What follows belongs to an exercise in optimizing a design on an open flow for small area; a production flow would make more cautious choices.
Function was checked by simulation only, so behaviour that the tests miss may differ from the original.
Not every run is shown, and edits may drop behaviour that the tests do not exercise.
With no activity given, the tool overestimates toggling in this design, so its power and IR-drop figures are unreliable.

### design/flow/config.mk
export PLATFORM = sky130hd
export DESIGN_NAME = sell_machine_2
export DESIGN_NICKNAME = sell_machine_2
export VERILOG_FILES = /design/flow/design.v
export SDC_FILE = /design/flow/constraint.sdc
export NUM_CORES = 4
export LEC_CHECK = 0
export CAP_MARGIN = 20
export CORE_MARGIN = 2
export CORE_UTILIZATION = 40
export SLEW_MARGIN = 20
### design/flow/constraint.sdc
create_clock -name core_clock -period 20.0 [get_ports {clk}]
set_input_delay 4.0000 -clock core_clock [delete_from_list [all_inputs] [get_ports {clk}]]
set_output_delay 4.0000 -clock core_clock [all_outputs]
set_load 0.01 [all_outputs]
### design/flow/design.v
module debounce(
	input reset, clk, in,
	output reg steady,
	output fall);
parameter limit = 150;
reg [7:0] count;
reg old;
assign fall = !reset && (in == old) && (count == limit) && steady && !old;
always@(posedge clk)begin
	if(reset)begin
		count <= 0;
		old <= in;
		steady <= in;
	end
	else if(in != old)begin
		old <= in;
		count <= 0;
	end
	else if(count == limit)begin
		steady <= old;
	end
	else begin
		count <= count + 1'd1;
	end
end
endmodule
module select_seg( 
	input clk,
	input reset,
	input [11:0]in,
	output reg [2:0]this_seg,
	output reg [6:0]seg);
	reg [4:0] times;
	reg [3:0] cur_data;
	reg [11:0] deci_data;
	reg [11:0] temp1, temp2;
	always@(posedge clk)begin
		if(reset)begin
			times <= 0;
			this_seg <= 3'b011;
			cur_data <= 0;
			deci_data <= 0;
			temp1 <= 0;
			temp2 <= 0;
			seg <= 7'b1000000;
		end
		else begin
		deci_data[11:8] <= in / 7'd100 % 4'd10;
		temp1 <= in % 7'd100;
		deci_data[7:4] <= temp1 / 4'd10;
		temp2 <= temp1 % 4'd10;
		deci_data[3:0] <= temp2;
		case(times)
			5'd00:begin this_seg <= 3'b011; cur_data <= deci_data[11:8]; end
			5'd10:begin this_seg <= 3'b101; cur_data <= deci_data[7:4];end
			5'd20:begin this_seg <= 3'b110; cur_data <= deci_data[3:0];end
		endcase
		times <= times + 1;
		if(times == 5'd30) times <= 0;
		case(cur_data)
			4'b0000: seg <= 7'b1000000;     
			4'b0001: seg <= 7'b1111001;     
			4'b0010: seg <= 7'b0100100;     
			4'b0011: seg <= 7'b0110000;     
			4'b0100: seg <= 7'b0011001;     
			4'b0101: seg <= 7'b0010010;     
			4'b0110: seg <= 7'b0000010;     
			4'b0111: seg <= 7'b1111000;     
			4'b1000: seg <= 7'b0000000;     
			4'b1001: seg <= 7'b0010000;     
		endcase
		end
	end
endmodule
module sell_machine_2( 
	input clk,
	input in_5j, in_1y, in_5y,
	input in_buy1, in_buy2,
	input reset, in_refund,
	output reg out_less, out_take, out_money,
	output [2:0] which_seg, output [6:0] seg);
reg [3:0] next_state, cur_state;
wire [11:0] now_money; 
reg [5:0] count1, count2; 
reg [5:0] num_c1, num_c2, num_c3; 
reg [3:0] elapsed_time; 
reg [11:0] slow_clk; 
reg init; 
wire in_5j0, in_1y0, in_5y0;
wire fall_5j, fall_1y, fall_5y;
debounce de1(reset, clk, in_5j, in_5j0, fall_5j);
debounce de2(reset, clk, in_1y, in_1y0, fall_1y);
debounce de3(reset, clk, in_5y, in_5y0, fall_5y);
parameter [3:0] IDLE = 0,
					 SHOP_1 = 1,
					 SHOP_2 = 2,
					 SELL = 3,
					 ERROR = 4,
					 CHECK = 5,
					 REFUND = 6;
parameter [5:0] price1 = 6'd15,
					 price2 = 6'd25,
					 coin1 = 6'd5,
					 coin2 = 6'd10,
					 coin3 = 6'd50;
always@(posedge clk)begin
	if(reset || init)begin
		elapsed_time <= 4'h0;
		slow_clk <= 12'b0;
	end
	else begin
		if(slow_clk == 12'd4000)begin
			elapsed_time <= elapsed_time + 4'h1;
			slow_clk <= 12'd0;
		end
		else begin
			slow_clk <= slow_clk + 12'd1;
		end
	end
end
always@(posedge clk)begin
	if(reset || in_refund)begin
		num_c1 <= 0;
	end
	else if(fall_5j)begin
		num_c1 <= num_c1 + 1;
	end
end
always@(posedge clk)begin
	if(reset || in_refund)begin
		num_c2 <= 0;
	end
	else if(fall_1y)begin
		num_c2 <= num_c2 + 1;
	end
end
always@(posedge clk)begin
	if(reset || in_refund)begin
		num_c3 <= 0;
	end
	else if(fall_5y)begin
		num_c3 <= num_c3 + 1;
	end
end
always@(*)
begin
	init = 1'b1;
	if(reset)begin
		next_state = IDLE;
	end
	else begin
	case(cur_state)
		IDLE:
			begin
				next_state = IDLE;
				if(in_buy1)begin
					if(now_money < 15)begin
						next_state = ERROR;
					end
					else begin
						next_state = SHOP_1;
					end
				end
				else if(in_buy2)begin
					if(now_money < 25)begin
						next_state = ERROR;
					end
					else begin
						next_state = SHOP_2;
					end
				end
				else if(in_refund)begin
					next_state = REFUND;
				end
			end
		SHOP_1:
			begin
				next_state = CHECK;
			end
		SHOP_2:
			begin
				next_state = CHECK;
			end
		CHECK:
			begin
				if(elapsed_time>4'h2)begin
					next_state=IDLE;
				end
				else begin
					init = 0;
					next_state = CHECK;
				end
			end
		ERROR:
			begin
				if(elapsed_time>4'h2)begin
					next_state=IDLE;
				end
				else begin
					init = 0;
					next_state = ERROR;
				end
			end
		REFUND:
			begin
				if(elapsed_time>4'h2)begin
					next_state=IDLE;
				end
				else begin
					init = 0;
					next_state = REFUND;
				end
			end
		default:
			begin
				next_state = IDLE;
			end
	endcase
	end
end
always@(posedge clk)begin
	if(reset)begin
		cur_state <= IDLE;
	end
	else begin
		cur_state <= next_state;
	end
end
always@(posedge clk)begin
	if(reset)begin
		count1 <= 0;
		count2 <= 0;
		out_less <= 0;
		out_money <= 0;
		out_take <= 0;
	end
	else begin
		case(next_state)
			IDLE:begin
				out_less <= 0;
				out_money <= 0;
				out_take <= 0;
			end
			SHOP_1:begin
				count1 <= count1 + 1;
			end
			SHOP_2:begin
				count2 <= count2 + 1;
			end
			CHECK:begin
				out_take <= 1;
			end
			ERROR:begin
				out_less <= 1;
			end
			REFUND:begin
				out_money <= 1;
				count1 <= 0;
				count2 <= 0;
			end
		endcase
	end
end
assign now_money = num_c1*coin1 + num_c2*coin2 + num_c3*coin3 - count1*price1 - count2*price2;
select_seg s1(clk, reset, now_money, which_seg, seg);
endmodule
### design/flow/run.sh
#!/bin/bash
# synth_recipe.tcl (not shown) runs the flow's synth.tcl, then flattens the netlist and writes it again
# the make line also repeats each setting of config.mk as NAME=value (left out here)
make -C /OpenROAD-flow-scripts/flow DESIGN_CONFIG=/design/flow/config.mk WORK_HOME=/design/flow/orfs CLKGATE_MAP_FILE= SYNTH_SCRIPT=/design/flow/synth_recipe.tcl finish
**Run 1: sequential cells coloured by instance or generate block**

Other sequential cells in the stronger grey, the rest of the logic in the fainter grey.
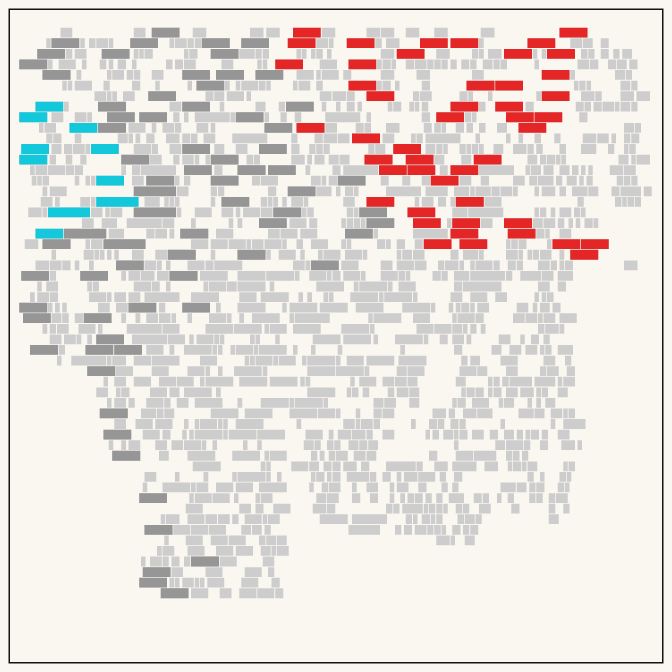
red -> `s1`  # flops 47
cyan -> `de2`  # flops 10, where upper left
not coloured = 72
Core Util, Final: 44.8%
Finished Layout Cells: 1601
die footprint: 28100 sq um

**Run 1: placed cells, one colour a class**

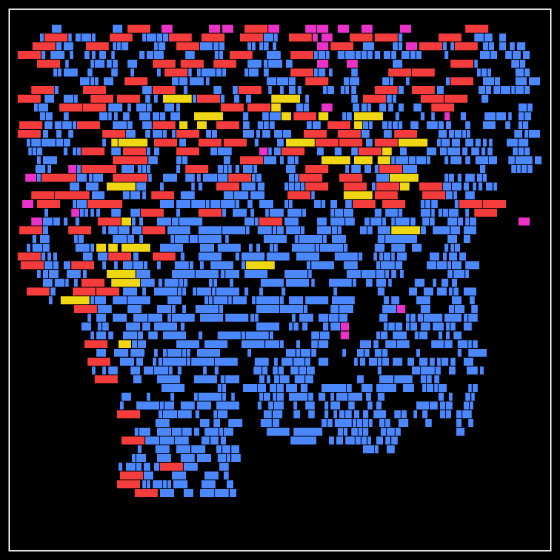
magenta -> remaining buffers and delay cells  # cells 27, share of their area 2.2%
blue -> combinational and other logic  # cells 1078, share of their area 70%
red -> sequential cells  # cells 129, share of their area 23%
yellow -> clock drivers and dummy loads  # cells 32, share of their area 5.0%

==> impl_metrics.csv, run 1 <==
group,metric,value,unit
worst_setup_path,worst_setup_path_start_kind,"flop",
place,gp_congestion,0.852,
yosys,synthTopCellsByArea,"dfxtp_1, ha_1, fa_1",
worst_setup_path,reg2reg_depth,33,
route,drt_iter0_drc,410,
sta,finClkSkew,0.0146,ns
route,vias_per_cell,5.29,
worst_setup_path,critical-path-slowest-cell,"xnor3_1",
sta,slew_violations,0,
worst_setup_path,crit_arrival,9.67,ns
route,drt-pass1-iter-count,5,
cells_and_area,insertedDiodeCount,0,
yosys,ys_ff_latch,129,
grt,busiest_layer,"met2",
grt,grt_use_met3,2.17,%
yosys,syn_avg_cell_area,8.58,sq um
yosys,synth_top_area_share,23.0,%
worst_setup_path,worstSetupPathType,"flop to flop",
die,die_h,168,microns
hold_path,min_to,"s1.deci_data[3]",
worst_setup_path,cp_max_fo,13,
sta,max_freq,0.107,GHz
place,dp_slack,10.74,ns
grt,overflow,0,
clock_tree,cts_hold_buffers,0,
die,die-width,168,microns
die,ioPinCount,21,
yosys,ys_dominant_reg_cell,"dfxtp_1",
clock_tree,clockRootBuffer,"clkbuf_16",
worst_setup_path,cpPeakStageDelay,0.59,ns
cells_and_area,nets,1418,
yosys,ys.warnings.count,3,
yosys,syn_area,10700,sq um
grt,grt_max_degree,47,
worst_setup_path,r2r_end,"s1.deci_data[10]",
clock_tree,cts_tree,"built",
status,status,"no timing/DRC/antenna violations",
yosys,synthCells,1249,
sta,period_needed,9.38,ns
worst_setup_path,end_kind,"flop",
clock_tree,clockBufferDepth,2,
sta,hold_viol_final,0,
sta,timing.hold.ws,0.436,ns
cells_and_area,area_growth,9.66,%
clock_tree,clk_pin_slew_worst_paths,0.06,ns
place,dpl.hpwl,16800,microns
clock_tree,clock_latency,0.42,ns
sta,fin_setup_tns,0,ns
clock_tree,cts_max_level,4,
sta,finalCritPeriodShare,46.9,%
place,port_buffers,20,
die,start_util,40.9,%
worst_setup_path,regToRegSetupSlack,10.62,ns
cells_and_area,multi_input_area,7400,sq um
sta,rsz0062_at_grt,"false",
clock_tree,cts_buffers,17,
clock_tree,clkSinkCount,129,
sta,relSlewSlack,26.1,%
worst_setup_path,r2r_start,"num_c2[3]",
sta,fin_ws,10.62,ns
yosys,async_reset_ff_share,0,%
route,wl,22000,microns
cells_and_area,seq_area,2640,sq um
hold_path,hold_depth,1,
grt,use_met1,22.0,%
route,antenna_left,0,
route,drc,0,
grt,grt_usage,16.3,%
yosys,yosysUniqueCellTypes,107,
worst_setup_path,crit_required,20.30,ns
hold_path,hp-class,"flop to flop",
yosys,synth-edff-count,6,
cells_and_area,drive_gt1_share,8.06,%
run,cap_violations,0,
grt,grt_pass1_wl,38300,microns
clock_tree,postCtsResizedCells,0,
grt,antenna_found_initial,0,
sta,setup_viol,0,
clock_tree,postCtsSetupRepairBufs,0,
route,vias,8462,
grt,groute.layer.met2.usage,27.3,%
grt,grt_pass1_vias,8078,
sta,worst_pin_slew,1.10,ns
**Run 1: cell placement**

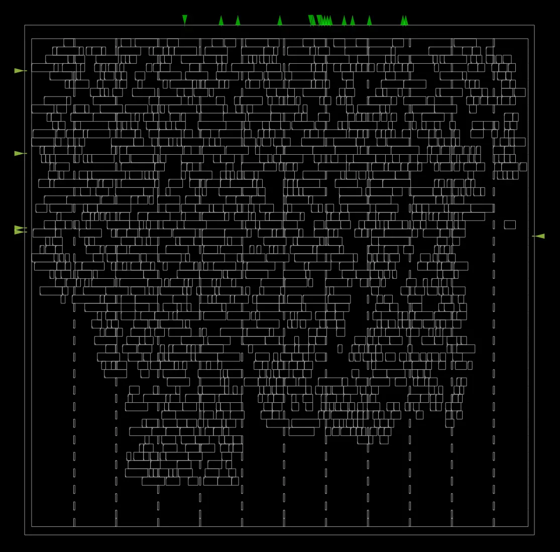
Rows: 59
CORE AREA: 26200 sq um
register fraction of the total cell area: 22.5%
fill count: 2541
Seq cells: 129

## run 1: worst max path at each step
stage | startpoint | endpoint | slack [ns]
finish | num_c2[3] | s1.deci_data[10] | 10.62
global route | num_c2[3] | s1.deci_data[10] | 9.98
CTS | num_c2[3] | s1.deci_data[10] | 10.69
detailed placement | num_c2[3] | s1.deci_data[10] | 10.74
global placement | num_c2[3] | s1.deci_data[10] | 10.93
floorplan | num_c2[3] | s1.deci_data[10] | 11.67
## run 1: Yosys cell counts (10+ instances only)
cell type,n
nor2_1,151
nand3_1,50
a21oi_1,62
mux2_2,11
o21ai_0,46
inv_1,125
fa_1,55
nor2b_1,19
and2_1,15
ha_1,102
xnor2_1,50
clkbuf_1,33
nand2b_1,12
a21o_1,11
or2_2,11
a31oi_1,10
nor3_1,23
nand2_1,62
xor2_1,43
dfxtp_1,123
nand4_1,17
and3_1,11
## run 1: metrics by stage
step	utilization, %	cells
after floorplan	-	1254
after global placement	42.7	1568
after detailed placement	42.7	1568
after CTS	44.8	1600
after global routing	44.8	1601
final	44.8	1601
## run 1: layout make-up
| class | instances | share of cell area [%] |
|---|---|---|
| Multi-Input combinational cell | 952 | 63.0 |
| Inverter | 126 | 4.05 |
| Clock buffer | 17 | 3.62 |
| Sequential cell | 129 | 22.5 |
| Tap cell | 335 | 3.57 |
| Clock inverter | 15 | 1.18 |
| Timing Repair Buffer | 27 | 2.09 |
## run 1: routing by layer
layer / share of wire (%) / vias up
met5: 0 / -
met4: 1.1 / 0
met3: 2.8 / 20
met2: 48 / 145
met1: 48 / 3987
li1: - / 4310
## run 1: logic make-up (layout without fill, tap and decap cells)
kind of cell | after synthesis | after routing | synth area share, %
other | 1 | 6 | 0.0350
AO/OA/AOI/OAI | 252 | 252 | 16.9
buffers and inverters | 173 | 185 | 6.42
adder cells (fa/ha/maj) | 158 | 158 | 22.3
AND/OR/NAND/NOR | 420 | 420 | 19.5
XOR/XNOR | 96 | 96 | 8.20
flip-flops | 129 | 129 | 24.7
multiplexers | 20 | 20 | 2.02
## run 1: cell usage in the layout, fill, tap and decap left out, types with 12 or more instances in the layout
| cell | n |
|---|---|
| nor2_1 | 151 |
| inv_1 | 125 |
| dfxtp_1 | 123 |
| ha_1 | 102 |
| a21oi_1 | 62 |
| nand2_1 | 62 |
| fa_1 | 55 |
| nand3_1 | 50 |
| xnor2_1 | 50 |
| o21ai_0 | 46 |
| xor2_1 | 43 |
| nor3_1 | 23 |
| nor2b_1 | 19 |
| clkdlybuf4s50_1 | 19 |
| nand4_1 | 17 |
| clkbuf_16 | 17 |
| and2_1 | 15 |
| nand2b_1 | 12 |
## run 1: state kept, by name (all words and copies together), names as in the netlist, 6 cells and up
name and count:
count1 6, num_c1 6, num_c3 6, s1.seg 7, de1.count 8, num_c2 6
s1.deci_data 12, de2.count 8, s1.temp1 12, de3.count 8, count2 6, slow_clk 12
## run 1: worst max-delay path, delay by kind of cell, from the launching register on
kind,cells,cell delay (ns)
xor+xnor,1,0.59
compound gates,8,1.70
mux,1,0.31
flops,1,0.41
fa+ha+maj,10,4.15
simple gates,8,1.84
buf+inv,5,0.26
==> run 2, diff against run 1 <==
==> design/flow/design.v (replaced) <==
module debounce(
	input reset, clk, in,
	output reg steady,
	output fall);
reg [7:0] count;
reg old;
wire same = (in == old);
wire term = (count == 8'd150);
assign fall = same && term && steady && !old;
always@(posedge clk)begin
	old <= in;
	if(reset || !same) count <= 0;
	else if(!term) count <= count + 1'd1;
	if(reset || (same && term)) steady <= in;
end
endmodule
module select_seg(
	input [9:0] x,
	input neg,
	output [3:0] hund, tens, ones);
	wire [7:0] z = x[9:2];
	wire [5:0] g = z % 8'd50;
	wire [2:0] r = g % 6'd5;
	assign hund = g / 6'd5;
	assign tens = {r, x[1]};
	assign ones = {1'b0, x[0], x[0] & neg, x[0] ^ neg};
endmodule
module sell_machine_2( 
	input clk,
	input in_5j, in_1y, in_5y,
	input in_buy1, in_buy2,
	input reset, in_refund,
	output reg out_less, out_take, out_money,
	output [2:0] which_seg, output [6:0] seg);
reg shop;
reg [5:0] n1, n2;
reg [5:0] c5, c10, c50;
reg [13:0] timer;
wire f5, f10, f50;
wire s5, s10, s50;
debounce de1(reset, clk, in_5j, s5, f5);
debounce de2(reset, clk, in_1y, s10, f10);
debounce de3(reset, clk, in_5y, s50, f50);
always@(posedge clk)begin
	if(reset || in_refund) c5 <= 0; else if(f5) c5 <= c5 + 1'd1;
	if(reset || in_refund) c10 <= 0; else if(f10) c10 <= c10 + 1'd1;
	if(reset || in_refund) c50 <= 0; else if(f50) c50 <= c50 + 1'd1;
end
wire signed [11:0] xs = {6'd0, c5} + {5'd0, c10, 1'b0} + {3'd0, c50, 3'b0} + {5'd0, c50, 1'b0}
                      - {6'd0, n1} - {5'd0, n1, 1'b0} - {6'd0, n2} - {4'd0, n2, 2'b0};
wire neg = xs[11];
wire [9:0] xm = xs[9:0] + (neg ? 10'd819 : 10'd0);
wire lt15 = !neg && (xs[9:0] < 10'd3);
wire lt25 = !neg && (xs[9:0] < 10'd5);
wire busy = out_take | out_less | out_money;
wire idle = !busy && !shop;
wire done = (timer == 14'd12003);
always@(posedge clk)begin
	if(reset || !busy || done) timer <= 0;
	else timer <= timer + 1'd1;
end
wire go1 = idle && in_buy1;
wire go2 = idle && !in_buy1 && in_buy2;
wire gor = idle && !in_buy1 && !in_buy2 && in_refund;
wire ok1 = go1 && !lt15;
wire ok2 = go2 && !lt25;
always@(posedge clk)begin
	if(reset) begin
		shop <= 0; out_take <= 0; out_less <= 0; out_money <= 0;
	end else begin
		shop <= ok1 || ok2;
		out_take <= shop || (out_take && !done);
		out_less <= (go1 && lt15) || (go2 && lt25) || (out_less && !done);
		out_money <= gor || (out_money && !done);
	end
	if(reset || gor) n1 <= 0; else if(ok1) n1 <= n1 + 1'd1;
	if(reset || gor) n2 <= 0; else if(ok2) n2 <= n2 + 1'd1;
end
reg [4:0] times;
reg [2:0] wsel;
reg [3:0] dig, shown;
wire [3:0] hund, tens, ones;
select_seg conv(xm, neg, hund, tens, ones);
always@(posedge clk)begin
	if(reset) begin
		times <= 0; wsel <= 3'b011; dig <= 0; shown <= 0;
	end else begin
		times <= (times == 5'd30) ? 5'd0 : times + 1'd1;
		case(times)
			5'd0: wsel <= 3'b011;
			5'd10: wsel <= 3'b101;
			5'd20: wsel <= 3'b110;
		endcase
		case(times)
			5'd30: dig <= hund;
			5'd8: dig <= tens;
			5'd17: dig <= ones;
		endcase
		if(times == 5'd1 || times == 5'd11 || times == 5'd21) shown <= dig;
	end
end
assign which_seg = wsel;
reg [6:0] pat;
always@(*)begin
	case(shown)
		4'd0: pat = 7'b1000000;
		4'd1: pat = 7'b1111001;
		4'd2: pat = 7'b0100100;
		4'd3: pat = 7'b0110000;
		4'd4: pat = 7'b0011001;
		4'd5: pat = 7'b0010010;
		4'd6: pat = 7'b0000010;
		4'd7: pat = 7'b1111000;
		4'd8: pat = 7'b0000000;
		4'd9: pat = 7'b0010000;
		default: pat = 7'b1111111;
	endcase
end
assign seg = pat;
endmodule
==> run 2 against run 1 <==
Compared with the run above:
- sequential share of layout area up 3.3 points
- fmax shrank 4.4%
- via count is 37% lower
- hold slack gained 0.026 ns
- register-to-register slack lost 0.43 ns
- worst setup slack got worse by 0.43 ns
- count of clock-buffer cells in the layout fell by 6
- sequential cell count shrank 28
- utilization is 0.31 points lower
- critical path depth rose by 8
- critical path type unchanged
==> impl_metrics.csv, run 2 <==
group,metric,value,unit
cells_and_area,insertedDiodeCount,0,
grt,grt_max_degree,29,
worst_setup_path,cpPeakStageDelay,0.54,ns
yosys,async_reset_ff_share,0,%
yosys,synthTopCellsByArea,"dfxtp_1, fa_1, ha_1",
yosys,synth-edff-count,3,
grt,antenna_found_initial,0,
cells_and_area,largest_reg_flops,14,
sta,finClkSkew,0.00792,ns
yosys,seq_area_frac_synth,28.2,%
clock_tree,clk_pin_slew_worst_paths,0.07,ns
yosys,synth_common_cells,"nor2_1, dfxtp_1, inv_1, ha_1, xnor2_1",
clock_tree,clockRootBuffer,"clkbuf_16",
run,cap_violations,0,
hold_path,hp-class,"flop to flop",
sta,timing.hold.ws,0.462,ns
yosys,synth_top_area_share,27.0,%
place,dpl.hpwl,10400,microns
die,die_h,139,microns
sta,worst_pin_slew,0.798,ns
yosys,ys_dominant_reg_cell,"dfxtp_1",
route,antenna_left,0,
sta,fin_setup_tns,0,ns
status,status,"no timing/DRC/antenna violations",
cells_and_area,top_register,"timer",
yosys,yosysTopAreaCell,"dfxtp_1",
worst_setup_path,worst_setup_path_start_kind,"flop",
yosys,syn_avg_cell_area,8.79,sq um
sta,setup_viol,0,
worst_setup_path,worstSetupPathType,"flop to flop",
yosys,synthCells,827,
grt,grt_pass1_vias,5074,
yosys,yosys.cell_count.top_type,"nor2_1",
clock_tree,clockBufferDepth,2,
clock_tree,clkSinkCount,101,
place,gp_congestion,0.816,
clock_tree,postCtsResizedCells,0,
route,drt-pass1-iter-count,4,
die,die-width,139,microns
route,vias,5349,
clock_tree,cts_hold_buffers,0,
clock_tree,cts_buffers,9,
sta,rsz0062_at_grt,"false",
die,ioPinCount,21,
worst_setup_path,critical-path-slowest-cell,"fa_1",
yosys,yosysUniqueCellTypes,89,
worst_setup_path,cp_max_fo,19,
cells_and_area,drive_gt1_share,8.07,%
cells_and_area,final_common_cell,"nor2_1",
sta,hold_viol_final,0,
route,vias_per_cell,4.99,
route,wl,13600,microns
die,die_area,19300,sq um
clock_tree,cts_tree,"built",
clock_tree,cts_max_level,3,
route,drc,0,
place,port_buffers,20,
grt,grt_usage,14.5,%
sta,max_freq,0.102,GHz
clock_tree,postCtsSetupRepairBufs,0,
worst_setup_path,crit_arrival,10.03,ns
sta,finalCritPeriodShare,49.0,%
cells_and_area,nets,929,
worst_setup_path,end_kind,"flop",
yosys,ys_ff_latch,101,
die,rows,49,
route,wl_per_cell,12.6,microns
yosys,ys.warnings.count,2,
sta,relSlewSlack,46.3,%
yosys,syn_area,7270,sq um
worst_setup_path,crit_required,20.22,ns
clock_tree,clock_latency,0.35,ns
sta,period_needed,9.81,ns
grt,grt_pass1_wl,23400,microns
cells_and_area,final_cell_mix,"nor2_1, dfxtp_1, inv_1",
place,dp_slack,10.21,ns
route,drt_iter0_drc,343,
grt,overflow,0,
sta,slew_violations,0,
==> run 2: changes by cell type after synthesis, moves of 11 or more <==
cell and change:
nand2_1 -23, ha_1 -54, dfxtp_1 -25, o21ai_0 -25
nor3_1 -19, clkbuf_1 -16, a21oi_1 -34, inv_1 -41
fa_1 -20, nor2_1 -25, nor2b_1 -15, nand3_1 -11
and2_1 -11
==> run 2: kinds of logic after synthesis <==
group	after synthesis	share of synthesized area, %
and+or+nand+nor	300	20.4
AOI/OAI and AO/OA	131	13.7
buffers and inverters	110	5.94
DFF	101	28.2
adders and majority gates	84	18.0
xor gates and xnor gates	83	11.0
muxes	18	2.69
==> run 2: area by class of cell <==
class                   count  area (sq um)  area share [%]
multi-input cells         616          4780            60.0
well taps                 229           287            3.59
clock buffers              11           233            2.92
flip-flops and latches    101          2050            25.7
repair buffers             25           238            2.98
inverters                  85           319            4.00
clock inverters             5          57.6           0.722
==> run 2: layer usage <==
layer / global-route usage [%] / part of all wire, % / up-vias
li1: - / - / 2801
met1: 19.6 / 50 / 2468
met2: 23.2 / 46 / 63
met3: 3.38 / 2.8 / 17
met4: 4.09 / 1.4 / 0
met5: 0 / 0 / -
==> run 2: final timing paths <==
| check | cells after the start | endpoint | slack, ns | from |
|---|---|---|---|---|
| setup / recovery | 41 | dig[0] | 10.19 | n1[2] |
| hold / removal | 1 | timer[0] | 0.46 | timer[0] |
| setup reg to reg | 41 | dig[0] | 10.19 | n1[2] |
| hold reg to reg | 1 | timer[0] | 0.46 | timer[0] |
==> run 2: through the flow <==
step,instances,cell area (sq um)
after floorplan,827,7270
after global placement,1056,7680
after detailed placement,1056,7680
after CTS,1072,7970
after global routing,1072,7970
final,1072,7970
==> run 2: worst max-delay path, delay by kind of cell (launching register included) <==
kind | cells | cell delay [ns]
compound gates | 14 | 3.38
fa+ha+maj | 10 | 3.76
buf+inv | 7 | 0.63
flops | 1 | 0.38
simple gates | 10 | 1.52
**Run 2: cell sizes after repair**

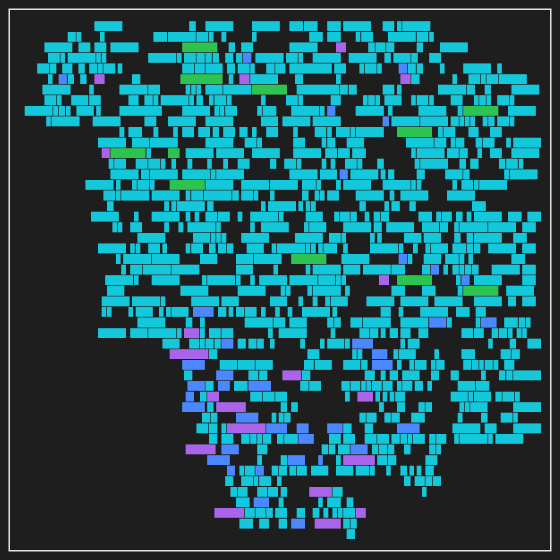
cyan -> _0 and _1 cells  # cells 775, most used nor2_1
green -> _6 and larger  # cells 11, most used clkbuf_16
purple -> _3 and _4 cells  # cells 19, most used buf_4
blue -> _2 cells  # cells 38, most used or2_2
setup ws final: 10.19 ns
area grow syn2layout: 9.66%
Non-Clock Buffer Count: 25
cell area after layout: 7970 sq um

**Run 2: placement density heat map**

Bar = 50 microns. 14 x 14 tiles, from white (low) to dark blue (high), 0 to 100% covered.
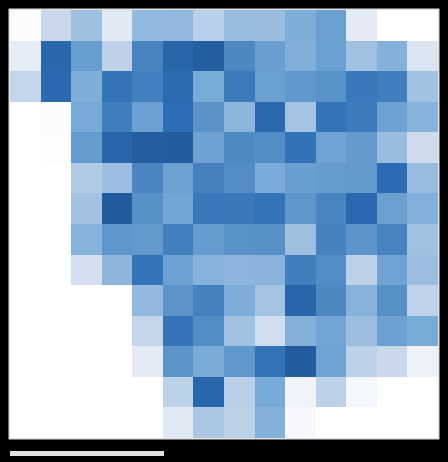
emptiest ninth of the die = lower left
nearly empty tiles = 21%
tiles over 75% full = 8.2%
fullest tile = 83%
CORE AREA: 17900 sq um
Core Util, Final: 44.5%
initial core utilization: 40.6%

**Run 2: cell placement**

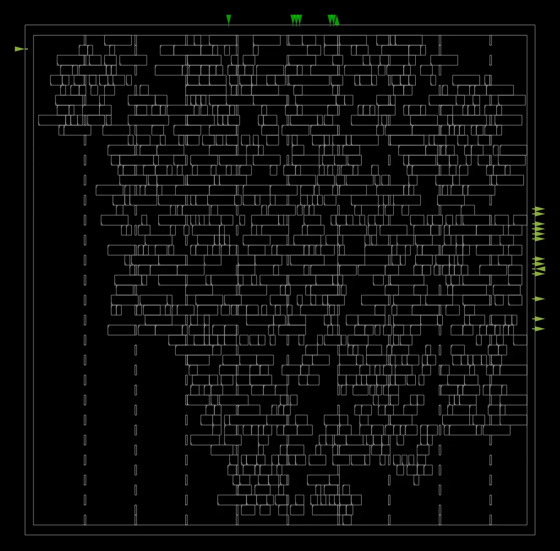
fill count: 1738
register fraction of the total cell area: 25.7%
Seq cells: 101
Tapcells: 229

--- run 3 (changed files replaced; the others as in run 2) ---
==> design/flow/design.v <==
module debounce(
	input reset, clk, in,
	output reg steady,
	output fall);
reg [7:0] q;    
reg old;
wire same = ~(in ^ old);
wire clr = reset | ~same;
wire term = q[0] & q[2] & ~q[3] & q[5] & ~q[6];
assign fall = same & term & steady & ~old;
always @(posedge clk) begin
	old <= in;
	q <= clr ? 8'd0 : {~q[6], ~q[5], ~q[4], q[3], ~q[2], ~q[1], ~q[0], q[7] ^ q[4]};
	if (reset | (same & term)) steady <= in;
end
endmodule
module select_seg(
	input [10:0] y,
	output neg, lt15, lt25,
	output [3:0] hund, tens, ones);
function automatic ltc(input [10:0] v, input [10:0] k);   
	integer i; reg r;
	begin r = 1'b0; for (i = 0; i < 11; i = i + 1) r = k[i] ? (~v[i] | r) : (~v[i] & r); ltc = r; end
endfunction
assign neg = ltc(y, 11'd504);
assign lt15 = ~neg & ltc(y, 11'd507);
assign lt25 = ~neg & ltc(y, 11'd509);
wire [1:0] l = y[1:0];
wire c = neg & (l[0] | l[1]);            
wire v0 = l[0] ^ neg;                    
wire v1 = l[1] ^ (neg & ~l[0]);          
wire [8:0] k = y[10:2];
wire cv_1;
wire cv_2;
wire cv_3;
wire cv_4;
wire cv_5;
wire cv_6;
wire cv_7;
wire cv_8;
wire cv_9;
wire cv_10;
wire cv_11;
wire cv_12;
wire cv_13;
wire cv_14;
wire cv_15;
wire cv_16;
wire cv_17;
wire cv_18;
wire cv_19;
wire cv_20;
wire cv_21;
wire cv_22;
wire cv_23;
wire cv_24;
wire cv_25;
wire cv_26;
wire cv_27;
wire cv_28;
wire cv_29;
wire cv_30;
assign cv_1 = k[0] ^ k[5] ^ k[7];
assign cv_2 = (k[0] & k[5]) | (k[7] & (k[0] ^ k[5]));
assign cv_3 = k[1] ^ k[5] ^ k[6];
assign cv_4 = (k[1] & k[5]) | (k[6] & (k[1] ^ k[5]));
assign cv_5 = k[2] ^ k[5] ^ k[6];
assign cv_6 = (k[2] & k[5]) | (k[6] & (k[2] ^ k[5]));
assign cv_7 = cv_2 ^ cv_3 ^ k[7];
assign cv_8 = (cv_2 & cv_3) | (k[7] & (cv_2 ^ cv_3));
assign cv_9 = cv_4 ^ cv_5 ^ k[8];
assign cv_10 = (cv_4 & cv_5) | (k[8] & (cv_4 ^ cv_5));
assign cv_11 = cv_6 ^ k[3] ^ k[6];
assign cv_12 = (cv_6 & k[3]) | (k[6] & (cv_6 ^ k[3]));
assign cv_13 = cv_8 ^ cv_9 ^ neg;
assign cv_14 = (cv_8 & cv_9) | (neg & (cv_8 ^ cv_9));
assign cv_15 = cv_14 ^ cv_10 ^ cv_11;
assign cv_16 = (cv_14 & cv_10) | (cv_11 & (cv_14 ^ cv_10));
assign cv_17 = cv_16 ^ cv_12 ^ k[4];
assign cv_18 = (cv_16 & cv_12) | (k[4] & (cv_16 ^ cv_12));
assign cv_19 = cv_1 ^ c;
assign cv_20 = cv_1 & c;
assign cv_21 = cv_7 ^ k[8] ^ cv_20;
assign cv_22 = (cv_7 & k[8]) | (cv_20 & (cv_7 ^ k[8]));
assign cv_23 = cv_13 ^ cv_22;
assign cv_24 = cv_13 & cv_22;
assign cv_25 = cv_15 ^ cv_24;
assign cv_26 = cv_15 & cv_24;
assign cv_27 = cv_17 ^ cv_26;
assign cv_28 = cv_17 & cv_26;
assign cv_29 = cv_18 ^ cv_28;
assign cv_30 = cv_18 & cv_28;
wire [6:0] s = {cv_30, cv_29, cv_27, cv_25, cv_23, cv_21, cv_19};
wire [5:0] pp;   
assign pp[0] = (~s[0] & ~s[2] & ~s[3] & ~s[4] & s[5]) | (s[0] & s[1] & ~s[2] & s[4] & ~s[5]) | (s[0] & ~s[1] & ~s[2] & ~s[3] & s[4]) | (s[0] & s[1] & s[2] & ~s[3] & ~s[4]) | (~s[0] & s[1] & s[2] & ~s[3] & s[4]) | (~s[0] & s[2] & s[3] & ~s[4] & ~s[5]) | (s[0] & ~s[2] & s[3] & s[4] & s[5]) | (~s[0] & ~s[1] & s[6]) | (~s[0] & s[1] & s[2] & s[4] & s[5]) | (~s[0] & s[1] & ~s[2] & ~s[4] & s[5]) | (s[0] & s[1] & s[2] & ~s[4] & s[5]) | (~s[0] & s[2] & ~s[3] & s[4] & s[5]) | (s[0] & s[2] & ~s[3] & ~s[4] & s[5]) | (~s[0] & ~s[1] & s[2] & s[3] & ~s[4]) | (~s[0] & ~s[1] & s[2] & ~s[4] & ~s[5]) | (s[0] & ~s[1] & s[2] & s[3] & s[4] & ~s[5]) | (s[0] & ~s[1] & ~s[2] & s[3] & ~s[4] & ~s[5]) | (~s[0] & ~s[1] & ~s[2] & s[3] & s[4] & ~s[5]) | (~s[0] & s[1] & ~s[2] & ~s[3] & ~s[4] & ~s[6]);
assign pp[1] = (~s[0] & s[1] & ~s[3] & ~s[4] & s[5]) | (s[1] & ~s[2] & s[3] & s[4] & s[5]) | (~s[1] & ~s[2] & ~s[3] & s[4] & s[5]) | (~s[0] & ~s[1] & s[3] & s[4] & ~s[5]) | (s[0] & s[1] & ~s[2] & ~s[3] & ~s[5]) | (~s[0] & ~s[1] & s[6]) | (s[0] & ~s[1] & ~s[2] & ~s[3] & s[5]) | (s[0] & ~s[1] & s[2] & s[3] & ~s[5]) | (s[0] & s[1] & s[3] & s[4] & s[5]) | (s[0] & ~s[1] & ~s[3] & s[4] & s[5]) | (s[1] & s[2] & ~s[3] & ~s[4] & s[5]) | (s[1] & ~s[2] & ~s[3] & s[4] & ~s[5]) | (s[0] & s[1] & ~s[3] & s[4] & ~s[5]) | (~s[0] & s[1] & s[2] & ~s[3] & s[5]) | (~s[1] & ~s[2] & s[3] & ~s[4] & ~s[5]) | (s[0] & s[1] & ~s[2] & s[3] & s[5]) | (~s[0] & ~s[1] & s[2] & ~s[3] & ~s[4] & ~s[5]) | (~s[0] & ~s[1] & s[2] & s[3] & ~s[4] & s[5]) | (~s[0] & s[1] & s[2] & s[3] & ~s[4] & ~s[5]);
assign pp[2] = (s[0] & s[6]) | (s[0] & ~s[1] & ~s[2] & s[3] & s[4] & ~s[5]) | (~s[0] & s[1] & ~s[2] & ~s[3] & s[4] & s[5]) | (s[0] & ~s[1] & s[2] & s[3] & ~s[4] & s[5]) | (~s[0] & ~s[1] & ~s[2] & s[3] & ~s[4] & s[5]) | (s[0] & s[1] & ~s[2] & ~s[3] & ~s[4] & s[5]) | (~s[0] & s[1] & s[2] & s[3] & s[4] & ~s[5]) | (~s[0] & ~s[1] & s[2] & ~s[3] & s[4] & ~s[5]) | (s[0] & s[1] & s[2] & s[3] & ~s[4] & ~s[5]) | (~s[0] & s[1] & ~s[2] & s[3] & ~s[4] & ~s[5]) | (s[0] & ~s[1] & s[2] & ~s[3] & ~s[4] & ~s[5]) | (~s[0] & ~s[1] & s[2] & s[3] & s[4] & s[5]) | (s[0] & s[1] & s[2] & ~s[3] & s[4] & s[5]) | (~s[0] & ~s[1] & ~s[2] & ~s[3] & ~s[4] & ~s[5] & ~s[6]);
assign pp[3] = (s[0] & ~s[2] & ~s[4] & s[5]) | (~s[2] & ~s[3] & s[4] & ~s[5]) | (~s[2] & s[3] & s[4] & s[5]) | (~s[2] & ~s[3] & ~s[4] & s[5]) | (~s[1] & s[2] & s[3] & ~s[4] & s[5]) | (s[1] & s[2] & ~s[3] & ~s[4] & ~s[5]) | (~s[0] & s[1] & ~s[2] & s[3] & ~s[4]) | (~s[1] & ~s[2] & s[3] & ~s[4] & ~s[5]) | (s[1] & s[6]) | (~s[0] & ~s[1] & s[3] & s[4] & s[5]) | (~s[0] & ~s[1] & ~s[3] & s[4] & ~s[5]) | (s[0] & s[1] & s[2] & s[3] & s[4] & ~s[5]);
assign pp[4] = (~s[1] & s[2] & s[3] & ~s[4]) | (~s[2] & ~s[3] & s[4] & ~s[5]) | (~s[2] & s[3] & ~s[4] & s[5]) | (s[2] & ~s[3] & ~s[4] & s[5]) | (s[6]) | (s[2] & s[3] & ~s[4] & ~s[5]) | (s[1] & s[2] & s[3] & s[4] & s[5]) | (s[0] & s[1] & s[3] & ~s[4] & ~s[5]) | (s[0] & ~s[1] & s[2] & s[3] & s[5]) | (~s[0] & ~s[1] & ~s[3] & s[4] & ~s[5]);
assign pp[5] = (~s[0] & ~s[2] & ~s[3] & s[4] & s[5]) | (s[1] & s[2] & s[3] & ~s[4] & s[5]) | (~s[1] & ~s[2] & s[3] & s[4] & ~s[5]) | (s[1] & s[2] & ~s[3] & s[4] & ~s[5]) | (~s[1] & ~s[2] & ~s[3] & s[4] & s[5]) | (s[0] & s[2] & ~s[3] & s[4] & ~s[5]) | (~s[0] & ~s[1] & ~s[2] & ~s[3] & ~s[4] & ~s[5] & ~s[6]);
wire [2:0] p1 = pp[5:3], p0 = pp[2:0];
wire w = p1[0] ^ p0[0] ^ k[0] ^ c;       
assign hund = {w & (p1[2] | (p1[1] & p1[0])), w ? ~(p1[2] | (p1[1] & p1[0])) : p1[2], w ? (p1[1] ^ p1[0]) : p1[1], p1[0] ^ w};
assign tens = {p0, v1};
assign ones = {1'b0, v0, v0 & neg, v0 ^ neg};
endmodule
module sell_machine_2( 
	input clk,
	input in_5j, in_1y, in_5y,
	input in_buy1, in_buy2,
	input reset, in_refund,
	output reg out_less, out_take, out_money,
	output [2:0] which_seg, output [6:0] seg);
reg shop;                  
reg [5:0] c5, c10, c50;    
reg [5:0] m1, m2;          
reg [13:0] tq;             
wire f5, f10, f50;
wire s5, s10, s50;
debounce de1(reset, clk, in_5j, s5, f5);
debounce de2(reset, clk, in_1y, s10, f10);
debounce de3(reset, clk, in_5y, s50, f50);
function automatic [5:0] inc6(input [5:0] v, input en);
	integer i; reg k;
	begin k = en; for (i = 0; i < 6; i = i + 1) begin inc6[i] = v[i] ^ k; k = k & v[i]; end end
endfunction
function automatic [5:0] dec6(input [5:0] v, input en);
	integer i; reg k;
	begin k = en; for (i = 0; i < 6; i = i + 1) begin dec6[i] = v[i] ^ k; k = k & ~v[i]; end end
endfunction
wire cclr = reset | in_refund;
always @(posedge clk) begin
	c5 <= cclr ? 6'd0 : inc6(c5, f5);
	c10 <= cclr ? 6'd0 : inc6(c10, f10);
	c50 <= cclr ? 6'd0 : inc6(c50, f50);
end
wire [10:0] y;
wire ms_1;
wire ms_2;
wire ms_3;
wire ms_4;
wire ms_5;
wire ms_6;
wire ms_7;
wire ms_8;
wire ms_9;
wire ms_10;
wire ms_11;
wire ms_12;
wire ms_13;
wire ms_14;
wire ms_15;
wire ms_16;
wire ms_17;
wire ms_18;
wire ms_19;
wire ms_20;
wire ms_21;
wire ms_22;
wire ms_23;
wire ms_24;
wire ms_25;
wire ms_26;
wire ms_27;
wire ms_28;
wire ms_29;
wire ms_30;
wire ms_31;
wire ms_32;
wire ms_33;
wire ms_34;
wire ms_35;
wire ms_36;
wire ms_37;
wire ms_38;
wire ms_39;
wire ms_40;
wire ms_41;
wire ms_42;
wire ms_43;
wire ms_44;
wire ms_45;
wire ms_46;
wire ms_47;
wire ms_48;
wire ms_49;
wire ms_50;
wire ms_51;
wire ms_52;
wire ms_53;
wire ms_54;
wire ms_55;
wire ms_56;
wire ms_57;
wire ms_58;
wire ms_59;
wire ms_60;
wire ms_61;
wire ms_62;
wire ms_63;
wire ms_64;
wire ms_65;
wire ms_66;
wire ms_67;
wire ms_68;
wire ms_69;
wire ms_70;
wire ms_71;
wire ms_72;
wire ms_73;
wire ms_74;
wire ms_75;
wire ms_76;
wire ms_77;
wire ms_78;
wire ms_79;
wire ms_80;
wire ms_81;
wire ms_82;
wire ms_83;
wire ms_84;
assign ms_1 = c5[0] ^ m1[0] ^ m2[0];
assign ms_2 = (c5[0] & m1[0]) | (m2[0] & (c5[0] ^ m1[0]));
assign ms_3 = c5[1] ^ c10[0] ^ c50[0];
assign ms_4 = (c5[1] & c10[0]) | (c50[0] & (c5[1] ^ c10[0]));
assign ms_5 = m1[1] ^ m1[0] ^ m2[1];
assign ms_6 = (m1[1] & m1[0]) | (m2[1] & (m1[1] ^ m1[0]));
assign ms_7 = c5[2] ^ c10[1] ^ c50[1];
assign ms_8 = (c5[2] & c10[1]) | (c50[1] & (c5[2] ^ c10[1]));
assign ms_9 = m1[2] ^ m1[1] ^ m2[2];
assign ms_10 = (m1[2] & m1[1]) | (m2[2] & (m1[2] ^ m1[1]));
assign ms_11 = c5[3] ^ c10[2] ^ c50[2];
assign ms_12 = (c5[3] & c10[2]) | (c50[2] & (c5[3] ^ c10[2]));
assign ms_13 = c50[0] ^ m1[3] ^ m1[2];
assign ms_14 = (c50[0] & m1[3]) | (m1[2] & (c50[0] ^ m1[3]));
assign ms_15 = c5[4] ^ c10[3] ^ c50[3];
assign ms_16 = (c5[4] & c10[3]) | (c50[3] & (c5[4] ^ c10[3]));
assign ms_17 = c50[1] ^ m1[4] ^ m1[3];
assign ms_18 = (c50[1] & m1[4]) | (m1[3] & (c50[1] ^ m1[4]));
assign ms_19 = c5[5] ^ c10[4] ^ c50[4];
assign ms_20 = (c5[5] & c10[4]) | (c50[4] & (c5[5] ^ c10[4]));
assign ms_21 = c50[2] ^ m1[5] ^ m1[4];
assign ms_22 = (c50[2] & m1[5]) | (m1[4] & (c50[2] ^ m1[5]));
assign ms_23 = c10[5] ^ c50[5] ^ c50[3];
assign ms_24 = (c10[5] & c50[5]) | (c50[3] & (c10[5] ^ c50[5]));
assign ms_25 = ms_2 ^ ms_3 ^ ms_5;
assign ms_26 = (ms_2 & ms_3) | (ms_5 & (ms_2 ^ ms_3));
assign ms_27 = ms_4 ^ ms_6 ^ ms_7;
assign ms_28 = (ms_4 & ms_6) | (ms_7 & (ms_4 ^ ms_6));
assign ms_29 = ms_8 ^ ms_10 ^ ms_11;
assign ms_30 = (ms_8 & ms_10) | (ms_11 & (ms_8 ^ ms_10));
assign ms_31 = ms_13 ^ m2[3] ^ m2[1];
assign ms_32 = (ms_13 & m2[3]) | (m2[1] & (ms_13 ^ m2[3]));
assign ms_33 = ms_12 ^ ms_14 ^ ms_15;
assign ms_34 = (ms_12 & ms_14) | (ms_15 & (ms_12 ^ ms_14));
assign ms_35 = ms_17 ^ m2[4] ^ m2[2];
assign ms_36 = (ms_17 & m2[4]) | (m2[2] & (ms_17 ^ m2[4]));
assign ms_37 = ms_16 ^ ms_18 ^ ms_19;
assign ms_38 = (ms_16 & ms_18) | (ms_19 & (ms_16 ^ ms_18));
assign ms_39 = ms_21 ^ m2[5] ^ m2[3];
assign ms_40 = (ms_21 & m2[5]) | (m2[3] & (ms_21 ^ m2[5]));
assign ms_41 = ms_20 ^ ms_22 ^ ms_23;
assign ms_42 = (ms_20 & ms_22) | (ms_23 & (ms_20 ^ ms_22));
assign ms_43 = ms_24 ^ c50[4] ^ m2[5];
assign ms_44 = (ms_24 & c50[4]) | (m2[5] & (ms_24 ^ c50[4]));
assign ms_45 = ms_26 ^ ms_27 ^ ms_9;
assign ms_46 = (ms_26 & ms_27) | (ms_9 & (ms_26 ^ ms_27));
assign ms_47 = ms_28 ^ ms_29 ^ ms_31;
assign ms_48 = (ms_28 & ms_29) | (ms_31 & (ms_28 ^ ms_29));
assign ms_49 = ms_30 ^ ms_32 ^ ms_33;
assign ms_50 = (ms_30 & ms_32) | (ms_33 & (ms_30 ^ ms_32));
assign ms_51 = ms_34 ^ ms_36 ^ ms_37;
assign ms_52 = (ms_34 & ms_36) | (ms_37 & (ms_34 ^ ms_36));
assign ms_53 = ms_38 ^ ms_40 ^ ms_41;
assign ms_54 = (ms_38 & ms_40) | (ms_41 & (ms_38 ^ ms_40));
assign ms_55 = ms_48 ^ ms_49 ^ ms_35;
assign ms_56 = (ms_48 & ms_49) | (ms_35 & (ms_48 ^ ms_49));
assign ms_57 = ms_50 ^ ms_51 ^ ms_39;
assign ms_58 = (ms_50 & ms_51) | (ms_39 & (ms_50 ^ ms_51));
assign ms_59 = ms_52 ^ ms_53 ^ m1[5];
assign ms_60 = (ms_52 & ms_53) | (m1[5] & (ms_52 ^ ms_53));
assign ms_61 = ms_54 ^ ms_42 ^ ms_43;
assign ms_62 = (ms_54 & ms_42) | (ms_43 & (ms_54 ^ ms_42));
assign ms_63 = ms_58 ^ ms_59 ^ m2[4];
assign ms_64 = (ms_58 & ms_59) | (m2[4] & (ms_58 ^ ms_59));
assign ms_65 = ms_62 ^ ms_44 ^ c50[5];
assign ms_66 = (ms_62 & ms_44) | (c50[5] & (ms_62 ^ ms_44));
assign ms_67 = ms_64 ^ ms_60 ^ ms_61;
assign ms_68 = (ms_64 & ms_60) | (ms_61 & (ms_64 ^ ms_60));
assign ms_69 = ms_45 ^ m2[0];
assign ms_70 = ms_45 & m2[0];
assign ms_71 = ms_46 ^ ms_47 ^ ms_70;
assign ms_72 = (ms_46 & ms_47) | (ms_70 & (ms_46 ^ ms_47));
assign ms_73 = ms_55 ^ ms_72;
assign ms_74 = ms_55 & ms_72;
assign ms_75 = ms_56 ^ ms_57 ^ ms_74;
assign ms_76 = (ms_56 & ms_57) | (ms_74 & (ms_56 ^ ms_57));
assign ms_77 = ms_63 ^ ms_76;
assign ms_78 = ms_63 & ms_76;
assign ms_79 = ms_67 ^ ms_78;
assign ms_80 = ms_67 & ms_78;
assign ms_81 = ms_68 ^ ms_65 ^ ms_80;
assign ms_82 = (ms_68 & ms_65) | (ms_80 & (ms_68 ^ ms_65));
assign ms_83 = ms_66 ^ ms_82;
assign ms_84 = ms_66 & ms_82;
assign y = {ms_84, ms_83, ms_81, ms_79, ms_77, ms_75, ms_73, ms_71, ms_69, ms_25, ms_1};
wire neg, lt15, lt25;
wire [3:0] hund, tens, ones;
select_seg conv(y, neg, lt15, lt25, hund, tens, ones);
wire busy = out_take | out_less | out_money;
wire idle = ~busy & ~shop;
wire done = tq[13] & tq[12] & ~tq[11] & ~tq[10] & ~tq[9] & tq[7] & tq[5] & ~tq[4] & tq[2] & ~tq[1] & ~tq[0];
always @(posedge clk) begin
	tq <= (reset | ~busy | done) ? 14'd0 : {tq[12:0], ~(tq[13] ^ tq[4] ^ tq[1])};
end
wire go1 = idle & in_buy1;
wire go2 = idle & ~in_buy1 & in_buy2;
wire gor = idle & ~in_buy1 & ~in_buy2 & in_refund;
wire ok1 = go1 & ~lt15;
wire ok2 = go2 & ~lt25;
always @(posedge clk) begin
	if (reset) begin
		shop <= 0; out_take <= 0; out_less <= 0; out_money <= 0;
	end else begin
		shop <= ok1 | ok2;
		out_take <= shop | (out_take & ~done);
		out_less <= (go1 & lt15) | (go2 & lt25) | (out_less & ~done);
		out_money <= gor | (out_money & ~done);
	end
	m1 <= (reset | gor) ? 6'h3f : dec6(m1, ok1);
	m2 <= (reset | gor) ? 6'h3f : dec6(m2, ok2);
end
reg [4:0] times;
reg [2:0] wsel;
reg [3:0] dig, shown;
always @(posedge clk) begin
	if (reset) begin
		times <= 0; wsel <= 3'b011; dig <= 0; shown <= 0;
	end else begin
		times <= (times == 5'd30) ? 5'd0 : times + 1'd1;
		case (times)
			5'd0: wsel <= 3'b011;
			5'd10: wsel <= 3'b101;
			5'd20: wsel <= 3'b110;
		endcase
		case (times)
			5'd30: dig <= hund;
			5'd8: dig <= tens;
			5'd17: dig <= ones;
		endcase
		if (times == 5'd1 || times == 5'd11 || times == 5'd21) shown <= dig;
	end
end
assign which_seg = wsel;
wire [6:0] pat;
assign pat[0] = (~shown[0] & ~shown[1] & shown[2]) | (shown[0] & ~shown[1] & ~shown[2] & ~shown[3]);
assign pat[1] = (~shown[0] & shown[1] & shown[2]) | (shown[0] & ~shown[1] & shown[2]);
assign pat[2] = (~shown[0] & shown[1] & ~shown[2]);
assign pat[3] = (~shown[0] & ~shown[1] & shown[2]) | (shown[0] & shown[1] & shown[2]) | (shown[0] & ~shown[1] & ~shown[2] & ~shown[3]);
assign pat[4] = (shown[0]) | (~shown[1] & shown[2]);
assign pat[5] = (shown[1] & ~shown[2]) | (shown[0] & shown[1]) | (shown[0] & ~shown[2] & ~shown[3]);
assign pat[6] = (~shown[1] & ~shown[2] & ~shown[3]) | (shown[0] & shown[1] & shown[2]);
assign seg = pat;
endmodule
==> design/flow/config.mk <==
export PLATFORM = sky130hd
export DESIGN_NAME = sell_machine_2
export DESIGN_NICKNAME = sell_machine_2
export VERILOG_FILES = /design/flow/design.v
export SDC_FILE = /design/flow/constraint.sdc
export NUM_CORES = 4
export LEC_CHECK = 0
export ABC_AREA = 1
export CAP_MARGIN = 20
export CORE_MARGIN = 2
export CORE_UTILIZATION = 40
export CTS_BUF_LIST = sky130_fd_sc_hd__clkbuf_8
export CTS_CLUSTER_DIAMETER = 200
export CTS_CLUSTER_SIZE = 40
export SLEW_MARGIN = 20
==> run 3 against run 2 <==
Compared with the run above:
- still clean
- routed wire length down 18%
- via count is 17% lower
- first-iteration DRC count decreased by 37%
- cell count fell by 13%
- global-route usage rose by 0.69 points
- sequential share of layout area rose by 4.1 points
- worst setup slack improved by 0.84 ns
- non-clock buffer count is 5 lower
- count of clock-buffer cells in the layout shrank 2
==> impl_metrics.csv, run 3 <==
group,metric,value,unit
status,status,"no timing/DRC/antenna violations",
worst_setup_path,regToRegSetupSlack,11.03,ns
die,die-width,125,microns
grt,grt_usage,15.2,%
worst_setup_path,worst_setup_path_start_kind,"flop",
worst_setup_path,end_kind,"flop",
route,drc,0,
grt,antenna_found_initial,0,
hold_path,min_to,"de1.q[2]",
yosys,synth-edff-count,3,
die,die_h,125,microns
die,start_util,40.7,%
sta,max_freq,0.112,GHz
yosys,async_reset_ff_share,0,%
clock_tree,cts_hold_buffers,0,
grt,grt_pass1_vias,4493,
route,drt_iter0_drc,217,
worst_setup_path,crit_arrival,9.23,ns
cells_and_area,top_register,"tq",
hold_path,worstHoldStart,"de1.q[1]",
sta,worst_pin_slew,0.640,ns
grt,grt_max_degree,19,
sta,finalCritPeriodShare,44.8,%
worst_setup_path,r2r_start,"c5[5]",
clock_tree,postCtsResizedCells,0,
yosys,syn_area,5890,sq um
yosys,synth_common_cells,"inv_1, nor2_1, nand2_1, dfxtp_1, fa_1",
sta,hold_viol_final,0,
die,core_area,14500,sq um
worst_setup_path,crit_required,20.26,ns
cells_and_area,area_growth,8.84,%
yosys,ys.warnings.count,3,
cells_and_area,largest_reg_flops,14,
cells_and_area,final_common_cell,"inv_1",
clock_tree,cts_tree,"built",
sta,relSlewSlack,57.2,%
cells_and_area,insertedDiodeCount,0,
clock_tree,clockRootBuffer,"clkbuf_8",
cells_and_area,multi_input_area,3280,sq um
place,port_buffers,20,
hold_path,hp-class,"flop to flop",
grt,overflow,0,
clock_tree,clock_latency,0.37,ns
clock_tree,postCtsSetupRepairBufs,0,
yosys,yosysUniqueCellTypes,42,
die,ioPinCount,21,
route,drt-pass1-iter-count,4,
grt,grt_pass1_wl,19700,microns
route,wl,11100,microns
place,dpl.hpwl,9020,microns
yosys,synthTopCellsByArea,"dfxtp_1, fa_1, inv_1",
route,vias_per_cell,4.77,
route,vias,4436,
yosys,synth_top_area_share,30.9,%
yosys,yosys.cell_count.top_type,"inv_1",
sta,setup_viol,0,
worst_setup_path,cp_max_fo,11,
worst_setup_path,crit_top_cell,"fa_1",
cells_and_area,drive_gt1_share,8.18,%
sta,slew_violations,0,
clock_tree,cts_max_level,3,
clock_tree,clockBufferDepth,2,
worst_setup_path,critical-path-slowest-cell,"fa_1",
sta,rsz0062_at_grt,"false",
cells_and_area,nets,838,
worst_setup_path,cpPeakStageDelay,0.61,ns
die,die_area,15700,sq um
place,gp_congestion,0.885,
yosys,synthCells,724,
sta,period_needed,8.97,ns
cells_and_area,final_cell_mix,"inv_1, nor2_1, nand2_1",
clock_tree,clk_pin_slew_worst_paths,0.10,ns
sta,finClkSkew,0.00981,ns
yosys,syn_avg_cell_area,8.13,sq um
yosys,ys_dominant_reg_cell,"dfxtp_1",
worst_setup_path,reg2reg_depth,30,
hold_path,hold_depth,1,
yosys,yosysTopAreaCell,"dfxtp_1",
yosys,seq_area_frac_synth,32.5,%
worst_setup_path,r2r_end,"dig[1]",
sta,fin_setup_tns,0,ns
route,wl_per_cell,11.9,microns
run,cap_violations,0,
clock_tree,cts_buffers,9,
route,antenna_left,0,
yosys,ys_ff_latch,94,
clock_tree,clkSinkCount,94,
worst_setup_path,worstSetupPathType,"flop to flop",
-- run 3: through the flow --
step | setup slack (ns) | cell area (sq um) | hold WS (ns) | std cells
after floorplan | 11.59 | 5890 | 0.368 | 724
after global placement | 11.18 | 6210 | 0.374 | 914
after detailed placement | 10.99 | 6220 | 0.373 | 914
after CTS | 10.99 | 6410 | 0.393 | 930
after global routing | 10.53 | 6410 | 0.407 | 930
final | 11.03 | 6410 | 0.388 | 930
-- run 3: worst max path at each step --
stage	from	to	slack [ns]	cells past startpoint
final	c5[5]	dig[1]	11.03	30
after global routing	c5[5]	dig[2]	10.53	32
after CTS	c5[5]	dig[1]	10.99	30
after detailed placement	c5[5]	dig[1]	10.99	30
after global placement	c5[5]	dig[1]	11.18	30
after floorplan	c10[5]	dig[1]	11.59	31
-- run 3: cell families (layout without fill, tap and decap cells) --
family	Yosys count	count (layout)	share of synthesized area (%)
compound gates	63	63	6.18
buf+inv	172	194	12.0
fa+ha+maj	89	89	24.9
xor+xnor	13	13	1.93
simple gates	293	293	22.5
flops	94	94	32.5
-- run 3: per-layer routing --
layer / vias up / global-route usage (%) / share of wire, % / wire, microns
met1: 2084 / 17.2 / 43 / 4720
met5: - / 0 / 0 / 0
met2: 69 / 27.6 / 51 / 5700
met3: 26 / 3.85 / 3.0 / 334
met4: 0 / 5.42 / 2.9 / 318
li1: 2257 / - / - / -
-- run 3: area by class of cell --
class	instances	area share, %
clock buffers	9	1.93
inverters	158	9.37
flip-flops and latches	94	29.8
clock inverters	7	1.02
repair buffers	20	3.12
well taps	184	3.59
multi-input cells	458	51.1
-- run 3: critical path: cells and delay by family (launching register included) --
family                     cells  cell delay, ns
adders and majority gates     16            7.02
DFF                            1            0.35
AOI/OAI and AO/OA              4            0.69
and+or+nand+nor                2            0.22
buffers and inverters          8            0.60
**Run 3: cell placement**

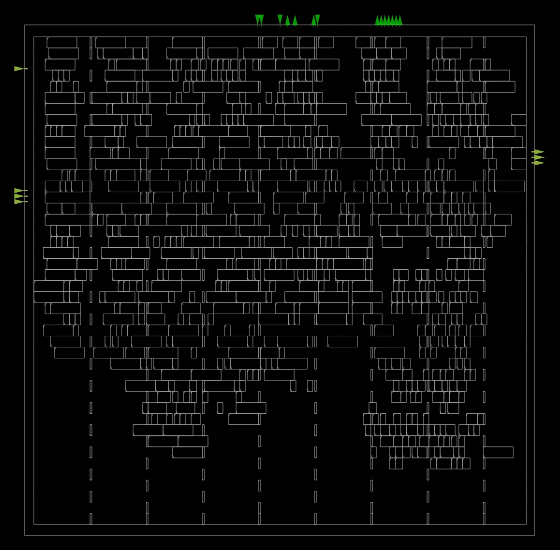
Core Util, Final: 44.3%
Rows: 44
fill count: 1453

**Run 3: register map, names as in the netlist**

Bar = 50 microns. Other sequential cells in the stronger grey, the rest of the logic in the fainter grey.
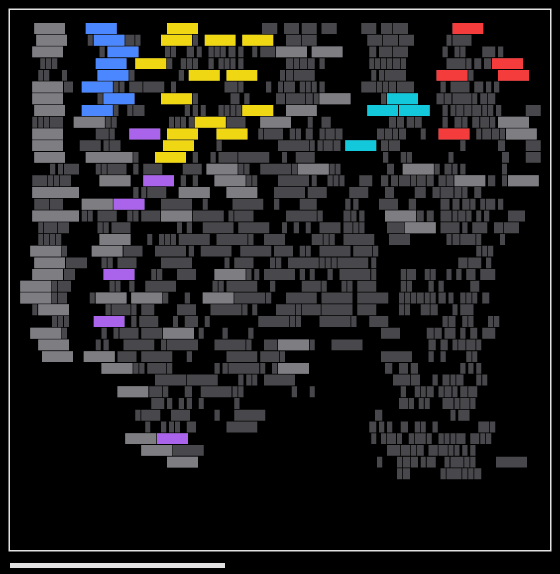
red -> `times`  # flops 5, where upper right
purple -> `c5`  # flops 6
blue -> `de2.q`  # flops 8, where upper left
yellow -> `tq`  # flops 14
cyan -> `shown`  # flops 4
not coloured = 57
register area: 1910 sq um
register fraction of the total cell area: 29.8%

**Run 3: static IR drop**

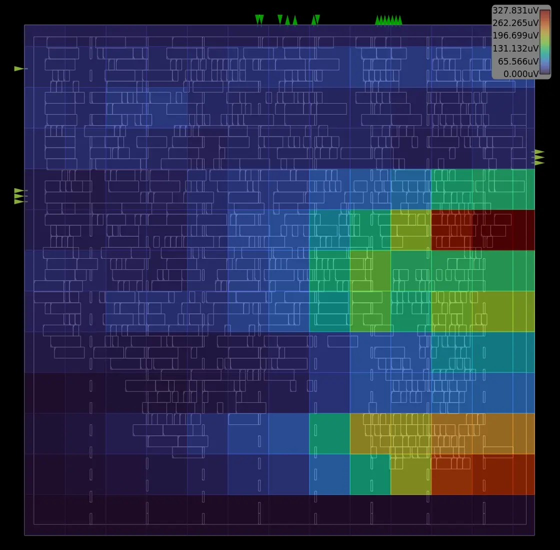

==> run 4, diff against run 3 <==
--- a/design/flow/config.mk
+++ b/design/flow/config.mk
@@ -9,7 +9,4 @@
 export CAP_MARGIN = 20
 export CORE_MARGIN = 2
 export CORE_UTILIZATION = 40
-export CTS_BUF_LIST = sky130_fd_sc_hd__clkbuf_8
-export CTS_CLUSTER_DIAMETER = 200
-export CTS_CLUSTER_SIZE = 40
 export SLEW_MARGIN = 20
==> run 4 against run 3 <==
Compared with the run above:
- routed wire length up 0.31%
- utilization rose by 0.70 points
- sequential cell count unchanged
- die area stayed put
- via count up 0.65%
- largest cell class unchanged
- design area up 1.6%
- fmax about the same
- register-to-register slack about the same
- area after synthesis stayed put
==> impl_metrics.csv, run 4 <==
group,metric,value,unit
grt,grt_usage,15.2,%
worst_setup_path,cp_max_fo,11,
run,cap_violations,0,
yosys,synthTopCellsByArea,"dfxtp_1, fa_1, inv_1",
worst_setup_path,crit_arrival,9.20,ns
route,wl,11100,microns
clock_tree,postCtsResizedCells,0,
grt,grt_pass1_wl,19700,microns
sta,period_needed,8.97,ns
grt,overflow,0,
yosys,synthCells,724,
hold_path,worstHoldStart,"de1.q[1]",
yosys,synth_xor_area_share,1.93,%
die,rows,44,
yosys,synth_top_family_by_area,"adder cells",
die,die_area,15700,sq um
clock_tree,cts_hold_buffers,0,
cells_and_area,seq_area,1910,sq um
yosys,synth-simple-area-share,22.5,%
clock_tree,cts_max_level,3,
yosys,syn_avg_cell_area,8.13,sq um
hold_path,hold_depth,1,
sta,rsz0062_at_grt,"false",
yosys,seq_area_frac_synth,32.5,%
worst_setup_path,cpPeakStageDelay,0.61,ns
cells_and_area,final_common_cell,"inv_1",
grt,antenna_found_initial,0,
sta,setup_viol,0,
die,die_h,125,microns
clock_tree,postCtsSetupRepairBufs,0,
sta,fin_ws,11.03,ns
grt,grt_pass1_vias,4499,
worst_setup_path,critical-path-slowest-cell,"fa_1",
grt,use_met1,17.3,%
worst_setup_path,r2r_start,"c5[5]",
worst_setup_path,regToRegSetupSlack,11.03,ns
grt,groute.layer.met2.usage,27.6,%
yosys,ys_ff_latch,94,
yosys,async_reset_ff_share,0,%
worst_setup_path,crit_top_cell,"fa_1",
cells_and_area,insertedDiodeCount,0,
hold_path,min_to,"de1.q[2]",
sta,hold_viol_final,0,
place,placed_cell_area,6220,sq um
route,wl_per_cell,11.9,microns
yosys,ys.warnings.count,3,
die,die-width,125,microns
sta,max_freq,0.111,GHz
cells_and_area,final_cell_mix,"inv_1, nor2_1, nand2_1",
route,drt-pass1-iter-count,5,
cells_and_area,nets,838,
yosys,ys_dominant_reg_cell,"dfxtp_1",
sta,slew_violations,0,
yosys,synthAdderAreaFrac,24.9,%
worst_setup_path,worstSetupPathType,"flop to flop",
yosys,yosys.cell_count.top_type,"inv_1",
worst_setup_path,end_kind,"flop",
clock_tree,cts_buffers,9,
yosys,synth_top_area_share,30.9,%
place,gp_congestion,0.885,
cells_and_area,multi_input_area,3280,sq um
route,vias,4465,
cells_and_area,area_growth,10.6,%
cells_and_area,largest_reg_flops,14,
route,drc,0,
cells_and_area,fill_cells,1444,
yosys,synth.area.mux_share,0,%
clock_tree,clkSinkCount,94,
yosys,syn_area,5890,sq um
yosys,synth_common_cells,"inv_1, nor2_1, nand2_1, dfxtp_1, fa_1",
route,vias_per_cell,4.80,
worst_setup_path,reg2reg_depth,30,
route,antenna_left,0,
clock_tree,clockRootBuffer,"clkbuf_16",
cells_and_area,design_area,6510,sq um
worst_setup_path,crit_required,20.23,ns
yosys,synth-compound-area-share,6.18,%
yosys,yosysUniqueCellTypes,42,
worst_setup_path,worst_setup_path_start_kind,"flop",
cells_and_area,drive_gt1_share,8.18,%
sta,worst_pin_slew,0.643,ns
grt,grt_use_met3,3.34,%
yosys,yosysTopAreaCell,"dfxtp_1",
die,ioPinCount,21,
grt,busiest_layer,"met2",
sta,relSlewSlack,57.0,%
sta,finClkSkew,0.00745,ns
die,core_area,14500,sq um
place,dp_slack,10.99,ns
place,dpl.hpwl,9020,microns
clock_tree,clk_pin_slew_worst_paths,0.07,ns
status,status,"no timing/DRC/antenna violations",
grt,grt_max_degree,19,
worst_setup_path,r2r_end,"dig[1]",
route,drt_iter0_drc,236,
yosys,synth-edff-count,3,
place,port_buffers,20,
die,start_util,40.7,%
cells_and_area,top_register,"tq",
clock_tree,clock_latency,0.34,ns
sta,fin_setup_tns,0,ns
sta,finalCritPeriodShare,44.9,%
hold_path,hp-class,"flop to flop",
clock_tree,clockBufferDepth,2,
clock_tree,cts_tree,"built",
run 4: through the flow:
step,hold WS (ns),std cells
6_report,0.384,930
5_1_grt,0.402,930
4_1_cts,0.389,930
3_5_place_dp,0.373,914
3_3_place_gp,0.374,914
2_1_floorplan,0.368,724
run 4: worst max-delay path by stage:
stage,startpoint,to,slack (ns),cells after the start
finish,c5[5],dig[1],11.03,30
global route,c5[5],dig[2],10.54,32
CTS,c5[5],dig[1],11.00,30
detailed placement,c5[5],dig[1],10.99,30
global placement,c5[5],dig[1],11.18,30
floorplan,c10[5],dig[1],11.59,31
run 4: cell families after synthesis:
kind of cell / after synthesis
AND/OR/NAND/NOR: 293
buffers and inverters: 172
flip-flops: 94
adder cells (fa/ha/maj): 89
AO/OA/AOI/OAI: 63
XOR/XNOR: 13
run 4: critical path, delay by kind of cell, from the launching register on:
kind,cells,cell delay (ns)
AND/OR/NAND/NOR,2,0.22
adder cells (fa/ha/maj),16,7.02
AO/OA/AOI/OAI,4,0.69
buffers and inverters,8,0.60
flip-flops,1,0.34
run 4: cell type report:
type,instances,area share [%]
multi-input cells,458,50.3
repair buffers,20,3.08
inverters,158,9.23
clock buffers,9,3.46
clock inverters,7,0.999
flip-flops and latches,94,29.4
well taps,184,3.54
run 4: layer usage:
metal	share of wire, %	vias to the layer above
met5	0	-
li1	-	2260
met4	2.9	0
met1	43	2085
met3	3.2	26
met2	51	94
**Run 4: register map, names as in the netlist**

Bar = 50 microns. Other sequential cells in the stronger grey, the rest of the logic in the fainter grey.
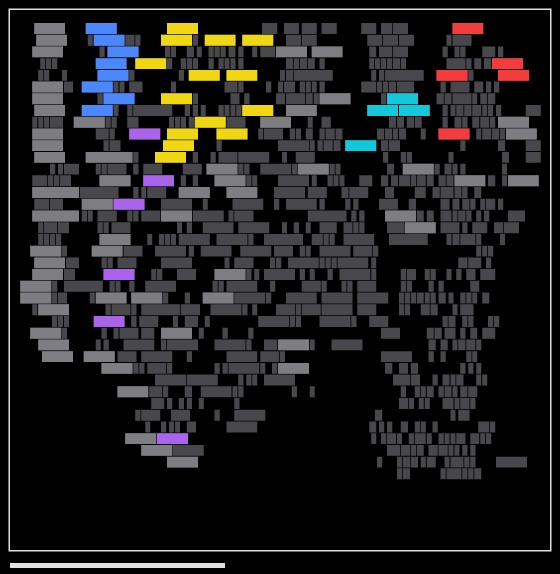
blue -> `de2.q`  # flops 8, where upper left
purple -> `c5`  # flops 6
cyan -> `shown`  # flops 4
yellow -> `tq`  # flops 14
red -> `times`  # flops 5, where upper right
not coloured = 57
Core Util, Final: 45.0%
register fraction of the total cell area: 29.4%

**Run 4: static IR drop**

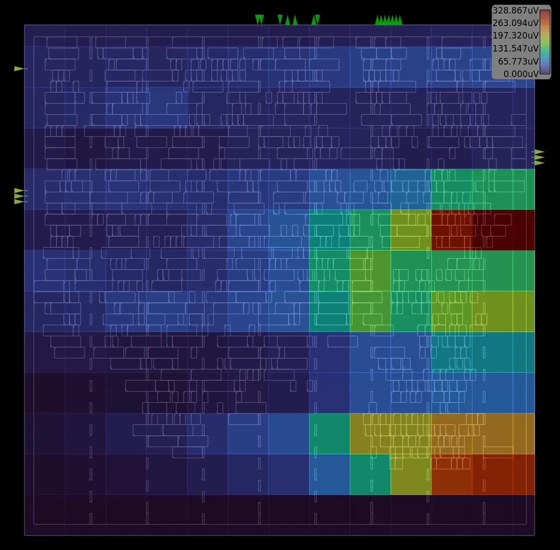

**Run 4: cell placement**

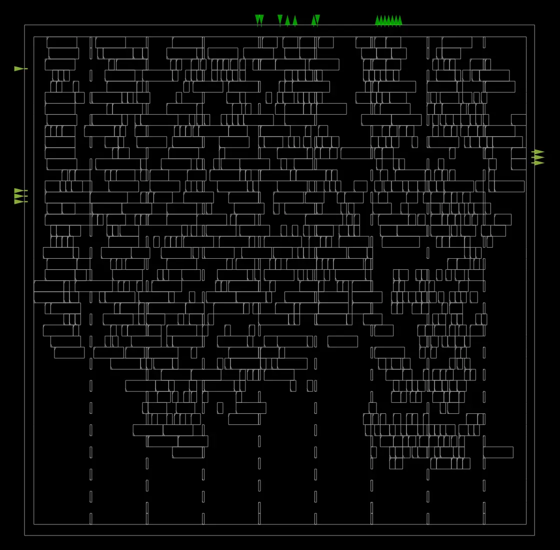
Finished Layout Cells: 930
Tapcells: 184

==> run 5, diff against run 4 <==
==> design/flow/flow/run.sh (new file) <==
#!/bin/bash
# Own layout flow: the standard ORFS flow, with an area-oriented ABC mapping script
# (and no pre-mapping ABC pass in Yosys) and a clock tree without dummy loads.
set -euo pipefail
W=$(pwd)
rm -rf "$W/scripts_own"
cp -r "$FLOW_HOME/scripts" "$W/scripts_own"
cp "$W/flow/abc_area.script" "$W/scripts_own/abc_area.script"
export CTS_ARGS="-sink_clustering_enable -repair_clock_nets -dont_use_dummy_load -buf_list sky130_fd_sc_hd__clkbuf_8"
bash standard.sh SCRIPTS_DIR="$W/scripts_own" SYNTH_ARGS=-noabc ABC_AREA=1 finish > "$W/standard_flow.log" 2>&1
==> design/flow/flow/abc_area.script (new file) <==
strash
dc2
&get -n
&st
&dch -f
&nf -R 1000 -a
&put
topo
==> design/flow/standard.sh (new file) <==
#!/bin/bash
# synth_recipe.tcl (not shown) runs the flow's synth.tcl, then flattens the netlist and writes it again
# the make line also repeats each setting of config.mk as NAME=value (left out here)
make -C /OpenROAD-flow-scripts/flow DESIGN_CONFIG=/design/flow/config.mk WORK_HOME=/design/flow/orfs CLKGATE_MAP_FILE= SYNTH_SCRIPT=/design/flow/synth_recipe.tcl "${@:-finish}"
removed: design/flow/run.sh
==> run 5 against run 4 <==
Compared with the run above:
- critical path depth fell by 6
- synthesized cell count fell by 29%
- count of clock-buffer cells in the layout did not move
- sequential share of layout area rose by 4.2 points
- sequential cell count did not move
- routed wire length fell by 16%
- area after synthesis fell by 13%
- clock skew rose by 0.015 ns
- fmax fell by 2.9%
- worst setup slack got worse by 0.27 ns
- highest routed layer unchanged
==> impl_metrics.csv, run 5 <==
group,metric,value,unit
status,status,"no timing/DRC/antenna violations",
grt,overflow,0,
sta,hold_viol_final,0,
yosys,synthCells,511,
sta,fin_setup_tns,0,ns
route,vias,3618,
yosys,syn_avg_cell_area,10.1,sq um
yosys,yosysUniqueCellTypes,43,
cells_and_area,insertedDiodeCount,0,
cells_and_area,multi_input_area,3150,sq um
die,start_util,41.0,%
die,die_area,13800,sq um
worst_setup_path,end_kind,"flop",
cells_and_area,final_cells,713,
die,rows,41,
clock_tree,clkSinkCount,94,
cells_and_area,design_area,5700,sq um
worst_setup_path,regToRegSetupSlack,10.76,ns
cells_and_area,seq_area,1910,sq um
place,port_buffers,20,
yosys,synth-edff-count,3,
hold_path,hp-class,"flop to flop",
sta,finClkSkew,0.0226,ns
place,dp_cells,704,
route,antenna_left,0,
worst_setup_path,r2r_start,"c50[5]",
route,wl_per_cell,13.1,microns
cells_and_area,final_cell_mix,"dfxtp_1, nor2_1, fa_1",
sta,relSlewSlack,35.3,%
sta,worst_pin_slew,0.967,ns
clock_tree,clockRootBuffer,"clkbuf_8",
yosys,yosysTopAreaCell,"dfxtp_1",
yosys,yosys.cell_count.top_type,"dfxtp_1",
cells_and_area,fill_cells,1212,
clock_tree,clock_latency,0.35,ns
route,drc,0,
grt,grt_pass1_wl,16400,microns
place,dpl.hpwl,7440,microns
worst_setup_path,crit_start,"c50[5]",
route,vias_per_cell,5.07,
grt,antenna_found_initial,0,
worst_setup_path,crit_arrival,9.46,ns
die,die_h,117,microns
yosys,synthTopCellsByArea,"dfxtp_1, fa_1, ha_1",
clock_tree,clk_pin_slew_worst_paths,0.09,ns
die,die-width,117,microns
place,placed_cell_area,5570,sq um
sta,max_freq,0.108,GHz
sta,rsz0062_at_grt,"false",
sta,finalCritPeriodShare,46.2,%
grt,grt_max_degree,26,
sta,period_needed,9.24,ns
grt,grt_usage,14.5,%
worst_setup_path,r2r_end,"dig[1]",
worst_setup_path,worst_setup_path_start_kind,"flop",
sta,slew_violations,0,
yosys,async_reset_ff_share,0,%
run,cap_violations,0,
yosys,seq_area_frac_synth,37.1,%
yosys,ys.warnings.count,3,
die,ioPinCount,21,
clock_tree,cts_hold_buffers,0,
cells_and_area,nets,641,
sta,setup_viol,0,
yosys,synth_top_area_share,35.4,%
clock_tree,cts_max_level,3,
clock_tree,cts_tree,"built",
worst_setup_path,reg2reg_depth,24,
grt,grt_pass1_vias,3592,
clock_tree,postCtsSetupRepairBufs,0,
clock_tree,clockBufferDepth,2,
die,core_area,12600,sq um
cells_and_area,largest_reg_flops,14,
clock_tree,postCtsResizedCells,0,
route,drt_iter0_drc,234,
worst_setup_path,endpoint,"dig[1]",
cells_and_area,drive_gt1_share,2.03,%
yosys,ys_ff_latch,94,
yosys,ys_dominant_reg_cell,"dfxtp_1",
place,gp_congestion,0.917,
worst_setup_path,worstSetupPathType,"flop to flop",
yosys,syn_area,5150,sq um
worst_setup_path,cp_max_fo,16,
worst_setup_path,crit_required,20.22,ns
cells_and_area,top_register,"tq",
cells_and_area,final_common_cell,"dfxtp_1",
route,wl,9360,microns
yosys,synth_common_cells,"dfxtp_1, nor2_1, fa_1, ha_1, nand2_1",
route,drt-pass1-iter-count,4,
clock_tree,cts_buffers,9,
-- run 5: cell families (layout without fill, tap and decap cells) --
logic type      count (synthesis)  in the layout  share of synthesized area [%]
compound gates                 71             71                           8.70
xor+xnor                       19             19                           3.23
fa+ha+maj                      90             90                           28.7
buf+inv                        24             54                           1.75
flops                          94             94                           37.1
mux                             4              4                          0.802
simple gates                  209            209                           19.6
-- run 5: cell type report --
cell class | count | share of cell area (%)
multi-input cells | 393 | 55.3
flip-flops and latches | 94 | 33.5
well taps | 172 | 3.78
repair buffers | 21 | 3.64
clock buffers | 9 | 2.17
inverters | 24 | 1.58
-- run 5: critical path, cell delays in order, from the launching register on --
cell and delay [ns]:
dfxtp_1 0.42, fa_1 0.47, fa_1 0.52, fa_1 0.43, fa_1 0.46, fa_1 0.40, fa_1 0.44, ha_1 0.22
fa_1 0.61, fa_1 0.48, fa_1 0.50, fa_1 0.46, fa_1 0.45, fa_1 0.47, ha_1 0.19, ha_1 0.50
nor2_1 0.46, o21ai_0 0.22, nand4_1 0.14, a21oi_1 0.07, xnor2_1 0.26, xnor2_1 0.20, mux2_1 0.36, a221oi_1 0.27
a211oi_1 0.11
-- run 5: worst min-delay path by stage --
| stage | cells past startpoint | slack (ns) | start | to |
|---|---|---|---|---|
| floorplan | 1 | 0.37 | de1.q[1] | de1.q[2] |
| global placement | 1 | 0.37 | de1.q[1] | de1.q[2] |
| detailed placement | 1 | 0.38 | de1.q[1] | de1.q[2] |
| CTS | 1 | 0.40 | de2.q[1] | de2.q[2] |
| global route | 1 | 0.41 | de1.q[1] | de1.q[2] |
| finish | 1 | 0.39 | de2.q[1] | de2.q[2] |
-- run 5: routing by layer --
| metal | routed length, microns | track usage (%) |
|---|---|---|
| met1 | 4260 | 18.1 |
| met2 | 4580 | 24.4 |
| met3 | 347 | 3.60 |
| met4 | 168 | 4.97 |
| met5 | 0 | 0 |
-- run 5: stage by stage --
step | hold slack, ns | setup slack [ns] | utilization, %
floorplan | 0.368 | 11.37 | -
global placement | 0.374 | 10.89 | 44.3
detailed placement | 0.378 | 10.80 | 44.3
CTS | 0.398 | 10.76 | 45.3
global route | 0.406 | 10.38 | 45.3
finish | 0.393 | 10.76 | 45.3
**Run 5: static IR drop**

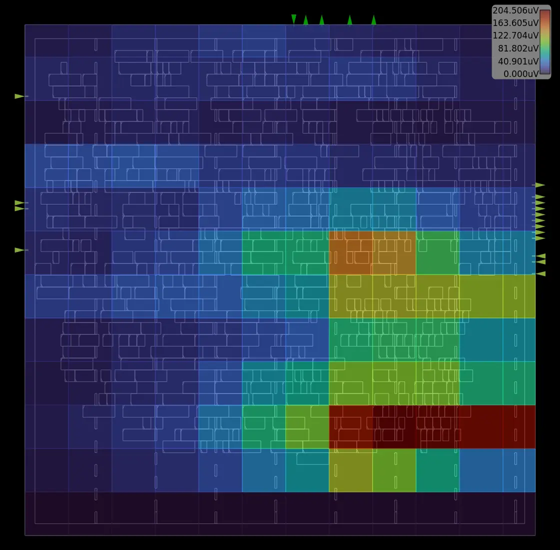

**Run 5: cell sizes after repair**

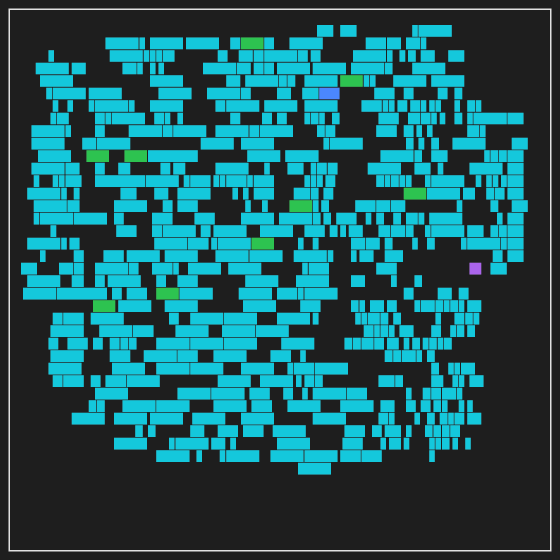
blue -> _2 cells  # cells 1, most used nor3b_2
purple -> _3 and _4 cells  # cells 1, most used buf_4
green -> _6 and larger  # cells 9, most used clkbuf_8
cyan -> _0 and _1 cells  # cells 530, most used dfxtp_1
Non-Clock Buffer Count: 21
area grow syn2layout: 10.7%
setup ws final: 10.76 ns

**Run 5: register map, names as in the netlist**

Bar = 20 microns. Other sequential cells in the stronger grey, the rest of the logic in the fainter grey.
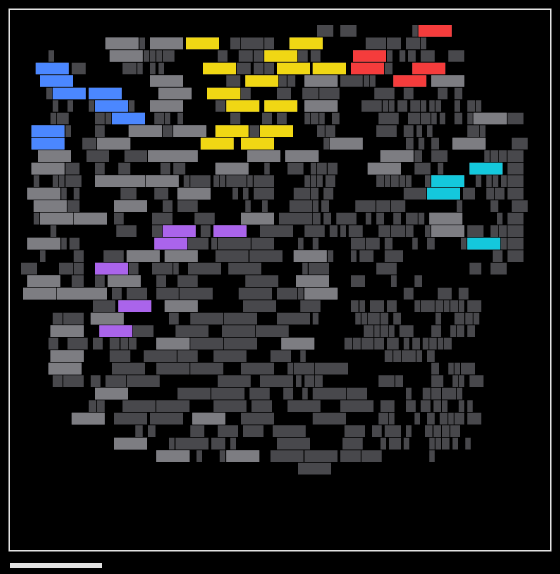
blue -> `de2.q`  # flops 8, where upper left
red -> `times`  # flops 5, where upper right
yellow -> `tq`  # flops 14, where top centre
purple -> `c5`  # flops 6, where middle left
cyan -> `shown`  # flops 4
not coloured = 57

==> run 6: a larger rewrite; changed files in full <==
==> design/flow/design.v <==
module debounce(
	input reset, clk, in,
	output reg steady,
	output fall);
reg [7:0] q;    
reg old;
wire same = ~(in ^ old);
wire clr = reset | ~same;
wire term = q[0] & q[2] & ~q[3] & q[5] & ~q[6];
assign fall = same & term & steady & ~old;
always @(posedge clk) begin
	old <= in;
	q <= clr ? 8'd0 : {~q[6], ~q[5], ~q[4], q[3], ~q[2], ~q[1], ~q[0], q[7] ^ q[4]};
	if (reset | (same & term)) steady <= in;
end
endmodule
module select_seg(input [10:0] y, output neg, lt15, lt25, output [3:0] hund, tens, ones);
function automatic ltc(input [10:0] v, input [10:0] k);
	integer i; reg r;
	begin r = 1'b0; for (i = 0; i < 11; i = i + 1) r = k[i] ? (~v[i] | r) : (~v[i] & r); ltc = r; end
endfunction
function automatic gec7(input [6:0] v, input [6:0] k);
	integer i; reg r;
	begin r = 1'b1; for (i = 0; i < 7; i = i + 1) r = k[i] ? (v[i] & r) : (v[i] | r); gec7 = r; end
endfunction
assign neg = ltc(y, 11'd504);
assign lt15 = ~neg & ltc(y, 11'd507);
assign lt25 = ~neg & ltc(y, 11'd509);
wire [1:0] l = y[1:0];
wire c = neg & (l[0] | l[1]);
wire v0 = l[0] ^ neg;
wire v1 = l[1] ^ (neg & ~l[0]);
wire [8:0] k = y[10:2];
wire cv_1;
wire cv_2;
wire cv_3;
wire cv_4;
wire cv_5;
wire cv_6;
wire cv_7;
wire cv_8;
wire cv_9;
wire cv_10;
wire cv_11;
wire cv_12;
wire cv_13;
wire cv_14;
wire cv_15;
wire cv_16;
wire cv_17;
wire cv_18;
wire cv_19;
wire cv_20;
wire cv_21;
wire cv_22;
wire cv_23;
wire cv_24;
wire cv_25;
wire cv_26;
wire cv_27;
wire cv_28;
wire cv_29;
wire cv_30;
wire cv_31;
wire cv_32;
wire cv_33;
wire cv_34;
wire cv_35;
wire cv_36;
wire cv_37;
wire cv_38;
wire cv_39;
wire cv_40;
assign cv_1 = k[0] ^ k[5] ^ k[7];
assign cv_2 = (k[0] & k[5]) | (k[7] & (k[0] ^ k[5]));
assign cv_3 = k[1] ^ k[5] ^ k[6];
assign cv_4 = (k[1] & k[5]) | (k[6] & (k[1] ^ k[5]));
assign cv_5 = k[2] ^ k[5] ^ k[6];
assign cv_6 = (k[2] & k[5]) | (k[6] & (k[2] ^ k[5]));
assign cv_7 = k[3] ^ k[6] ^ 1'b1;
assign cv_8 = (k[3] & k[6]) | (1'b1 & (k[3] ^ k[6]));
assign cv_9 = cv_2 ^ cv_3 ^ k[7];
assign cv_10 = (cv_2 & cv_3) | (k[7] & (cv_2 ^ cv_3));
assign cv_11 = cv_4 ^ cv_5 ^ k[8];
assign cv_12 = (cv_4 & cv_5) | (k[8] & (cv_4 ^ cv_5));
assign cv_13 = cv_8 ^ k[4] ^ 1'b1;
assign cv_14 = (cv_8 & k[4]) | (1'b1 & (cv_8 ^ k[4]));
assign cv_15 = cv_10 ^ cv_11 ^ neg;
assign cv_16 = (cv_10 & cv_11) | (neg & (cv_10 ^ cv_11));
assign cv_17 = cv_12 ^ cv_6 ^ cv_7;
assign cv_18 = (cv_12 & cv_6) | (cv_7 & (cv_12 ^ cv_6));
assign cv_19 = cv_1 ^ c;
assign cv_20 = cv_1 & c;
assign cv_21 = cv_9 ^ k[8] ^ cv_20;
assign cv_22 = (cv_9 & k[8]) | (cv_20 & (cv_9 ^ k[8]));
assign cv_23 = cv_15 ^ cv_22;
assign cv_24 = cv_15 & cv_22;
assign cv_25 = cv_16 ^ cv_17 ^ cv_24;
assign cv_26 = (cv_16 & cv_17) | (cv_24 & (cv_16 ^ cv_17));
assign cv_27 = cv_18 ^ cv_13 ^ cv_26;
assign cv_28 = (cv_18 & cv_13) | (cv_26 & (cv_18 ^ cv_13));
assign cv_29 = cv_14 ^ cv_28;
assign cv_30 = cv_14 & cv_28;
assign cv_31 = s[0] ^ d0;
assign cv_32 = s[0] & d0;
assign cv_33 = s[1] ^ d1 ^ cv_32;
assign cv_34 = (s[1] & d1) | (cv_32 & (s[1] ^ d1));
assign cv_35 = s[2] ^ d2 ^ cv_34;
assign cv_36 = (s[2] & d2) | (cv_34 & (s[2] ^ d2));
assign cv_37 = s[3] ^ d3 ^ cv_36;
assign cv_38 = (s[3] & d3) | (cv_36 & (s[3] ^ d3));
assign cv_39 = s[4] ^ d4 ^ cv_38;
assign cv_40 = (s[4] & d4) | (cv_38 & (s[4] ^ d4));
wire [6:0] s = {cv_30, cv_29, cv_27, cv_25, cv_23, cv_21, cv_19};
wire q1 = gec7(s, 7'd25), q2 = gec7(s, 7'd50), q3 = gec7(s, 7'd75);
wire e1 = q2, e0 = (q1 & ~q2) | q3;
wire d0 = e0, d1 = e0 ^ e1, d2 = e0 | e1, d3 = e1 & ~e0, d4 = e1 & e0;
wire [4:0] p = {cv_39, cv_37, cv_35, cv_33, cv_31};
wire [2:0] p1, p0;
assign p1[0] = (~p[2] & ~p[3] & p[4]) | (~p[1] & ~p[2] & p[3] & ~p[4]) | (p[1] & p[2] & ~p[3] & ~p[4]) | (p[0] & p[1] & p[2] & p[3]) | (p[0] & p[2] & ~p[3] & ~p[4]);
assign p0[0] = (p[0] & p[2] & p[4]) | (p[0] & p[1] & ~p[2] & ~p[4]) | (~p[0] & ~p[2] & ~p[3] & p[4]) | (p[0] & ~p[2] & ~p[3] & ~p[4]) | (p[0] & ~p[1] & p[2] & p[3]) | (~p[0] & ~p[1] & ~p[2] & p[3] & ~p[4]) | (~p[0] & p[1] & p[2] & ~p[3] & ~p[4]);
assign p1[1] = (p[1] & p[3]) | (~p[2] & ~p[3] & p[4]) | (p[2] & p[3]);
assign p0[1] = (~p[1] & p[2] & p[3]) | (~p[0] & p[1] & p[4]) | (p[1] & ~p[2] & ~p[3] & ~p[4]) | (p[0] & p[1] & p[2] & ~p[3]) | (~p[0] & ~p[1] & p[3] & ~p[4]) | (p[0] & ~p[1] & ~p[2] & p[4]);
assign p1[2] = (p[2] & p[4]) | (p[3] & p[4]);
assign p0[2] = (p[3] & p[4]) | (p[0] & p[1] & ~p[2] & p[4]) | (p[0] & ~p[1] & ~p[2] & p[3]) | (~p[0] & p[1] & p[2] & p[3]) | (~p[0] & ~p[1] & p[2] & ~p[3] & ~p[4]);
wire w = p1[0] ^ p0[0] ^ k[0] ^ c;
assign hund = {w & (p1[2] | (p1[1] & p1[0])), w ? ~(p1[2] | (p1[1] & p1[0])) : p1[2], w ? (p1[1] ^ p1[0]) : p1[1], p1[0] ^ w};
assign tens = {p0, v1};
assign ones = {1'b0, v0, v0 & neg, v0 ^ neg};
endmodule
module sell_machine_2( 
	input clk,
	input in_5j, in_1y, in_5y,
	input in_buy1, in_buy2,
	input reset, in_refund,
	output reg out_less, out_take, out_money,
	output [2:0] which_seg, output [6:0] seg);
reg shop;                  
reg [5:0] c5, c10, c50;    
reg [5:0] m1, m2;          
reg [13:0] tq;             
wire f5, f10, f50;
wire s5, s10, s50;
debounce de1(reset, clk, in_5j, s5, f5);
debounce de2(reset, clk, in_1y, s10, f10);
debounce de3(reset, clk, in_5y, s50, f50);
function automatic [5:0] inc6(input [5:0] v, input en);
	integer i; reg k;
	begin k = en; for (i = 0; i < 6; i = i + 1) begin inc6[i] = v[i] ^ k; k = k & v[i]; end end
endfunction
function automatic [5:0] dec6(input [5:0] v, input en);
	integer i; reg k;
	begin k = en; for (i = 0; i < 6; i = i + 1) begin dec6[i] = v[i] ^ k; k = k & ~v[i]; end end
endfunction
wire cclr = reset | in_refund;
always @(posedge clk) begin
	c5 <= cclr ? 6'd0 : inc6(c5, f5);
	c10 <= cclr ? 6'd0 : inc6(c10, f10);
	c50 <= cclr ? 6'd0 : inc6(c50, f50);
end
wire [10:0] y;
wire ms_1;
wire ms_2;
wire ms_3;
wire ms_4;
wire ms_5;
wire ms_6;
wire ms_7;
wire ms_8;
wire ms_9;
wire ms_10;
wire ms_11;
wire ms_12;
wire ms_13;
wire ms_14;
wire ms_15;
wire ms_16;
wire ms_17;
wire ms_18;
wire ms_19;
wire ms_20;
wire ms_21;
wire ms_22;
wire ms_23;
wire ms_24;
wire ms_25;
wire ms_26;
wire ms_27;
wire ms_28;
wire ms_29;
wire ms_30;
wire ms_31;
wire ms_32;
wire ms_33;
wire ms_34;
wire ms_35;
wire ms_36;
wire ms_37;
wire ms_38;
wire ms_39;
wire ms_40;
wire ms_41;
wire ms_42;
wire ms_43;
wire ms_44;
wire ms_45;
wire ms_46;
wire ms_47;
wire ms_48;
wire ms_49;
wire ms_50;
wire ms_51;
wire ms_52;
wire ms_53;
wire ms_54;
wire ms_55;
wire ms_56;
wire ms_57;
wire ms_58;
wire ms_59;
wire ms_60;
wire ms_61;
wire ms_62;
wire ms_63;
wire ms_64;
wire ms_65;
wire ms_66;
wire ms_67;
wire ms_68;
wire ms_69;
wire ms_70;
wire ms_71;
wire ms_72;
wire ms_73;
wire ms_74;
wire ms_75;
wire ms_76;
wire ms_77;
wire ms_78;
wire ms_79;
wire ms_80;
wire ms_81;
wire ms_82;
wire ms_83;
wire ms_84;
assign ms_1 = c5[0] ^ m1[0] ^ m2[0];
assign ms_2 = (c5[0] & m1[0]) | (m2[0] & (c5[0] ^ m1[0]));
assign ms_3 = c5[1] ^ c10[0] ^ c50[0];
assign ms_4 = (c5[1] & c10[0]) | (c50[0] & (c5[1] ^ c10[0]));
assign ms_5 = m1[1] ^ m1[0] ^ m2[1];
assign ms_6 = (m1[1] & m1[0]) | (m2[1] & (m1[1] ^ m1[0]));
assign ms_7 = c5[2] ^ c10[1] ^ c50[1];
assign ms_8 = (c5[2] & c10[1]) | (c50[1] & (c5[2] ^ c10[1]));
assign ms_9 = m1[2] ^ m1[1] ^ m2[2];
assign ms_10 = (m1[2] & m1[1]) | (m2[2] & (m1[2] ^ m1[1]));
assign ms_11 = c5[3] ^ c10[2] ^ c50[2];
assign ms_12 = (c5[3] & c10[2]) | (c50[2] & (c5[3] ^ c10[2]));
assign ms_13 = c50[0] ^ m1[3] ^ m1[2];
assign ms_14 = (c50[0] & m1[3]) | (m1[2] & (c50[0] ^ m1[3]));
assign ms_15 = c5[4] ^ c10[3] ^ c50[3];
assign ms_16 = (c5[4] & c10[3]) | (c50[3] & (c5[4] ^ c10[3]));
assign ms_17 = c50[1] ^ m1[4] ^ m1[3];
assign ms_18 = (c50[1] & m1[4]) | (m1[3] & (c50[1] ^ m1[4]));
assign ms_19 = c5[5] ^ c10[4] ^ c50[4];
assign ms_20 = (c5[5] & c10[4]) | (c50[4] & (c5[5] ^ c10[4]));
assign ms_21 = c50[2] ^ m1[5] ^ m1[4];
assign ms_22 = (c50[2] & m1[5]) | (m1[4] & (c50[2] ^ m1[5]));
assign ms_23 = c10[5] ^ c50[5] ^ c50[3];
assign ms_24 = (c10[5] & c50[5]) | (c50[3] & (c10[5] ^ c50[5]));
assign ms_25 = ms_2 ^ ms_3 ^ ms_5;
assign ms_26 = (ms_2 & ms_3) | (ms_5 & (ms_2 ^ ms_3));
assign ms_27 = ms_4 ^ ms_6 ^ ms_7;
assign ms_28 = (ms_4 & ms_6) | (ms_7 & (ms_4 ^ ms_6));
assign ms_29 = ms_8 ^ ms_10 ^ ms_11;
assign ms_30 = (ms_8 & ms_10) | (ms_11 & (ms_8 ^ ms_10));
assign ms_31 = ms_13 ^ m2[3] ^ m2[1];
assign ms_32 = (ms_13 & m2[3]) | (m2[1] & (ms_13 ^ m2[3]));
assign ms_33 = ms_12 ^ ms_14 ^ ms_15;
assign ms_34 = (ms_12 & ms_14) | (ms_15 & (ms_12 ^ ms_14));
assign ms_35 = ms_17 ^ m2[4] ^ m2[2];
assign ms_36 = (ms_17 & m2[4]) | (m2[2] & (ms_17 ^ m2[4]));
assign ms_37 = ms_16 ^ ms_18 ^ ms_19;
assign ms_38 = (ms_16 & ms_18) | (ms_19 & (ms_16 ^ ms_18));
assign ms_39 = ms_21 ^ m2[5] ^ m2[3];
assign ms_40 = (ms_21 & m2[5]) | (m2[3] & (ms_21 ^ m2[5]));
assign ms_41 = ms_20 ^ ms_22 ^ ms_23;
assign ms_42 = (ms_20 & ms_22) | (ms_23 & (ms_20 ^ ms_22));
assign ms_43 = ms_24 ^ c50[4] ^ m2[5];
assign ms_44 = (ms_24 & c50[4]) | (m2[5] & (ms_24 ^ c50[4]));
assign ms_45 = ms_26 ^ ms_27 ^ ms_9;
assign ms_46 = (ms_26 & ms_27) | (ms_9 & (ms_26 ^ ms_27));
assign ms_47 = ms_28 ^ ms_29 ^ ms_31;
assign ms_48 = (ms_28 & ms_29) | (ms_31 & (ms_28 ^ ms_29));
assign ms_49 = ms_30 ^ ms_32 ^ ms_33;
assign ms_50 = (ms_30 & ms_32) | (ms_33 & (ms_30 ^ ms_32));
assign ms_51 = ms_34 ^ ms_36 ^ ms_37;
assign ms_52 = (ms_34 & ms_36) | (ms_37 & (ms_34 ^ ms_36));
assign ms_53 = ms_38 ^ ms_40 ^ ms_41;
assign ms_54 = (ms_38 & ms_40) | (ms_41 & (ms_38 ^ ms_40));
assign ms_55 = ms_48 ^ ms_49 ^ ms_35;
assign ms_56 = (ms_48 & ms_49) | (ms_35 & (ms_48 ^ ms_49));
assign ms_57 = ms_50 ^ ms_51 ^ ms_39;
assign ms_58 = (ms_50 & ms_51) | (ms_39 & (ms_50 ^ ms_51));
assign ms_59 = ms_52 ^ ms_53 ^ m1[5];
assign ms_60 = (ms_52 & ms_53) | (m1[5] & (ms_52 ^ ms_53));
assign ms_61 = ms_54 ^ ms_42 ^ ms_43;
assign ms_62 = (ms_54 & ms_42) | (ms_43 & (ms_54 ^ ms_42));
assign ms_63 = ms_58 ^ ms_59 ^ m2[4];
assign ms_64 = (ms_58 & ms_59) | (m2[4] & (ms_58 ^ ms_59));
assign ms_65 = ms_62 ^ ms_44 ^ c50[5];
assign ms_66 = (ms_62 & ms_44) | (c50[5] & (ms_62 ^ ms_44));
assign ms_67 = ms_64 ^ ms_60 ^ ms_61;
assign ms_68 = (ms_64 & ms_60) | (ms_61 & (ms_64 ^ ms_60));
assign ms_69 = ms_45 ^ m2[0];
assign ms_70 = ms_45 & m2[0];
assign ms_71 = ms_46 ^ ms_47 ^ ms_70;
assign ms_72 = (ms_46 & ms_47) | (ms_70 & (ms_46 ^ ms_47));
assign ms_73 = ms_55 ^ ms_72;
assign ms_74 = ms_55 & ms_72;
assign ms_75 = ms_56 ^ ms_57 ^ ms_74;
assign ms_76 = (ms_56 & ms_57) | (ms_74 & (ms_56 ^ ms_57));
assign ms_77 = ms_63 ^ ms_76;
assign ms_78 = ms_63 & ms_76;
assign ms_79 = ms_67 ^ ms_78;
assign ms_80 = ms_67 & ms_78;
assign ms_81 = ms_68 ^ ms_65 ^ ms_80;
assign ms_82 = (ms_68 & ms_65) | (ms_80 & (ms_68 ^ ms_65));
assign ms_83 = ms_66 ^ ms_82;
assign ms_84 = ms_66 & ms_82;
assign y = {ms_84, ms_83, ms_81, ms_79, ms_77, ms_75, ms_73, ms_71, ms_69, ms_25, ms_1};
wire neg, lt15, lt25;
wire [3:0] hund, tens, ones;
select_seg conv(y, neg, lt15, lt25, hund, tens, ones);
wire busy = out_take | out_less | out_money;
wire idle = ~busy & ~shop;
wire done = tq[13] & tq[12] & ~tq[11] & ~tq[10] & ~tq[9] & tq[7] & tq[5] & ~tq[4] & tq[2] & ~tq[1] & ~tq[0];
always @(posedge clk) begin
	tq <= (reset | ~busy | done) ? 14'd0 : {tq[12:0], ~(tq[13] ^ tq[4] ^ tq[1])};
end
wire go1 = idle & in_buy1;
wire go2 = idle & ~in_buy1 & in_buy2;
wire gor = idle & ~in_buy1 & ~in_buy2 & in_refund;
wire ok1 = go1 & ~lt15;
wire ok2 = go2 & ~lt25;
always @(posedge clk) begin
	if (reset) begin
		shop <= 0; out_take <= 0; out_less <= 0; out_money <= 0;
	end else begin
		shop <= ok1 | ok2;
		out_take <= shop | (out_take & ~done);
		out_less <= (go1 & lt15) | (go2 & lt25) | (out_less & ~done);
		out_money <= gor | (out_money & ~done);
	end
	m1 <= (reset | gor) ? 6'h3f : dec6(m1, ok1);
	m2 <= (reset | gor) ? 6'h3f : dec6(m2, ok2);
end
reg [4:0] times;
reg first;
reg [3:0] dig, shown;
wire t_h = (times == 5'd30), t_t = (times == 5'd8), t_o = (times == 5'd17);
wire t_show = (times == 5'd1) | (times == 5'd11) | (times == 5'd21);
always @(posedge clk) begin
	first <= reset;
	if (reset) begin
		times <= 0; dig <= 0; shown <= 0;
	end else begin
		times <= t_h ? 5'd0 : times + 1'd1;
		if (t_h) dig <= hund;
		else if (t_t) dig <= tens;
		else if (t_o) dig <= ones;
		if (t_show) shown <= dig;
	end
end
assign which_seg[0] = (times[0] & ~times[4]) | (times[1] & ~times[4]) | (~times[2] & ~times[3] & times[4]) | (times[3] & ~times[4]) | (~times[0] & ~times[1] & times[2] & ~times[3]) | (first);
assign which_seg[1] = (~times[3] & ~times[4]) | (times[3] & times[4]) | (times[1] & times[2] & times[4]) | (~times[0] & ~times[2] & ~times[4]) | (times[0] & times[2] & times[4]) | (~times[1] & ~times[2] & times[3]);
assign which_seg[2] = (times[4]) | (times[2] & times[3]) | (times[0] & times[1] & times[3]) | (~times[0] & ~times[1] & ~times[2] & ~times[3] & ~first);
wire [6:0] pat;
assign pat[0] = (~shown[0] & ~shown[1] & shown[2]) | (shown[0] & ~shown[1] & ~shown[2] & ~shown[3]);
assign pat[1] = (~shown[0] & shown[1] & shown[2]) | (shown[0] & ~shown[1] & shown[2]);
assign pat[2] = (~shown[0] & shown[1] & ~shown[2]);
assign pat[3] = (~shown[0] & ~shown[1] & shown[2]) | (shown[0] & shown[1] & shown[2]) | (shown[0] & ~shown[1] & ~shown[2] & ~shown[3]);
assign pat[4] = (shown[0]) | (~shown[1] & shown[2]);
assign pat[5] = (shown[1] & ~shown[2]) | (shown[0] & shown[1]) | (shown[0] & ~shown[2] & ~shown[3]);
assign pat[6] = (~shown[1] & ~shown[2] & ~shown[3]) | (shown[0] & shown[1] & shown[2]);
assign seg = pat;
endmodule
==> design/flow/flow/run.sh <==
#!/bin/bash
# Own layout flow: the standard ORFS flow, with an area-oriented ABC mapping script
# (and no pre-mapping ABC pass in Yosys) and a clock tree without dummy loads.
set -euo pipefail
W=$(pwd)
rm -rf "$W/scripts_own"
cp -r "$FLOW_HOME/scripts" "$W/scripts_own"
cp "$W/flow/abc_area.script" "$W/scripts_own/abc_area.script"
export CTS_ARGS="-sink_clustering_enable -sink_clustering_size 100 -sink_clustering_max_diameter 1000 -repair_clock_nets -dont_use_dummy_load -buf_list sky130_fd_sc_hd__clkbuf_16"
export BUFFER_PORTS_ARGS="-buffer_cell sky130_fd_sc_hd__buf_1"
bash standard.sh SCRIPTS_DIR="$W/scripts_own" SYNTH_ARGS=-noabc ABC_AREA=1 finish > "$W/standard_flow.log" 2>&1
==> run 6 against run 5 <==
Compared with the run above:
- still clean
- hold slack worse by 0.019 ns
- via count down 8.6%
- routed wire length down 10%
- register-to-register slack worse by 1.8 ns
- clock skew down 0.0086 ns
- synthesized cell count down 4.9%
- die area down 1.6%
- sequential share of layout area about the same
- largest cell class unchanged
==> impl_metrics.csv, run 6 <==
group,metric,value,unit
grt,grt_pass1_wl,14400,microns
route,antenna_left,0,
worst_setup_path,cp_num_buf_inv,3,
yosys,synth_top_area_share,35.2,%
worst_setup_path,cp_max_fo,9,
sta,rsz0062_at_grt,"false",
place,gp_congestion,0.783,
route,drt-pass1-iter-count,4,
place,dpl.hpwl,6750,microns
cells_and_area,final_common_cell,"dfxtp_1",
place,dp_slack,8.94,ns
yosys,yosys.cell_count.top_type,"dfxtp_1",
clock_tree,clkSinkCount,92,
yosys,syn_area,5060,sq um
yosys,synthCells,486,
worst_setup_path,r2r_start,"c50[5]",
sta,slew_violations,0,
yosys,yosysUniqueCellTypes,35,
grt,antenna_found_initial,0,
cells_and_area,top_register,"tq",
clock_tree,cts_hold_buffers,0,
clock_tree,cts_max_level,3,
worst_setup_path,crit_required,20.21,ns
worst_setup_path,crit_family,"adder cells",
sta,setup_viol,0,
sta,worst_pin_slew,0.930,ns
sta,period_needed,11.06,ns
hold_path,worstHoldStart,"de3.q[1]",
die,die_h,116,microns
worst_setup_path,worst_setup_path_start_kind,"flop",
clock_tree,clock_latency,0.34,ns
yosys,synth_common_cells,"dfxtp_1, nor2_1, fa_1, ha_1, clkinv_1",
cells_and_area,area_growth,10.4,%
sta,fin_ws,8.94,ns
clock_tree,postCtsSetupRepairBufs,0,
sta,max_freq,0.0904,GHz
yosys,syn_avg_cell_area,10.4,sq um
cells_and_area,insertedDiodeCount,0,
cells_and_area,nets,626,
yosys,synth-edff-count,3,
clock_tree,clockBufferDepth,2,
worst_setup_path,critical-path-slowest-cell,"fa_1",
route,wl_per_cell,12.2,microns
yosys,yosysTopAreaCell,"dfxtp_1",
yosys,async_reset_ff_share,0,%
sta,finalCritPeriodShare,55.3,%
yosys,ys_ff_latch,92,
clock_tree,cts_buffers,9,
clock_tree,clockRootBuffer,"clkbuf_16",
sta,finClkSkew,0.0140,ns
place,port_buffers,20,
sta,hold_viol_final,0,
yosys,seq_area_frac_synth,37.0,%
grt,overflow,0,
yosys,ys.warnings.count,3,
status,status,"no timing/DRC/antenna violations",
sta,fin_setup_tns,0,ns
clock_tree,clk_pin_slew_worst_paths,0.06,ns
worst_setup_path,cpPeakStageDelay,0.69,ns
clock_tree,postCtsResizedCells,0,
yosys,synthTopCellsByArea,"dfxtp_1, fa_1, ha_1",
route,wl,8390,microns
clock_tree,cts_tree,"built",
place,placed_cell_area,5360,sq um
run,cap_violations,0,
worst_setup_path,end_kind,"flop",
worst_setup_path,worstSetupPathType,"flop to flop",
route,vias_per_cell,4.81,
die,die-width,116,microns
worst_setup_path,crit_start,"c50[5]",
grt,grt_max_degree,24,
yosys,ys_dominant_reg_cell,"dfxtp_1",
cells_and_area,drive_gt1_share,2.13,%
route,drt_iter0_drc,113,
grt,grt_pass1_vias,3330,
route,vias,3307,
die,die_area,13600,sq um
worst_setup_path,crit_top_cell,"fa_1",
die,start_util,40.6,%
cells_and_area,largest_reg_flops,14,
hold_path,hp-class,"flop to flop",
route,drc,0,
grt,grt_usage,13.7,%
cells_and_area,final_cell_mix,"dfxtp_1, nor2_1, fa_1, ha_1, clkinv_1",
sta,relSlewSlack,37.8,%
die,ioPinCount,21,
worst_setup_path,crit_arrival,11.27,ns
[run 6: final timing paths]
path               to  slack, ns  depth (start not counted)
max            dig[1]       8.94                         34
min          de3.q[2]       0.37                          1
max reg2reg    dig[1]       8.94                         34
min reg2reg  de3.q[2]       0.37                          1
[run 6: per-stage QoR]
step                      cells  hold WS [ns]
after floorplan             486         0.368
after global placement      679         0.372
after detailed placement    679         0.386
after CTS                   688         0.380
after global routing        688         0.383
final                       688         0.374
[run 6: logic make-up (layout without fill, tap and decap cells)]
kind of cell / count (synthesis) / count (layout) / synth area share, %
simple gates: 173 / 173 / 16.7
fa+ha+maj: 100 / 100 / 32.1
flops: 92 / 92 / 37.0
compound gates: 58 / 58 / 6.73
buf+inv: 37 / 67 / 2.74
xor+xnor: 21 / 21 / 3.64
mux: 5 / 5 / 1.04
[run 6: per-layer routing]
metal  part of all wire, %  wire length [microns]  track usage (%)  up-vias
li1                      -                      -                -     1676
met1                    43                   3590             15.3     1567
met2                    52                   4380             25.0       47
met3                   3.2                    270             3.53       17
met4                   1.8                    151             5.16        0
met5                     0                      0                0        -
[run 6: cell type report]
cell class | count | area (sq um) | share of cell area (%)
inverter | 37 | 139 | 2.49
sequential | 92 | 1870 | 33.5
timing repair buffer | 21 | 82.6 | 1.48
clock buffer | 9 | 225 | 4.03
multi-input combinational | 357 | 3050 | 54.7
tap | 172 | 215 | 3.85
[run 6: worst register-to-register path: cells and delay by family, from the launching register on]
family / cells / cell delay (ns)
fa+ha+maj: 19 / 7.88
compound gates: 6 / 0.94
simple gates: 3 / 0.61
xor+xnor: 2 / 0.44
flops: 1 / 0.41
mux: 1 / 0.36
buf+inv: 3 / 0.29
**Run 6: cell placement**

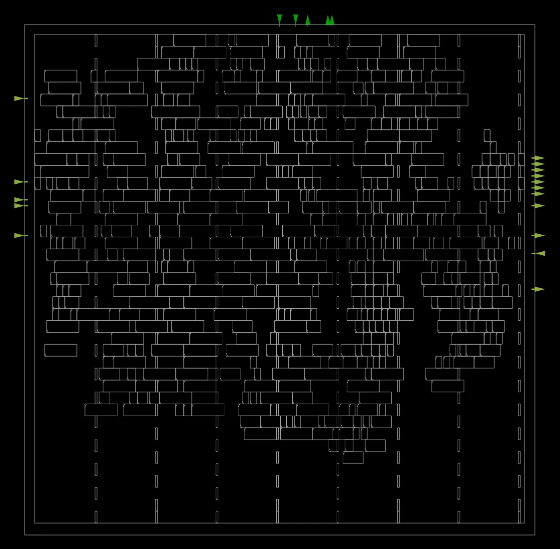
register fraction of the total cell area: 33.5%
fill count: 1182
Core Util, Final: 44.8%

**Run 6: placed cells, one colour a class**

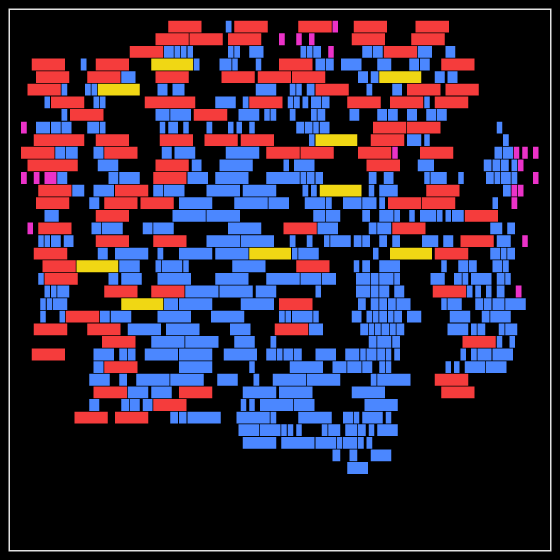
yellow -> clock drivers  # cells 9, share of their area 4.2%
red -> sequential cells  # cells 92, share of their area 35%
magenta -> remaining buffers and delay cells  # cells 21, share of their area 1.5%
blue -> combinational and other logic  # cells 394, share of their area 59%
cell area after layout: 5590 sq um
CORE AREA: 12500 sq um
Rows: 41

**Run 6: register map, names as in the netlist**

Bar = 20 microns. Other sequential cells in the stronger grey, the rest of the logic in the fainter grey.
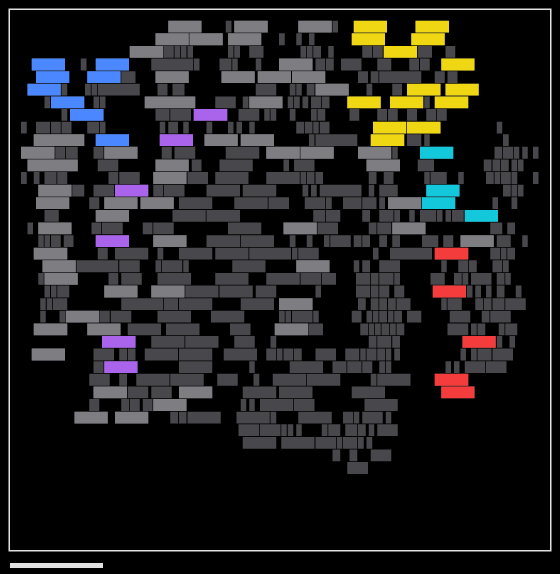
purple -> `c5`  # flops 6
blue -> `de2.q`  # flops 8, where upper left
yellow -> `tq`  # flops 14, where upper right
red -> `times`  # flops 5, where middle right
cyan -> `shown`  # flops 4

==> run 7, diff against run 6 <==
==> design/flow/flow/run.sh (replaced) <==
#!/bin/bash
# Own layout flow: the standard ORFS flow, with an area-oriented ABC mapping script
# (and no pre-mapping ABC pass in Yosys) and a clock tree without dummy loads.
set -euo pipefail
W=$(pwd)
rm -rf "$W/scripts_own"
cp -r "$FLOW_HOME/scripts" "$W/scripts_own"
cp "$W/flow/abc_area.script" "$W/scripts_own/abc_area.script"
export CTS_ARGS="-sink_clustering_enable -repair_clock_nets -dont_use_dummy_load -buf_list sky130_fd_sc_hd__clkbuf_8"
export BUFFER_PORTS_ARGS="-buffer_cell sky130_fd_sc_hd__buf_1"
bash standard.sh SCRIPTS_DIR="$W/scripts_own" SYNTH_ARGS=-noabc ABC_AREA=1 finish > "$W/standard_flow.log" 2>&1
==> run 7 against run 6 <==
Compared with the run above:
- largest cell class unchanged
- utilization fell by 0.81 points
- synthesized cell count did not move
- register-to-register slack improved by 0.04 ns
- still clean
- critical endpoint unchanged
- fmax rose by 0.38%
==> impl_metrics.csv, run 7 <==
group,metric,value,unit
status,status,"no timing/DRC/antenna violations",
cells_and_area,drive_gt1_share,2.13,%
yosys,yosysTopAreaCell,"dfxtp_1",
cells_and_area,largest_reg_flops,14,
cells_and_area,insertedDiodeCount,0,
grt,overflow,0,
place,port_buffers,20,
clock_tree,cts_max_level,3,
clock_tree,cts_hold_buffers,0,
route,drt-pass1-iter-count,6,
cells_and_area,multi_input_area,3050,sq um
worst_setup_path,reg2reg_depth,34,
worst_setup_path,crit_arrival,11.25,ns
yosys,synth-simple-area-share,16.7,%
yosys,seq_area_frac_synth,37.0,%
worst_setup_path,worstSetupPathType,"flop to flop",
sta,fin_setup_tns,0,ns
hold_path,hold_depth,1,
yosys,synthAdderAreaFrac,32.1,%
yosys,synth_xor_area_share,3.64,%
worst_setup_path,crit_top_cell,"fa_1",
cells_and_area,top_register,"tq",
clock_tree,clockRootBuffer,"clkbuf_8",
yosys,yosys.cell_count.top_type,"dfxtp_1",
clock_tree,postCtsSetupRepairBufs,0,
cells_and_area,area_growth,8.43,%
sta,hold_viol_final,0,
clock_tree,clkSinkCount,92,
worst_setup_path,cp_max_fo,9,
yosys,synth-compound-area-share,6.73,%
sta,rsz0062_at_grt,"false",
cells_and_area,seq_area,1870,sq um
worst_setup_path,r2r_start,"c50[5]",
cells_and_area,final_cell_mix,"dfxtp_1, nor2_1, fa_1, ha_1, clkinv_1",
sta,period_needed,11.02,ns
worst_setup_path,r2r_end,"dig[1]",
worst_setup_path,end_kind,"flop",
cells_and_area,nets,626,
yosys,synth_common_cells,"dfxtp_1, nor2_1, fa_1, ha_1, clkinv_1",
die,core_area,12500,sq um
sta,slew_violations,0,
place,dpl.hpwl,6750,microns
sta,setup_viol,0,
hold_path,min_to,"de3.q[2]",
worst_setup_path,worst_setup_path_start_kind,"flop",
grt,grt_usage,13.5,%
die,die_h,116,microns
sta,finClkSkew,0.0187,ns
route,wl,8320,microns
sta,relSlewSlack,36.9,%
route,vias_per_cell,4.81,
worst_setup_path,crit_family,"adder cells",
route,drc,0,
yosys,yosysUniqueCellTypes,35,
worst_setup_path,cpPeakStageDelay,0.68,ns
yosys,syn_area,5060,sq um
route,drt_iter0_drc,134,
grt,grt_pass1_wl,14200,microns
cells_and_area,final_common_cell,"dfxtp_1",
sta,finalCritPeriodShare,55.1,%
yosys,synth.area.mux_share,1.04,%
yosys,ys_ff_latch,92,
place,gp_congestion,0.783,
clock_tree,postCtsResizedCells,0,
die,die_area,13600,sq um
clock_tree,clock_latency,0.36,ns
grt,grt_pass1_vias,3327,
hold_path,worstHoldStart,"de3.q[1]",
sta,worst_pin_slew,0.944,ns
run,cap_violations,0,
route,antenna_left,0,
hold_path,hp-class,"flop to flop",
route,wl_per_cell,12.1,microns
die,rows,41,
yosys,synth-edff-count,3,
yosys,ys_dominant_reg_cell,"dfxtp_1",
clock_tree,cts_buffers,9,
clock_tree,clk_pin_slew_worst_paths,0.08,ns
die,start_util,40.6,%
die,die-width,116,microns
grt,grt_max_degree,24,
yosys,synthCells,486,
clock_tree,clockBufferDepth,2,
yosys,synth_top_family_by_area,"adder cells",
yosys,synth_top_area_share,35.2,%
worst_setup_path,regToRegSetupSlack,8.98,ns
grt,antenna_found_initial,0,
yosys,async_reset_ff_share,0,%
sta,max_freq,0.0907,GHz
die,ioPinCount,21,
worst_setup_path,crit_required,20.23,ns
worst_setup_path,cp_num_buf_inv,3,
yosys,synthTopCellsByArea,"dfxtp_1, fa_1, ha_1",
route,vias,3306,
worst_setup_path,critical-path-slowest-cell,"fa_1",
yosys,ys.warnings.count,3,
clock_tree,cts_tree,"built",
yosys,syn_avg_cell_area,10.4,sq um
[run 7: cell types whose count changed in the layout (fill, tap and decap cells not counted)]
cell / previous run / this run
clkbuf_16: 9 / 0
clkbuf_8: 0 / 9
[run 7: worst max path at each step]
stage | from | end | slack [ns] | cells past startpoint
2_1_floorplan | c10[5] | dig[1] | 9.56 | 35
5_1_grt | c50[5] | dig[1] | 8.32 | 34
3_3_place_gp | c50[5] | dig[1] | 9.25 | 35
3_5_place_dp | c50[5] | dig[1] | 8.94 | 34
4_1_cts | c50[5] | dig[1] | 8.93 | 34
6_report | c50[5] | dig[1] | 8.98 | 34
[run 7: area by class of cell]
class | count | share of cell area (%)
Multi-Input combinational cell | 357 | 55.7
Sequential cell | 92 | 34.1
Tap cell | 172 | 3.92
Inverter | 37 | 2.53
Clock buffer | 9 | 2.26
Timing Repair Buffer | 21 | 1.51
[run 7: metal layers]
layer | GRT usage [%] | routed length [microns] | vias to the layer above
li1 | - | - | 1675
met1 | 15.0 | 3600 | 1564
met2 | 24.8 | 4310 | 51
met3 | 3.37 | 264 | 16
met4 | 5.40 | 155 | 0
met5 | 0 | 0 | -
[run 7: cell families after synthesis]
family | count (synthesis)
and+or+nand+nor | 173
adders and majority gates | 100
DFF | 92
AOI/OAI and AO/OA | 58
buffers and inverters | 37
xor gates and xnor gates | 21
muxes | 5
[run 7: worst register-to-register path, delay by kind of cell (launching register included)]
kind                       cells  cell delay [ns]
and+or+nand+nor                3             0.61
muxes                          1             0.34
xor gates and xnor gates       2             0.43
buffers and inverters          3             0.29
DFF                            1             0.42
adders and majority gates     19             7.87
AOI/OAI and AO/OA              6             0.94
[run 7: metrics by stage]
stage / setup WS, ns / hold WS [ns] / cells / cell area [sq um]
2_1_floorplan: 9.56 / 0.368 / 486 / 5060
3_3_place_gp: 9.25 / 0.372 / 679 / 5360
3_5_place_dp: 8.94 / 0.386 / 679 / 5360
4_1_cts: 8.93 / 0.374 / 688 / 5480
5_1_grt: 8.32 / 0.377 / 688 / 5490
6_report: 8.98 / 0.368 / 688 / 5490
**Run 7: placed cells, one colour a class**

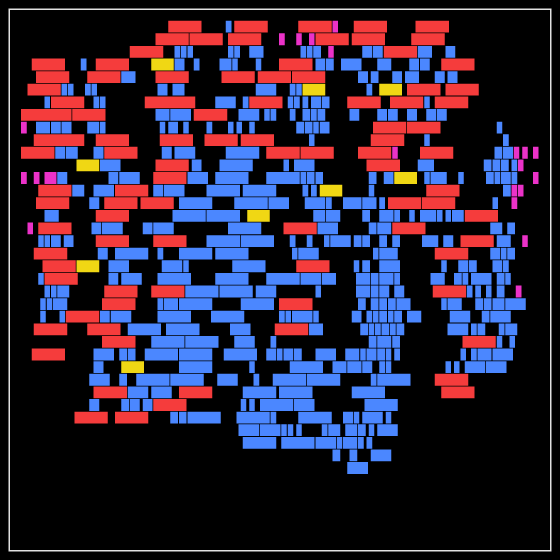
yellow -> clock drivers  # cells 9, share of their area 2.3%
magenta -> remaining buffers and delay cells  # cells 21, share of their area 1.6%
blue -> combinational and other logic  # cells 394, share of their area 61%
red -> sequential cells  # cells 92, share of their area 36%
cell area after layout: 5490 sq um
Core Util, Final: 44.0%
register fraction of the total cell area: 34.1%

**Run 7: static IR drop**

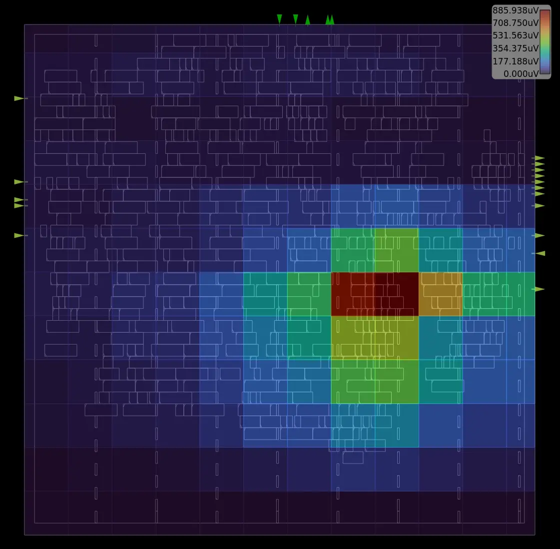

**Run 7: cell placement**

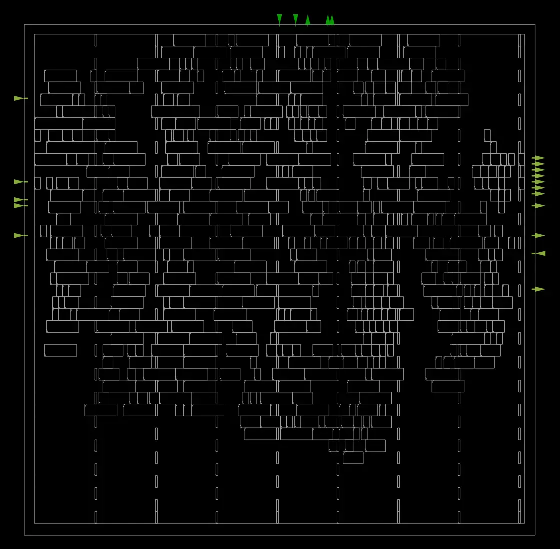
fill count: 1196
Tapcells: 172
Finished Layout Cells: 688
Seq cells: 92


## Gallery

Placement density heat map.
(a)
Bar = 20 microns. 12 x 12 tiles, from white (low) to dark blue (high), 0 to 100% covered.
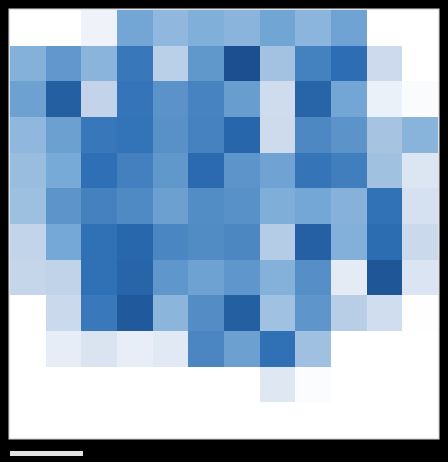
(b)
Bar = 50 microns. 17 x 17 tiles, from white (low) to dark blue (high), 0 to 100% covered.
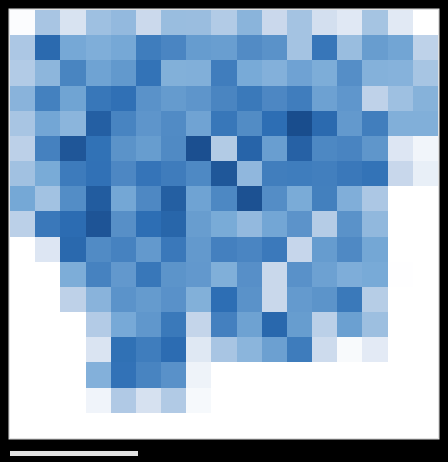
(c)
Bar = 50 microns. 13 x 13 tiles, from white (low) to dark blue (high), 0 to 100% covered.
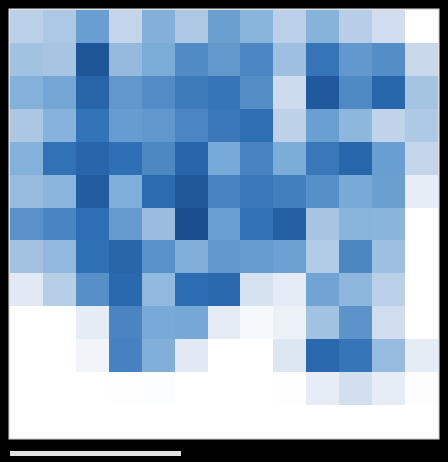
(d)
Bar = 20 microns. 12 x 12 tiles, from white (low) to dark blue (high), 0 to 100% covered.
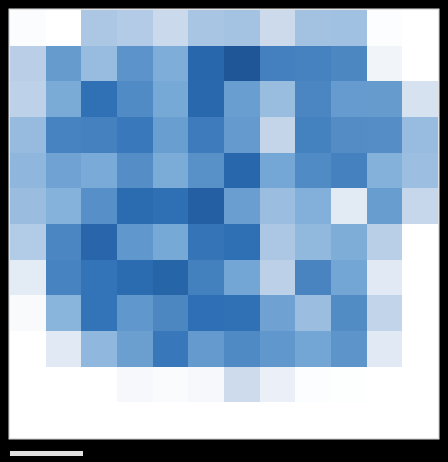
run 7 -> (a)
run 4 -> (c)
run 5 -> (d)
run 1 -> (b)
Of these, largest die: (b)


==> notes/layouts.md <==
Pictures saved along the way, in no particular order.

Placed cells, one colour a class.
picture 1
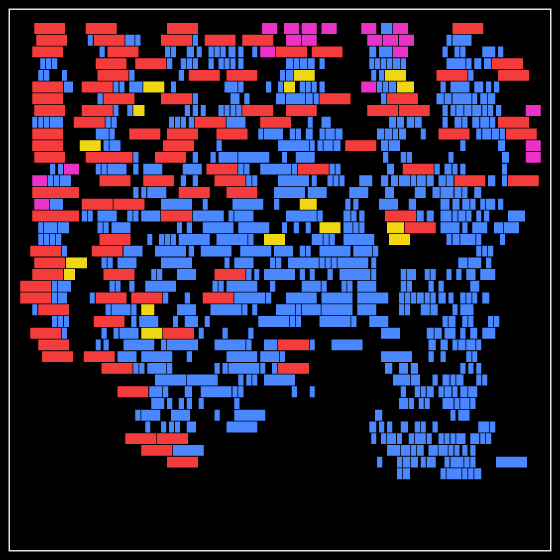
picture 2
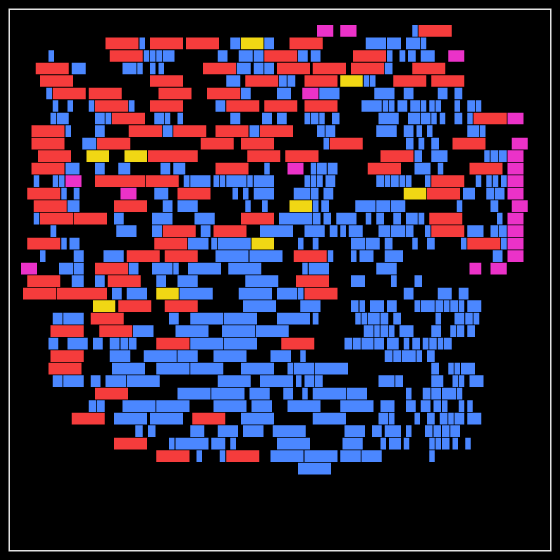
picture 3
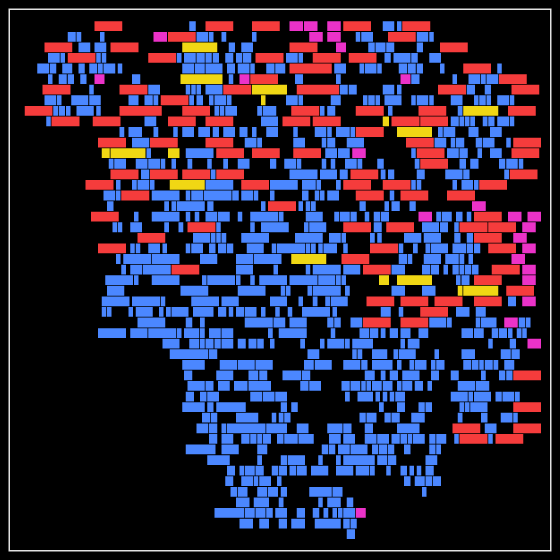
- most cells: picture 3
- fewest cells: picture 2
Picture 2 is run 5.
Picture 3 is run 2.
Picture 1 is run 3.

==> separate check: timing with driven ports <==
Ports are ideal in the flow. The routed layouts listed here were re-timed in OpenROAD. Step 1 (the two cells are an assumption about what drives the block):
set clk [get_ports {clk}]
set_driving_cell -lib_cell sky130_fd_sc_hd__clkbuf_16 $clk
set_driving_cell -lib_cell sky130_fd_sc_hd__buf_2 [delete_from_list [all_inputs] $clk]
Step 2 adds t to the input delays and takes it off the output delays; t is the mean of the earliest and latest rising clock arrival at the registers after step 1. Input paths then give back, and output paths get back, about the clock's delay inside the block. Slacks: no drivers / after step 1 / after step 2; pairs: no drivers / after step 1.
run	shift t [ns]	setup slack, ns	latest minus earliest clock arrival (ns)	slew at the worst register clock pin (ns)	cell pins on the clock port's net
run 1	0.462	10.625 / 10.625 / 10.625	0.016 / 0.015	0.07 / 0.07	1
run 2	0.389	10.193 / 10.193 / 10.193	0.008 / 0.008	0.07 / 0.07	1
run 3	0.399	11.032 / 11.032 / 11.032	0.010 / 0.010	0.10 / 0.10	1
run 4	0.381	11.028 / 11.028 / 11.028	0.007 / 0.008	0.07 / 0.07	1
run 5	0.373	10.763 / 10.763 / 10.763	0.024 / 0.025	0.09 / 0.09	1
run 6	0.366	8.935 / 8.935 / 8.935	0.014 / 0.014	0.06 / 0.06	1
run 7	0.380	8.977 / 8.977 / 8.977	0.019 / 0.019	0.08 / 0.08	1
After both steps setup and hold are still met in every run listed.
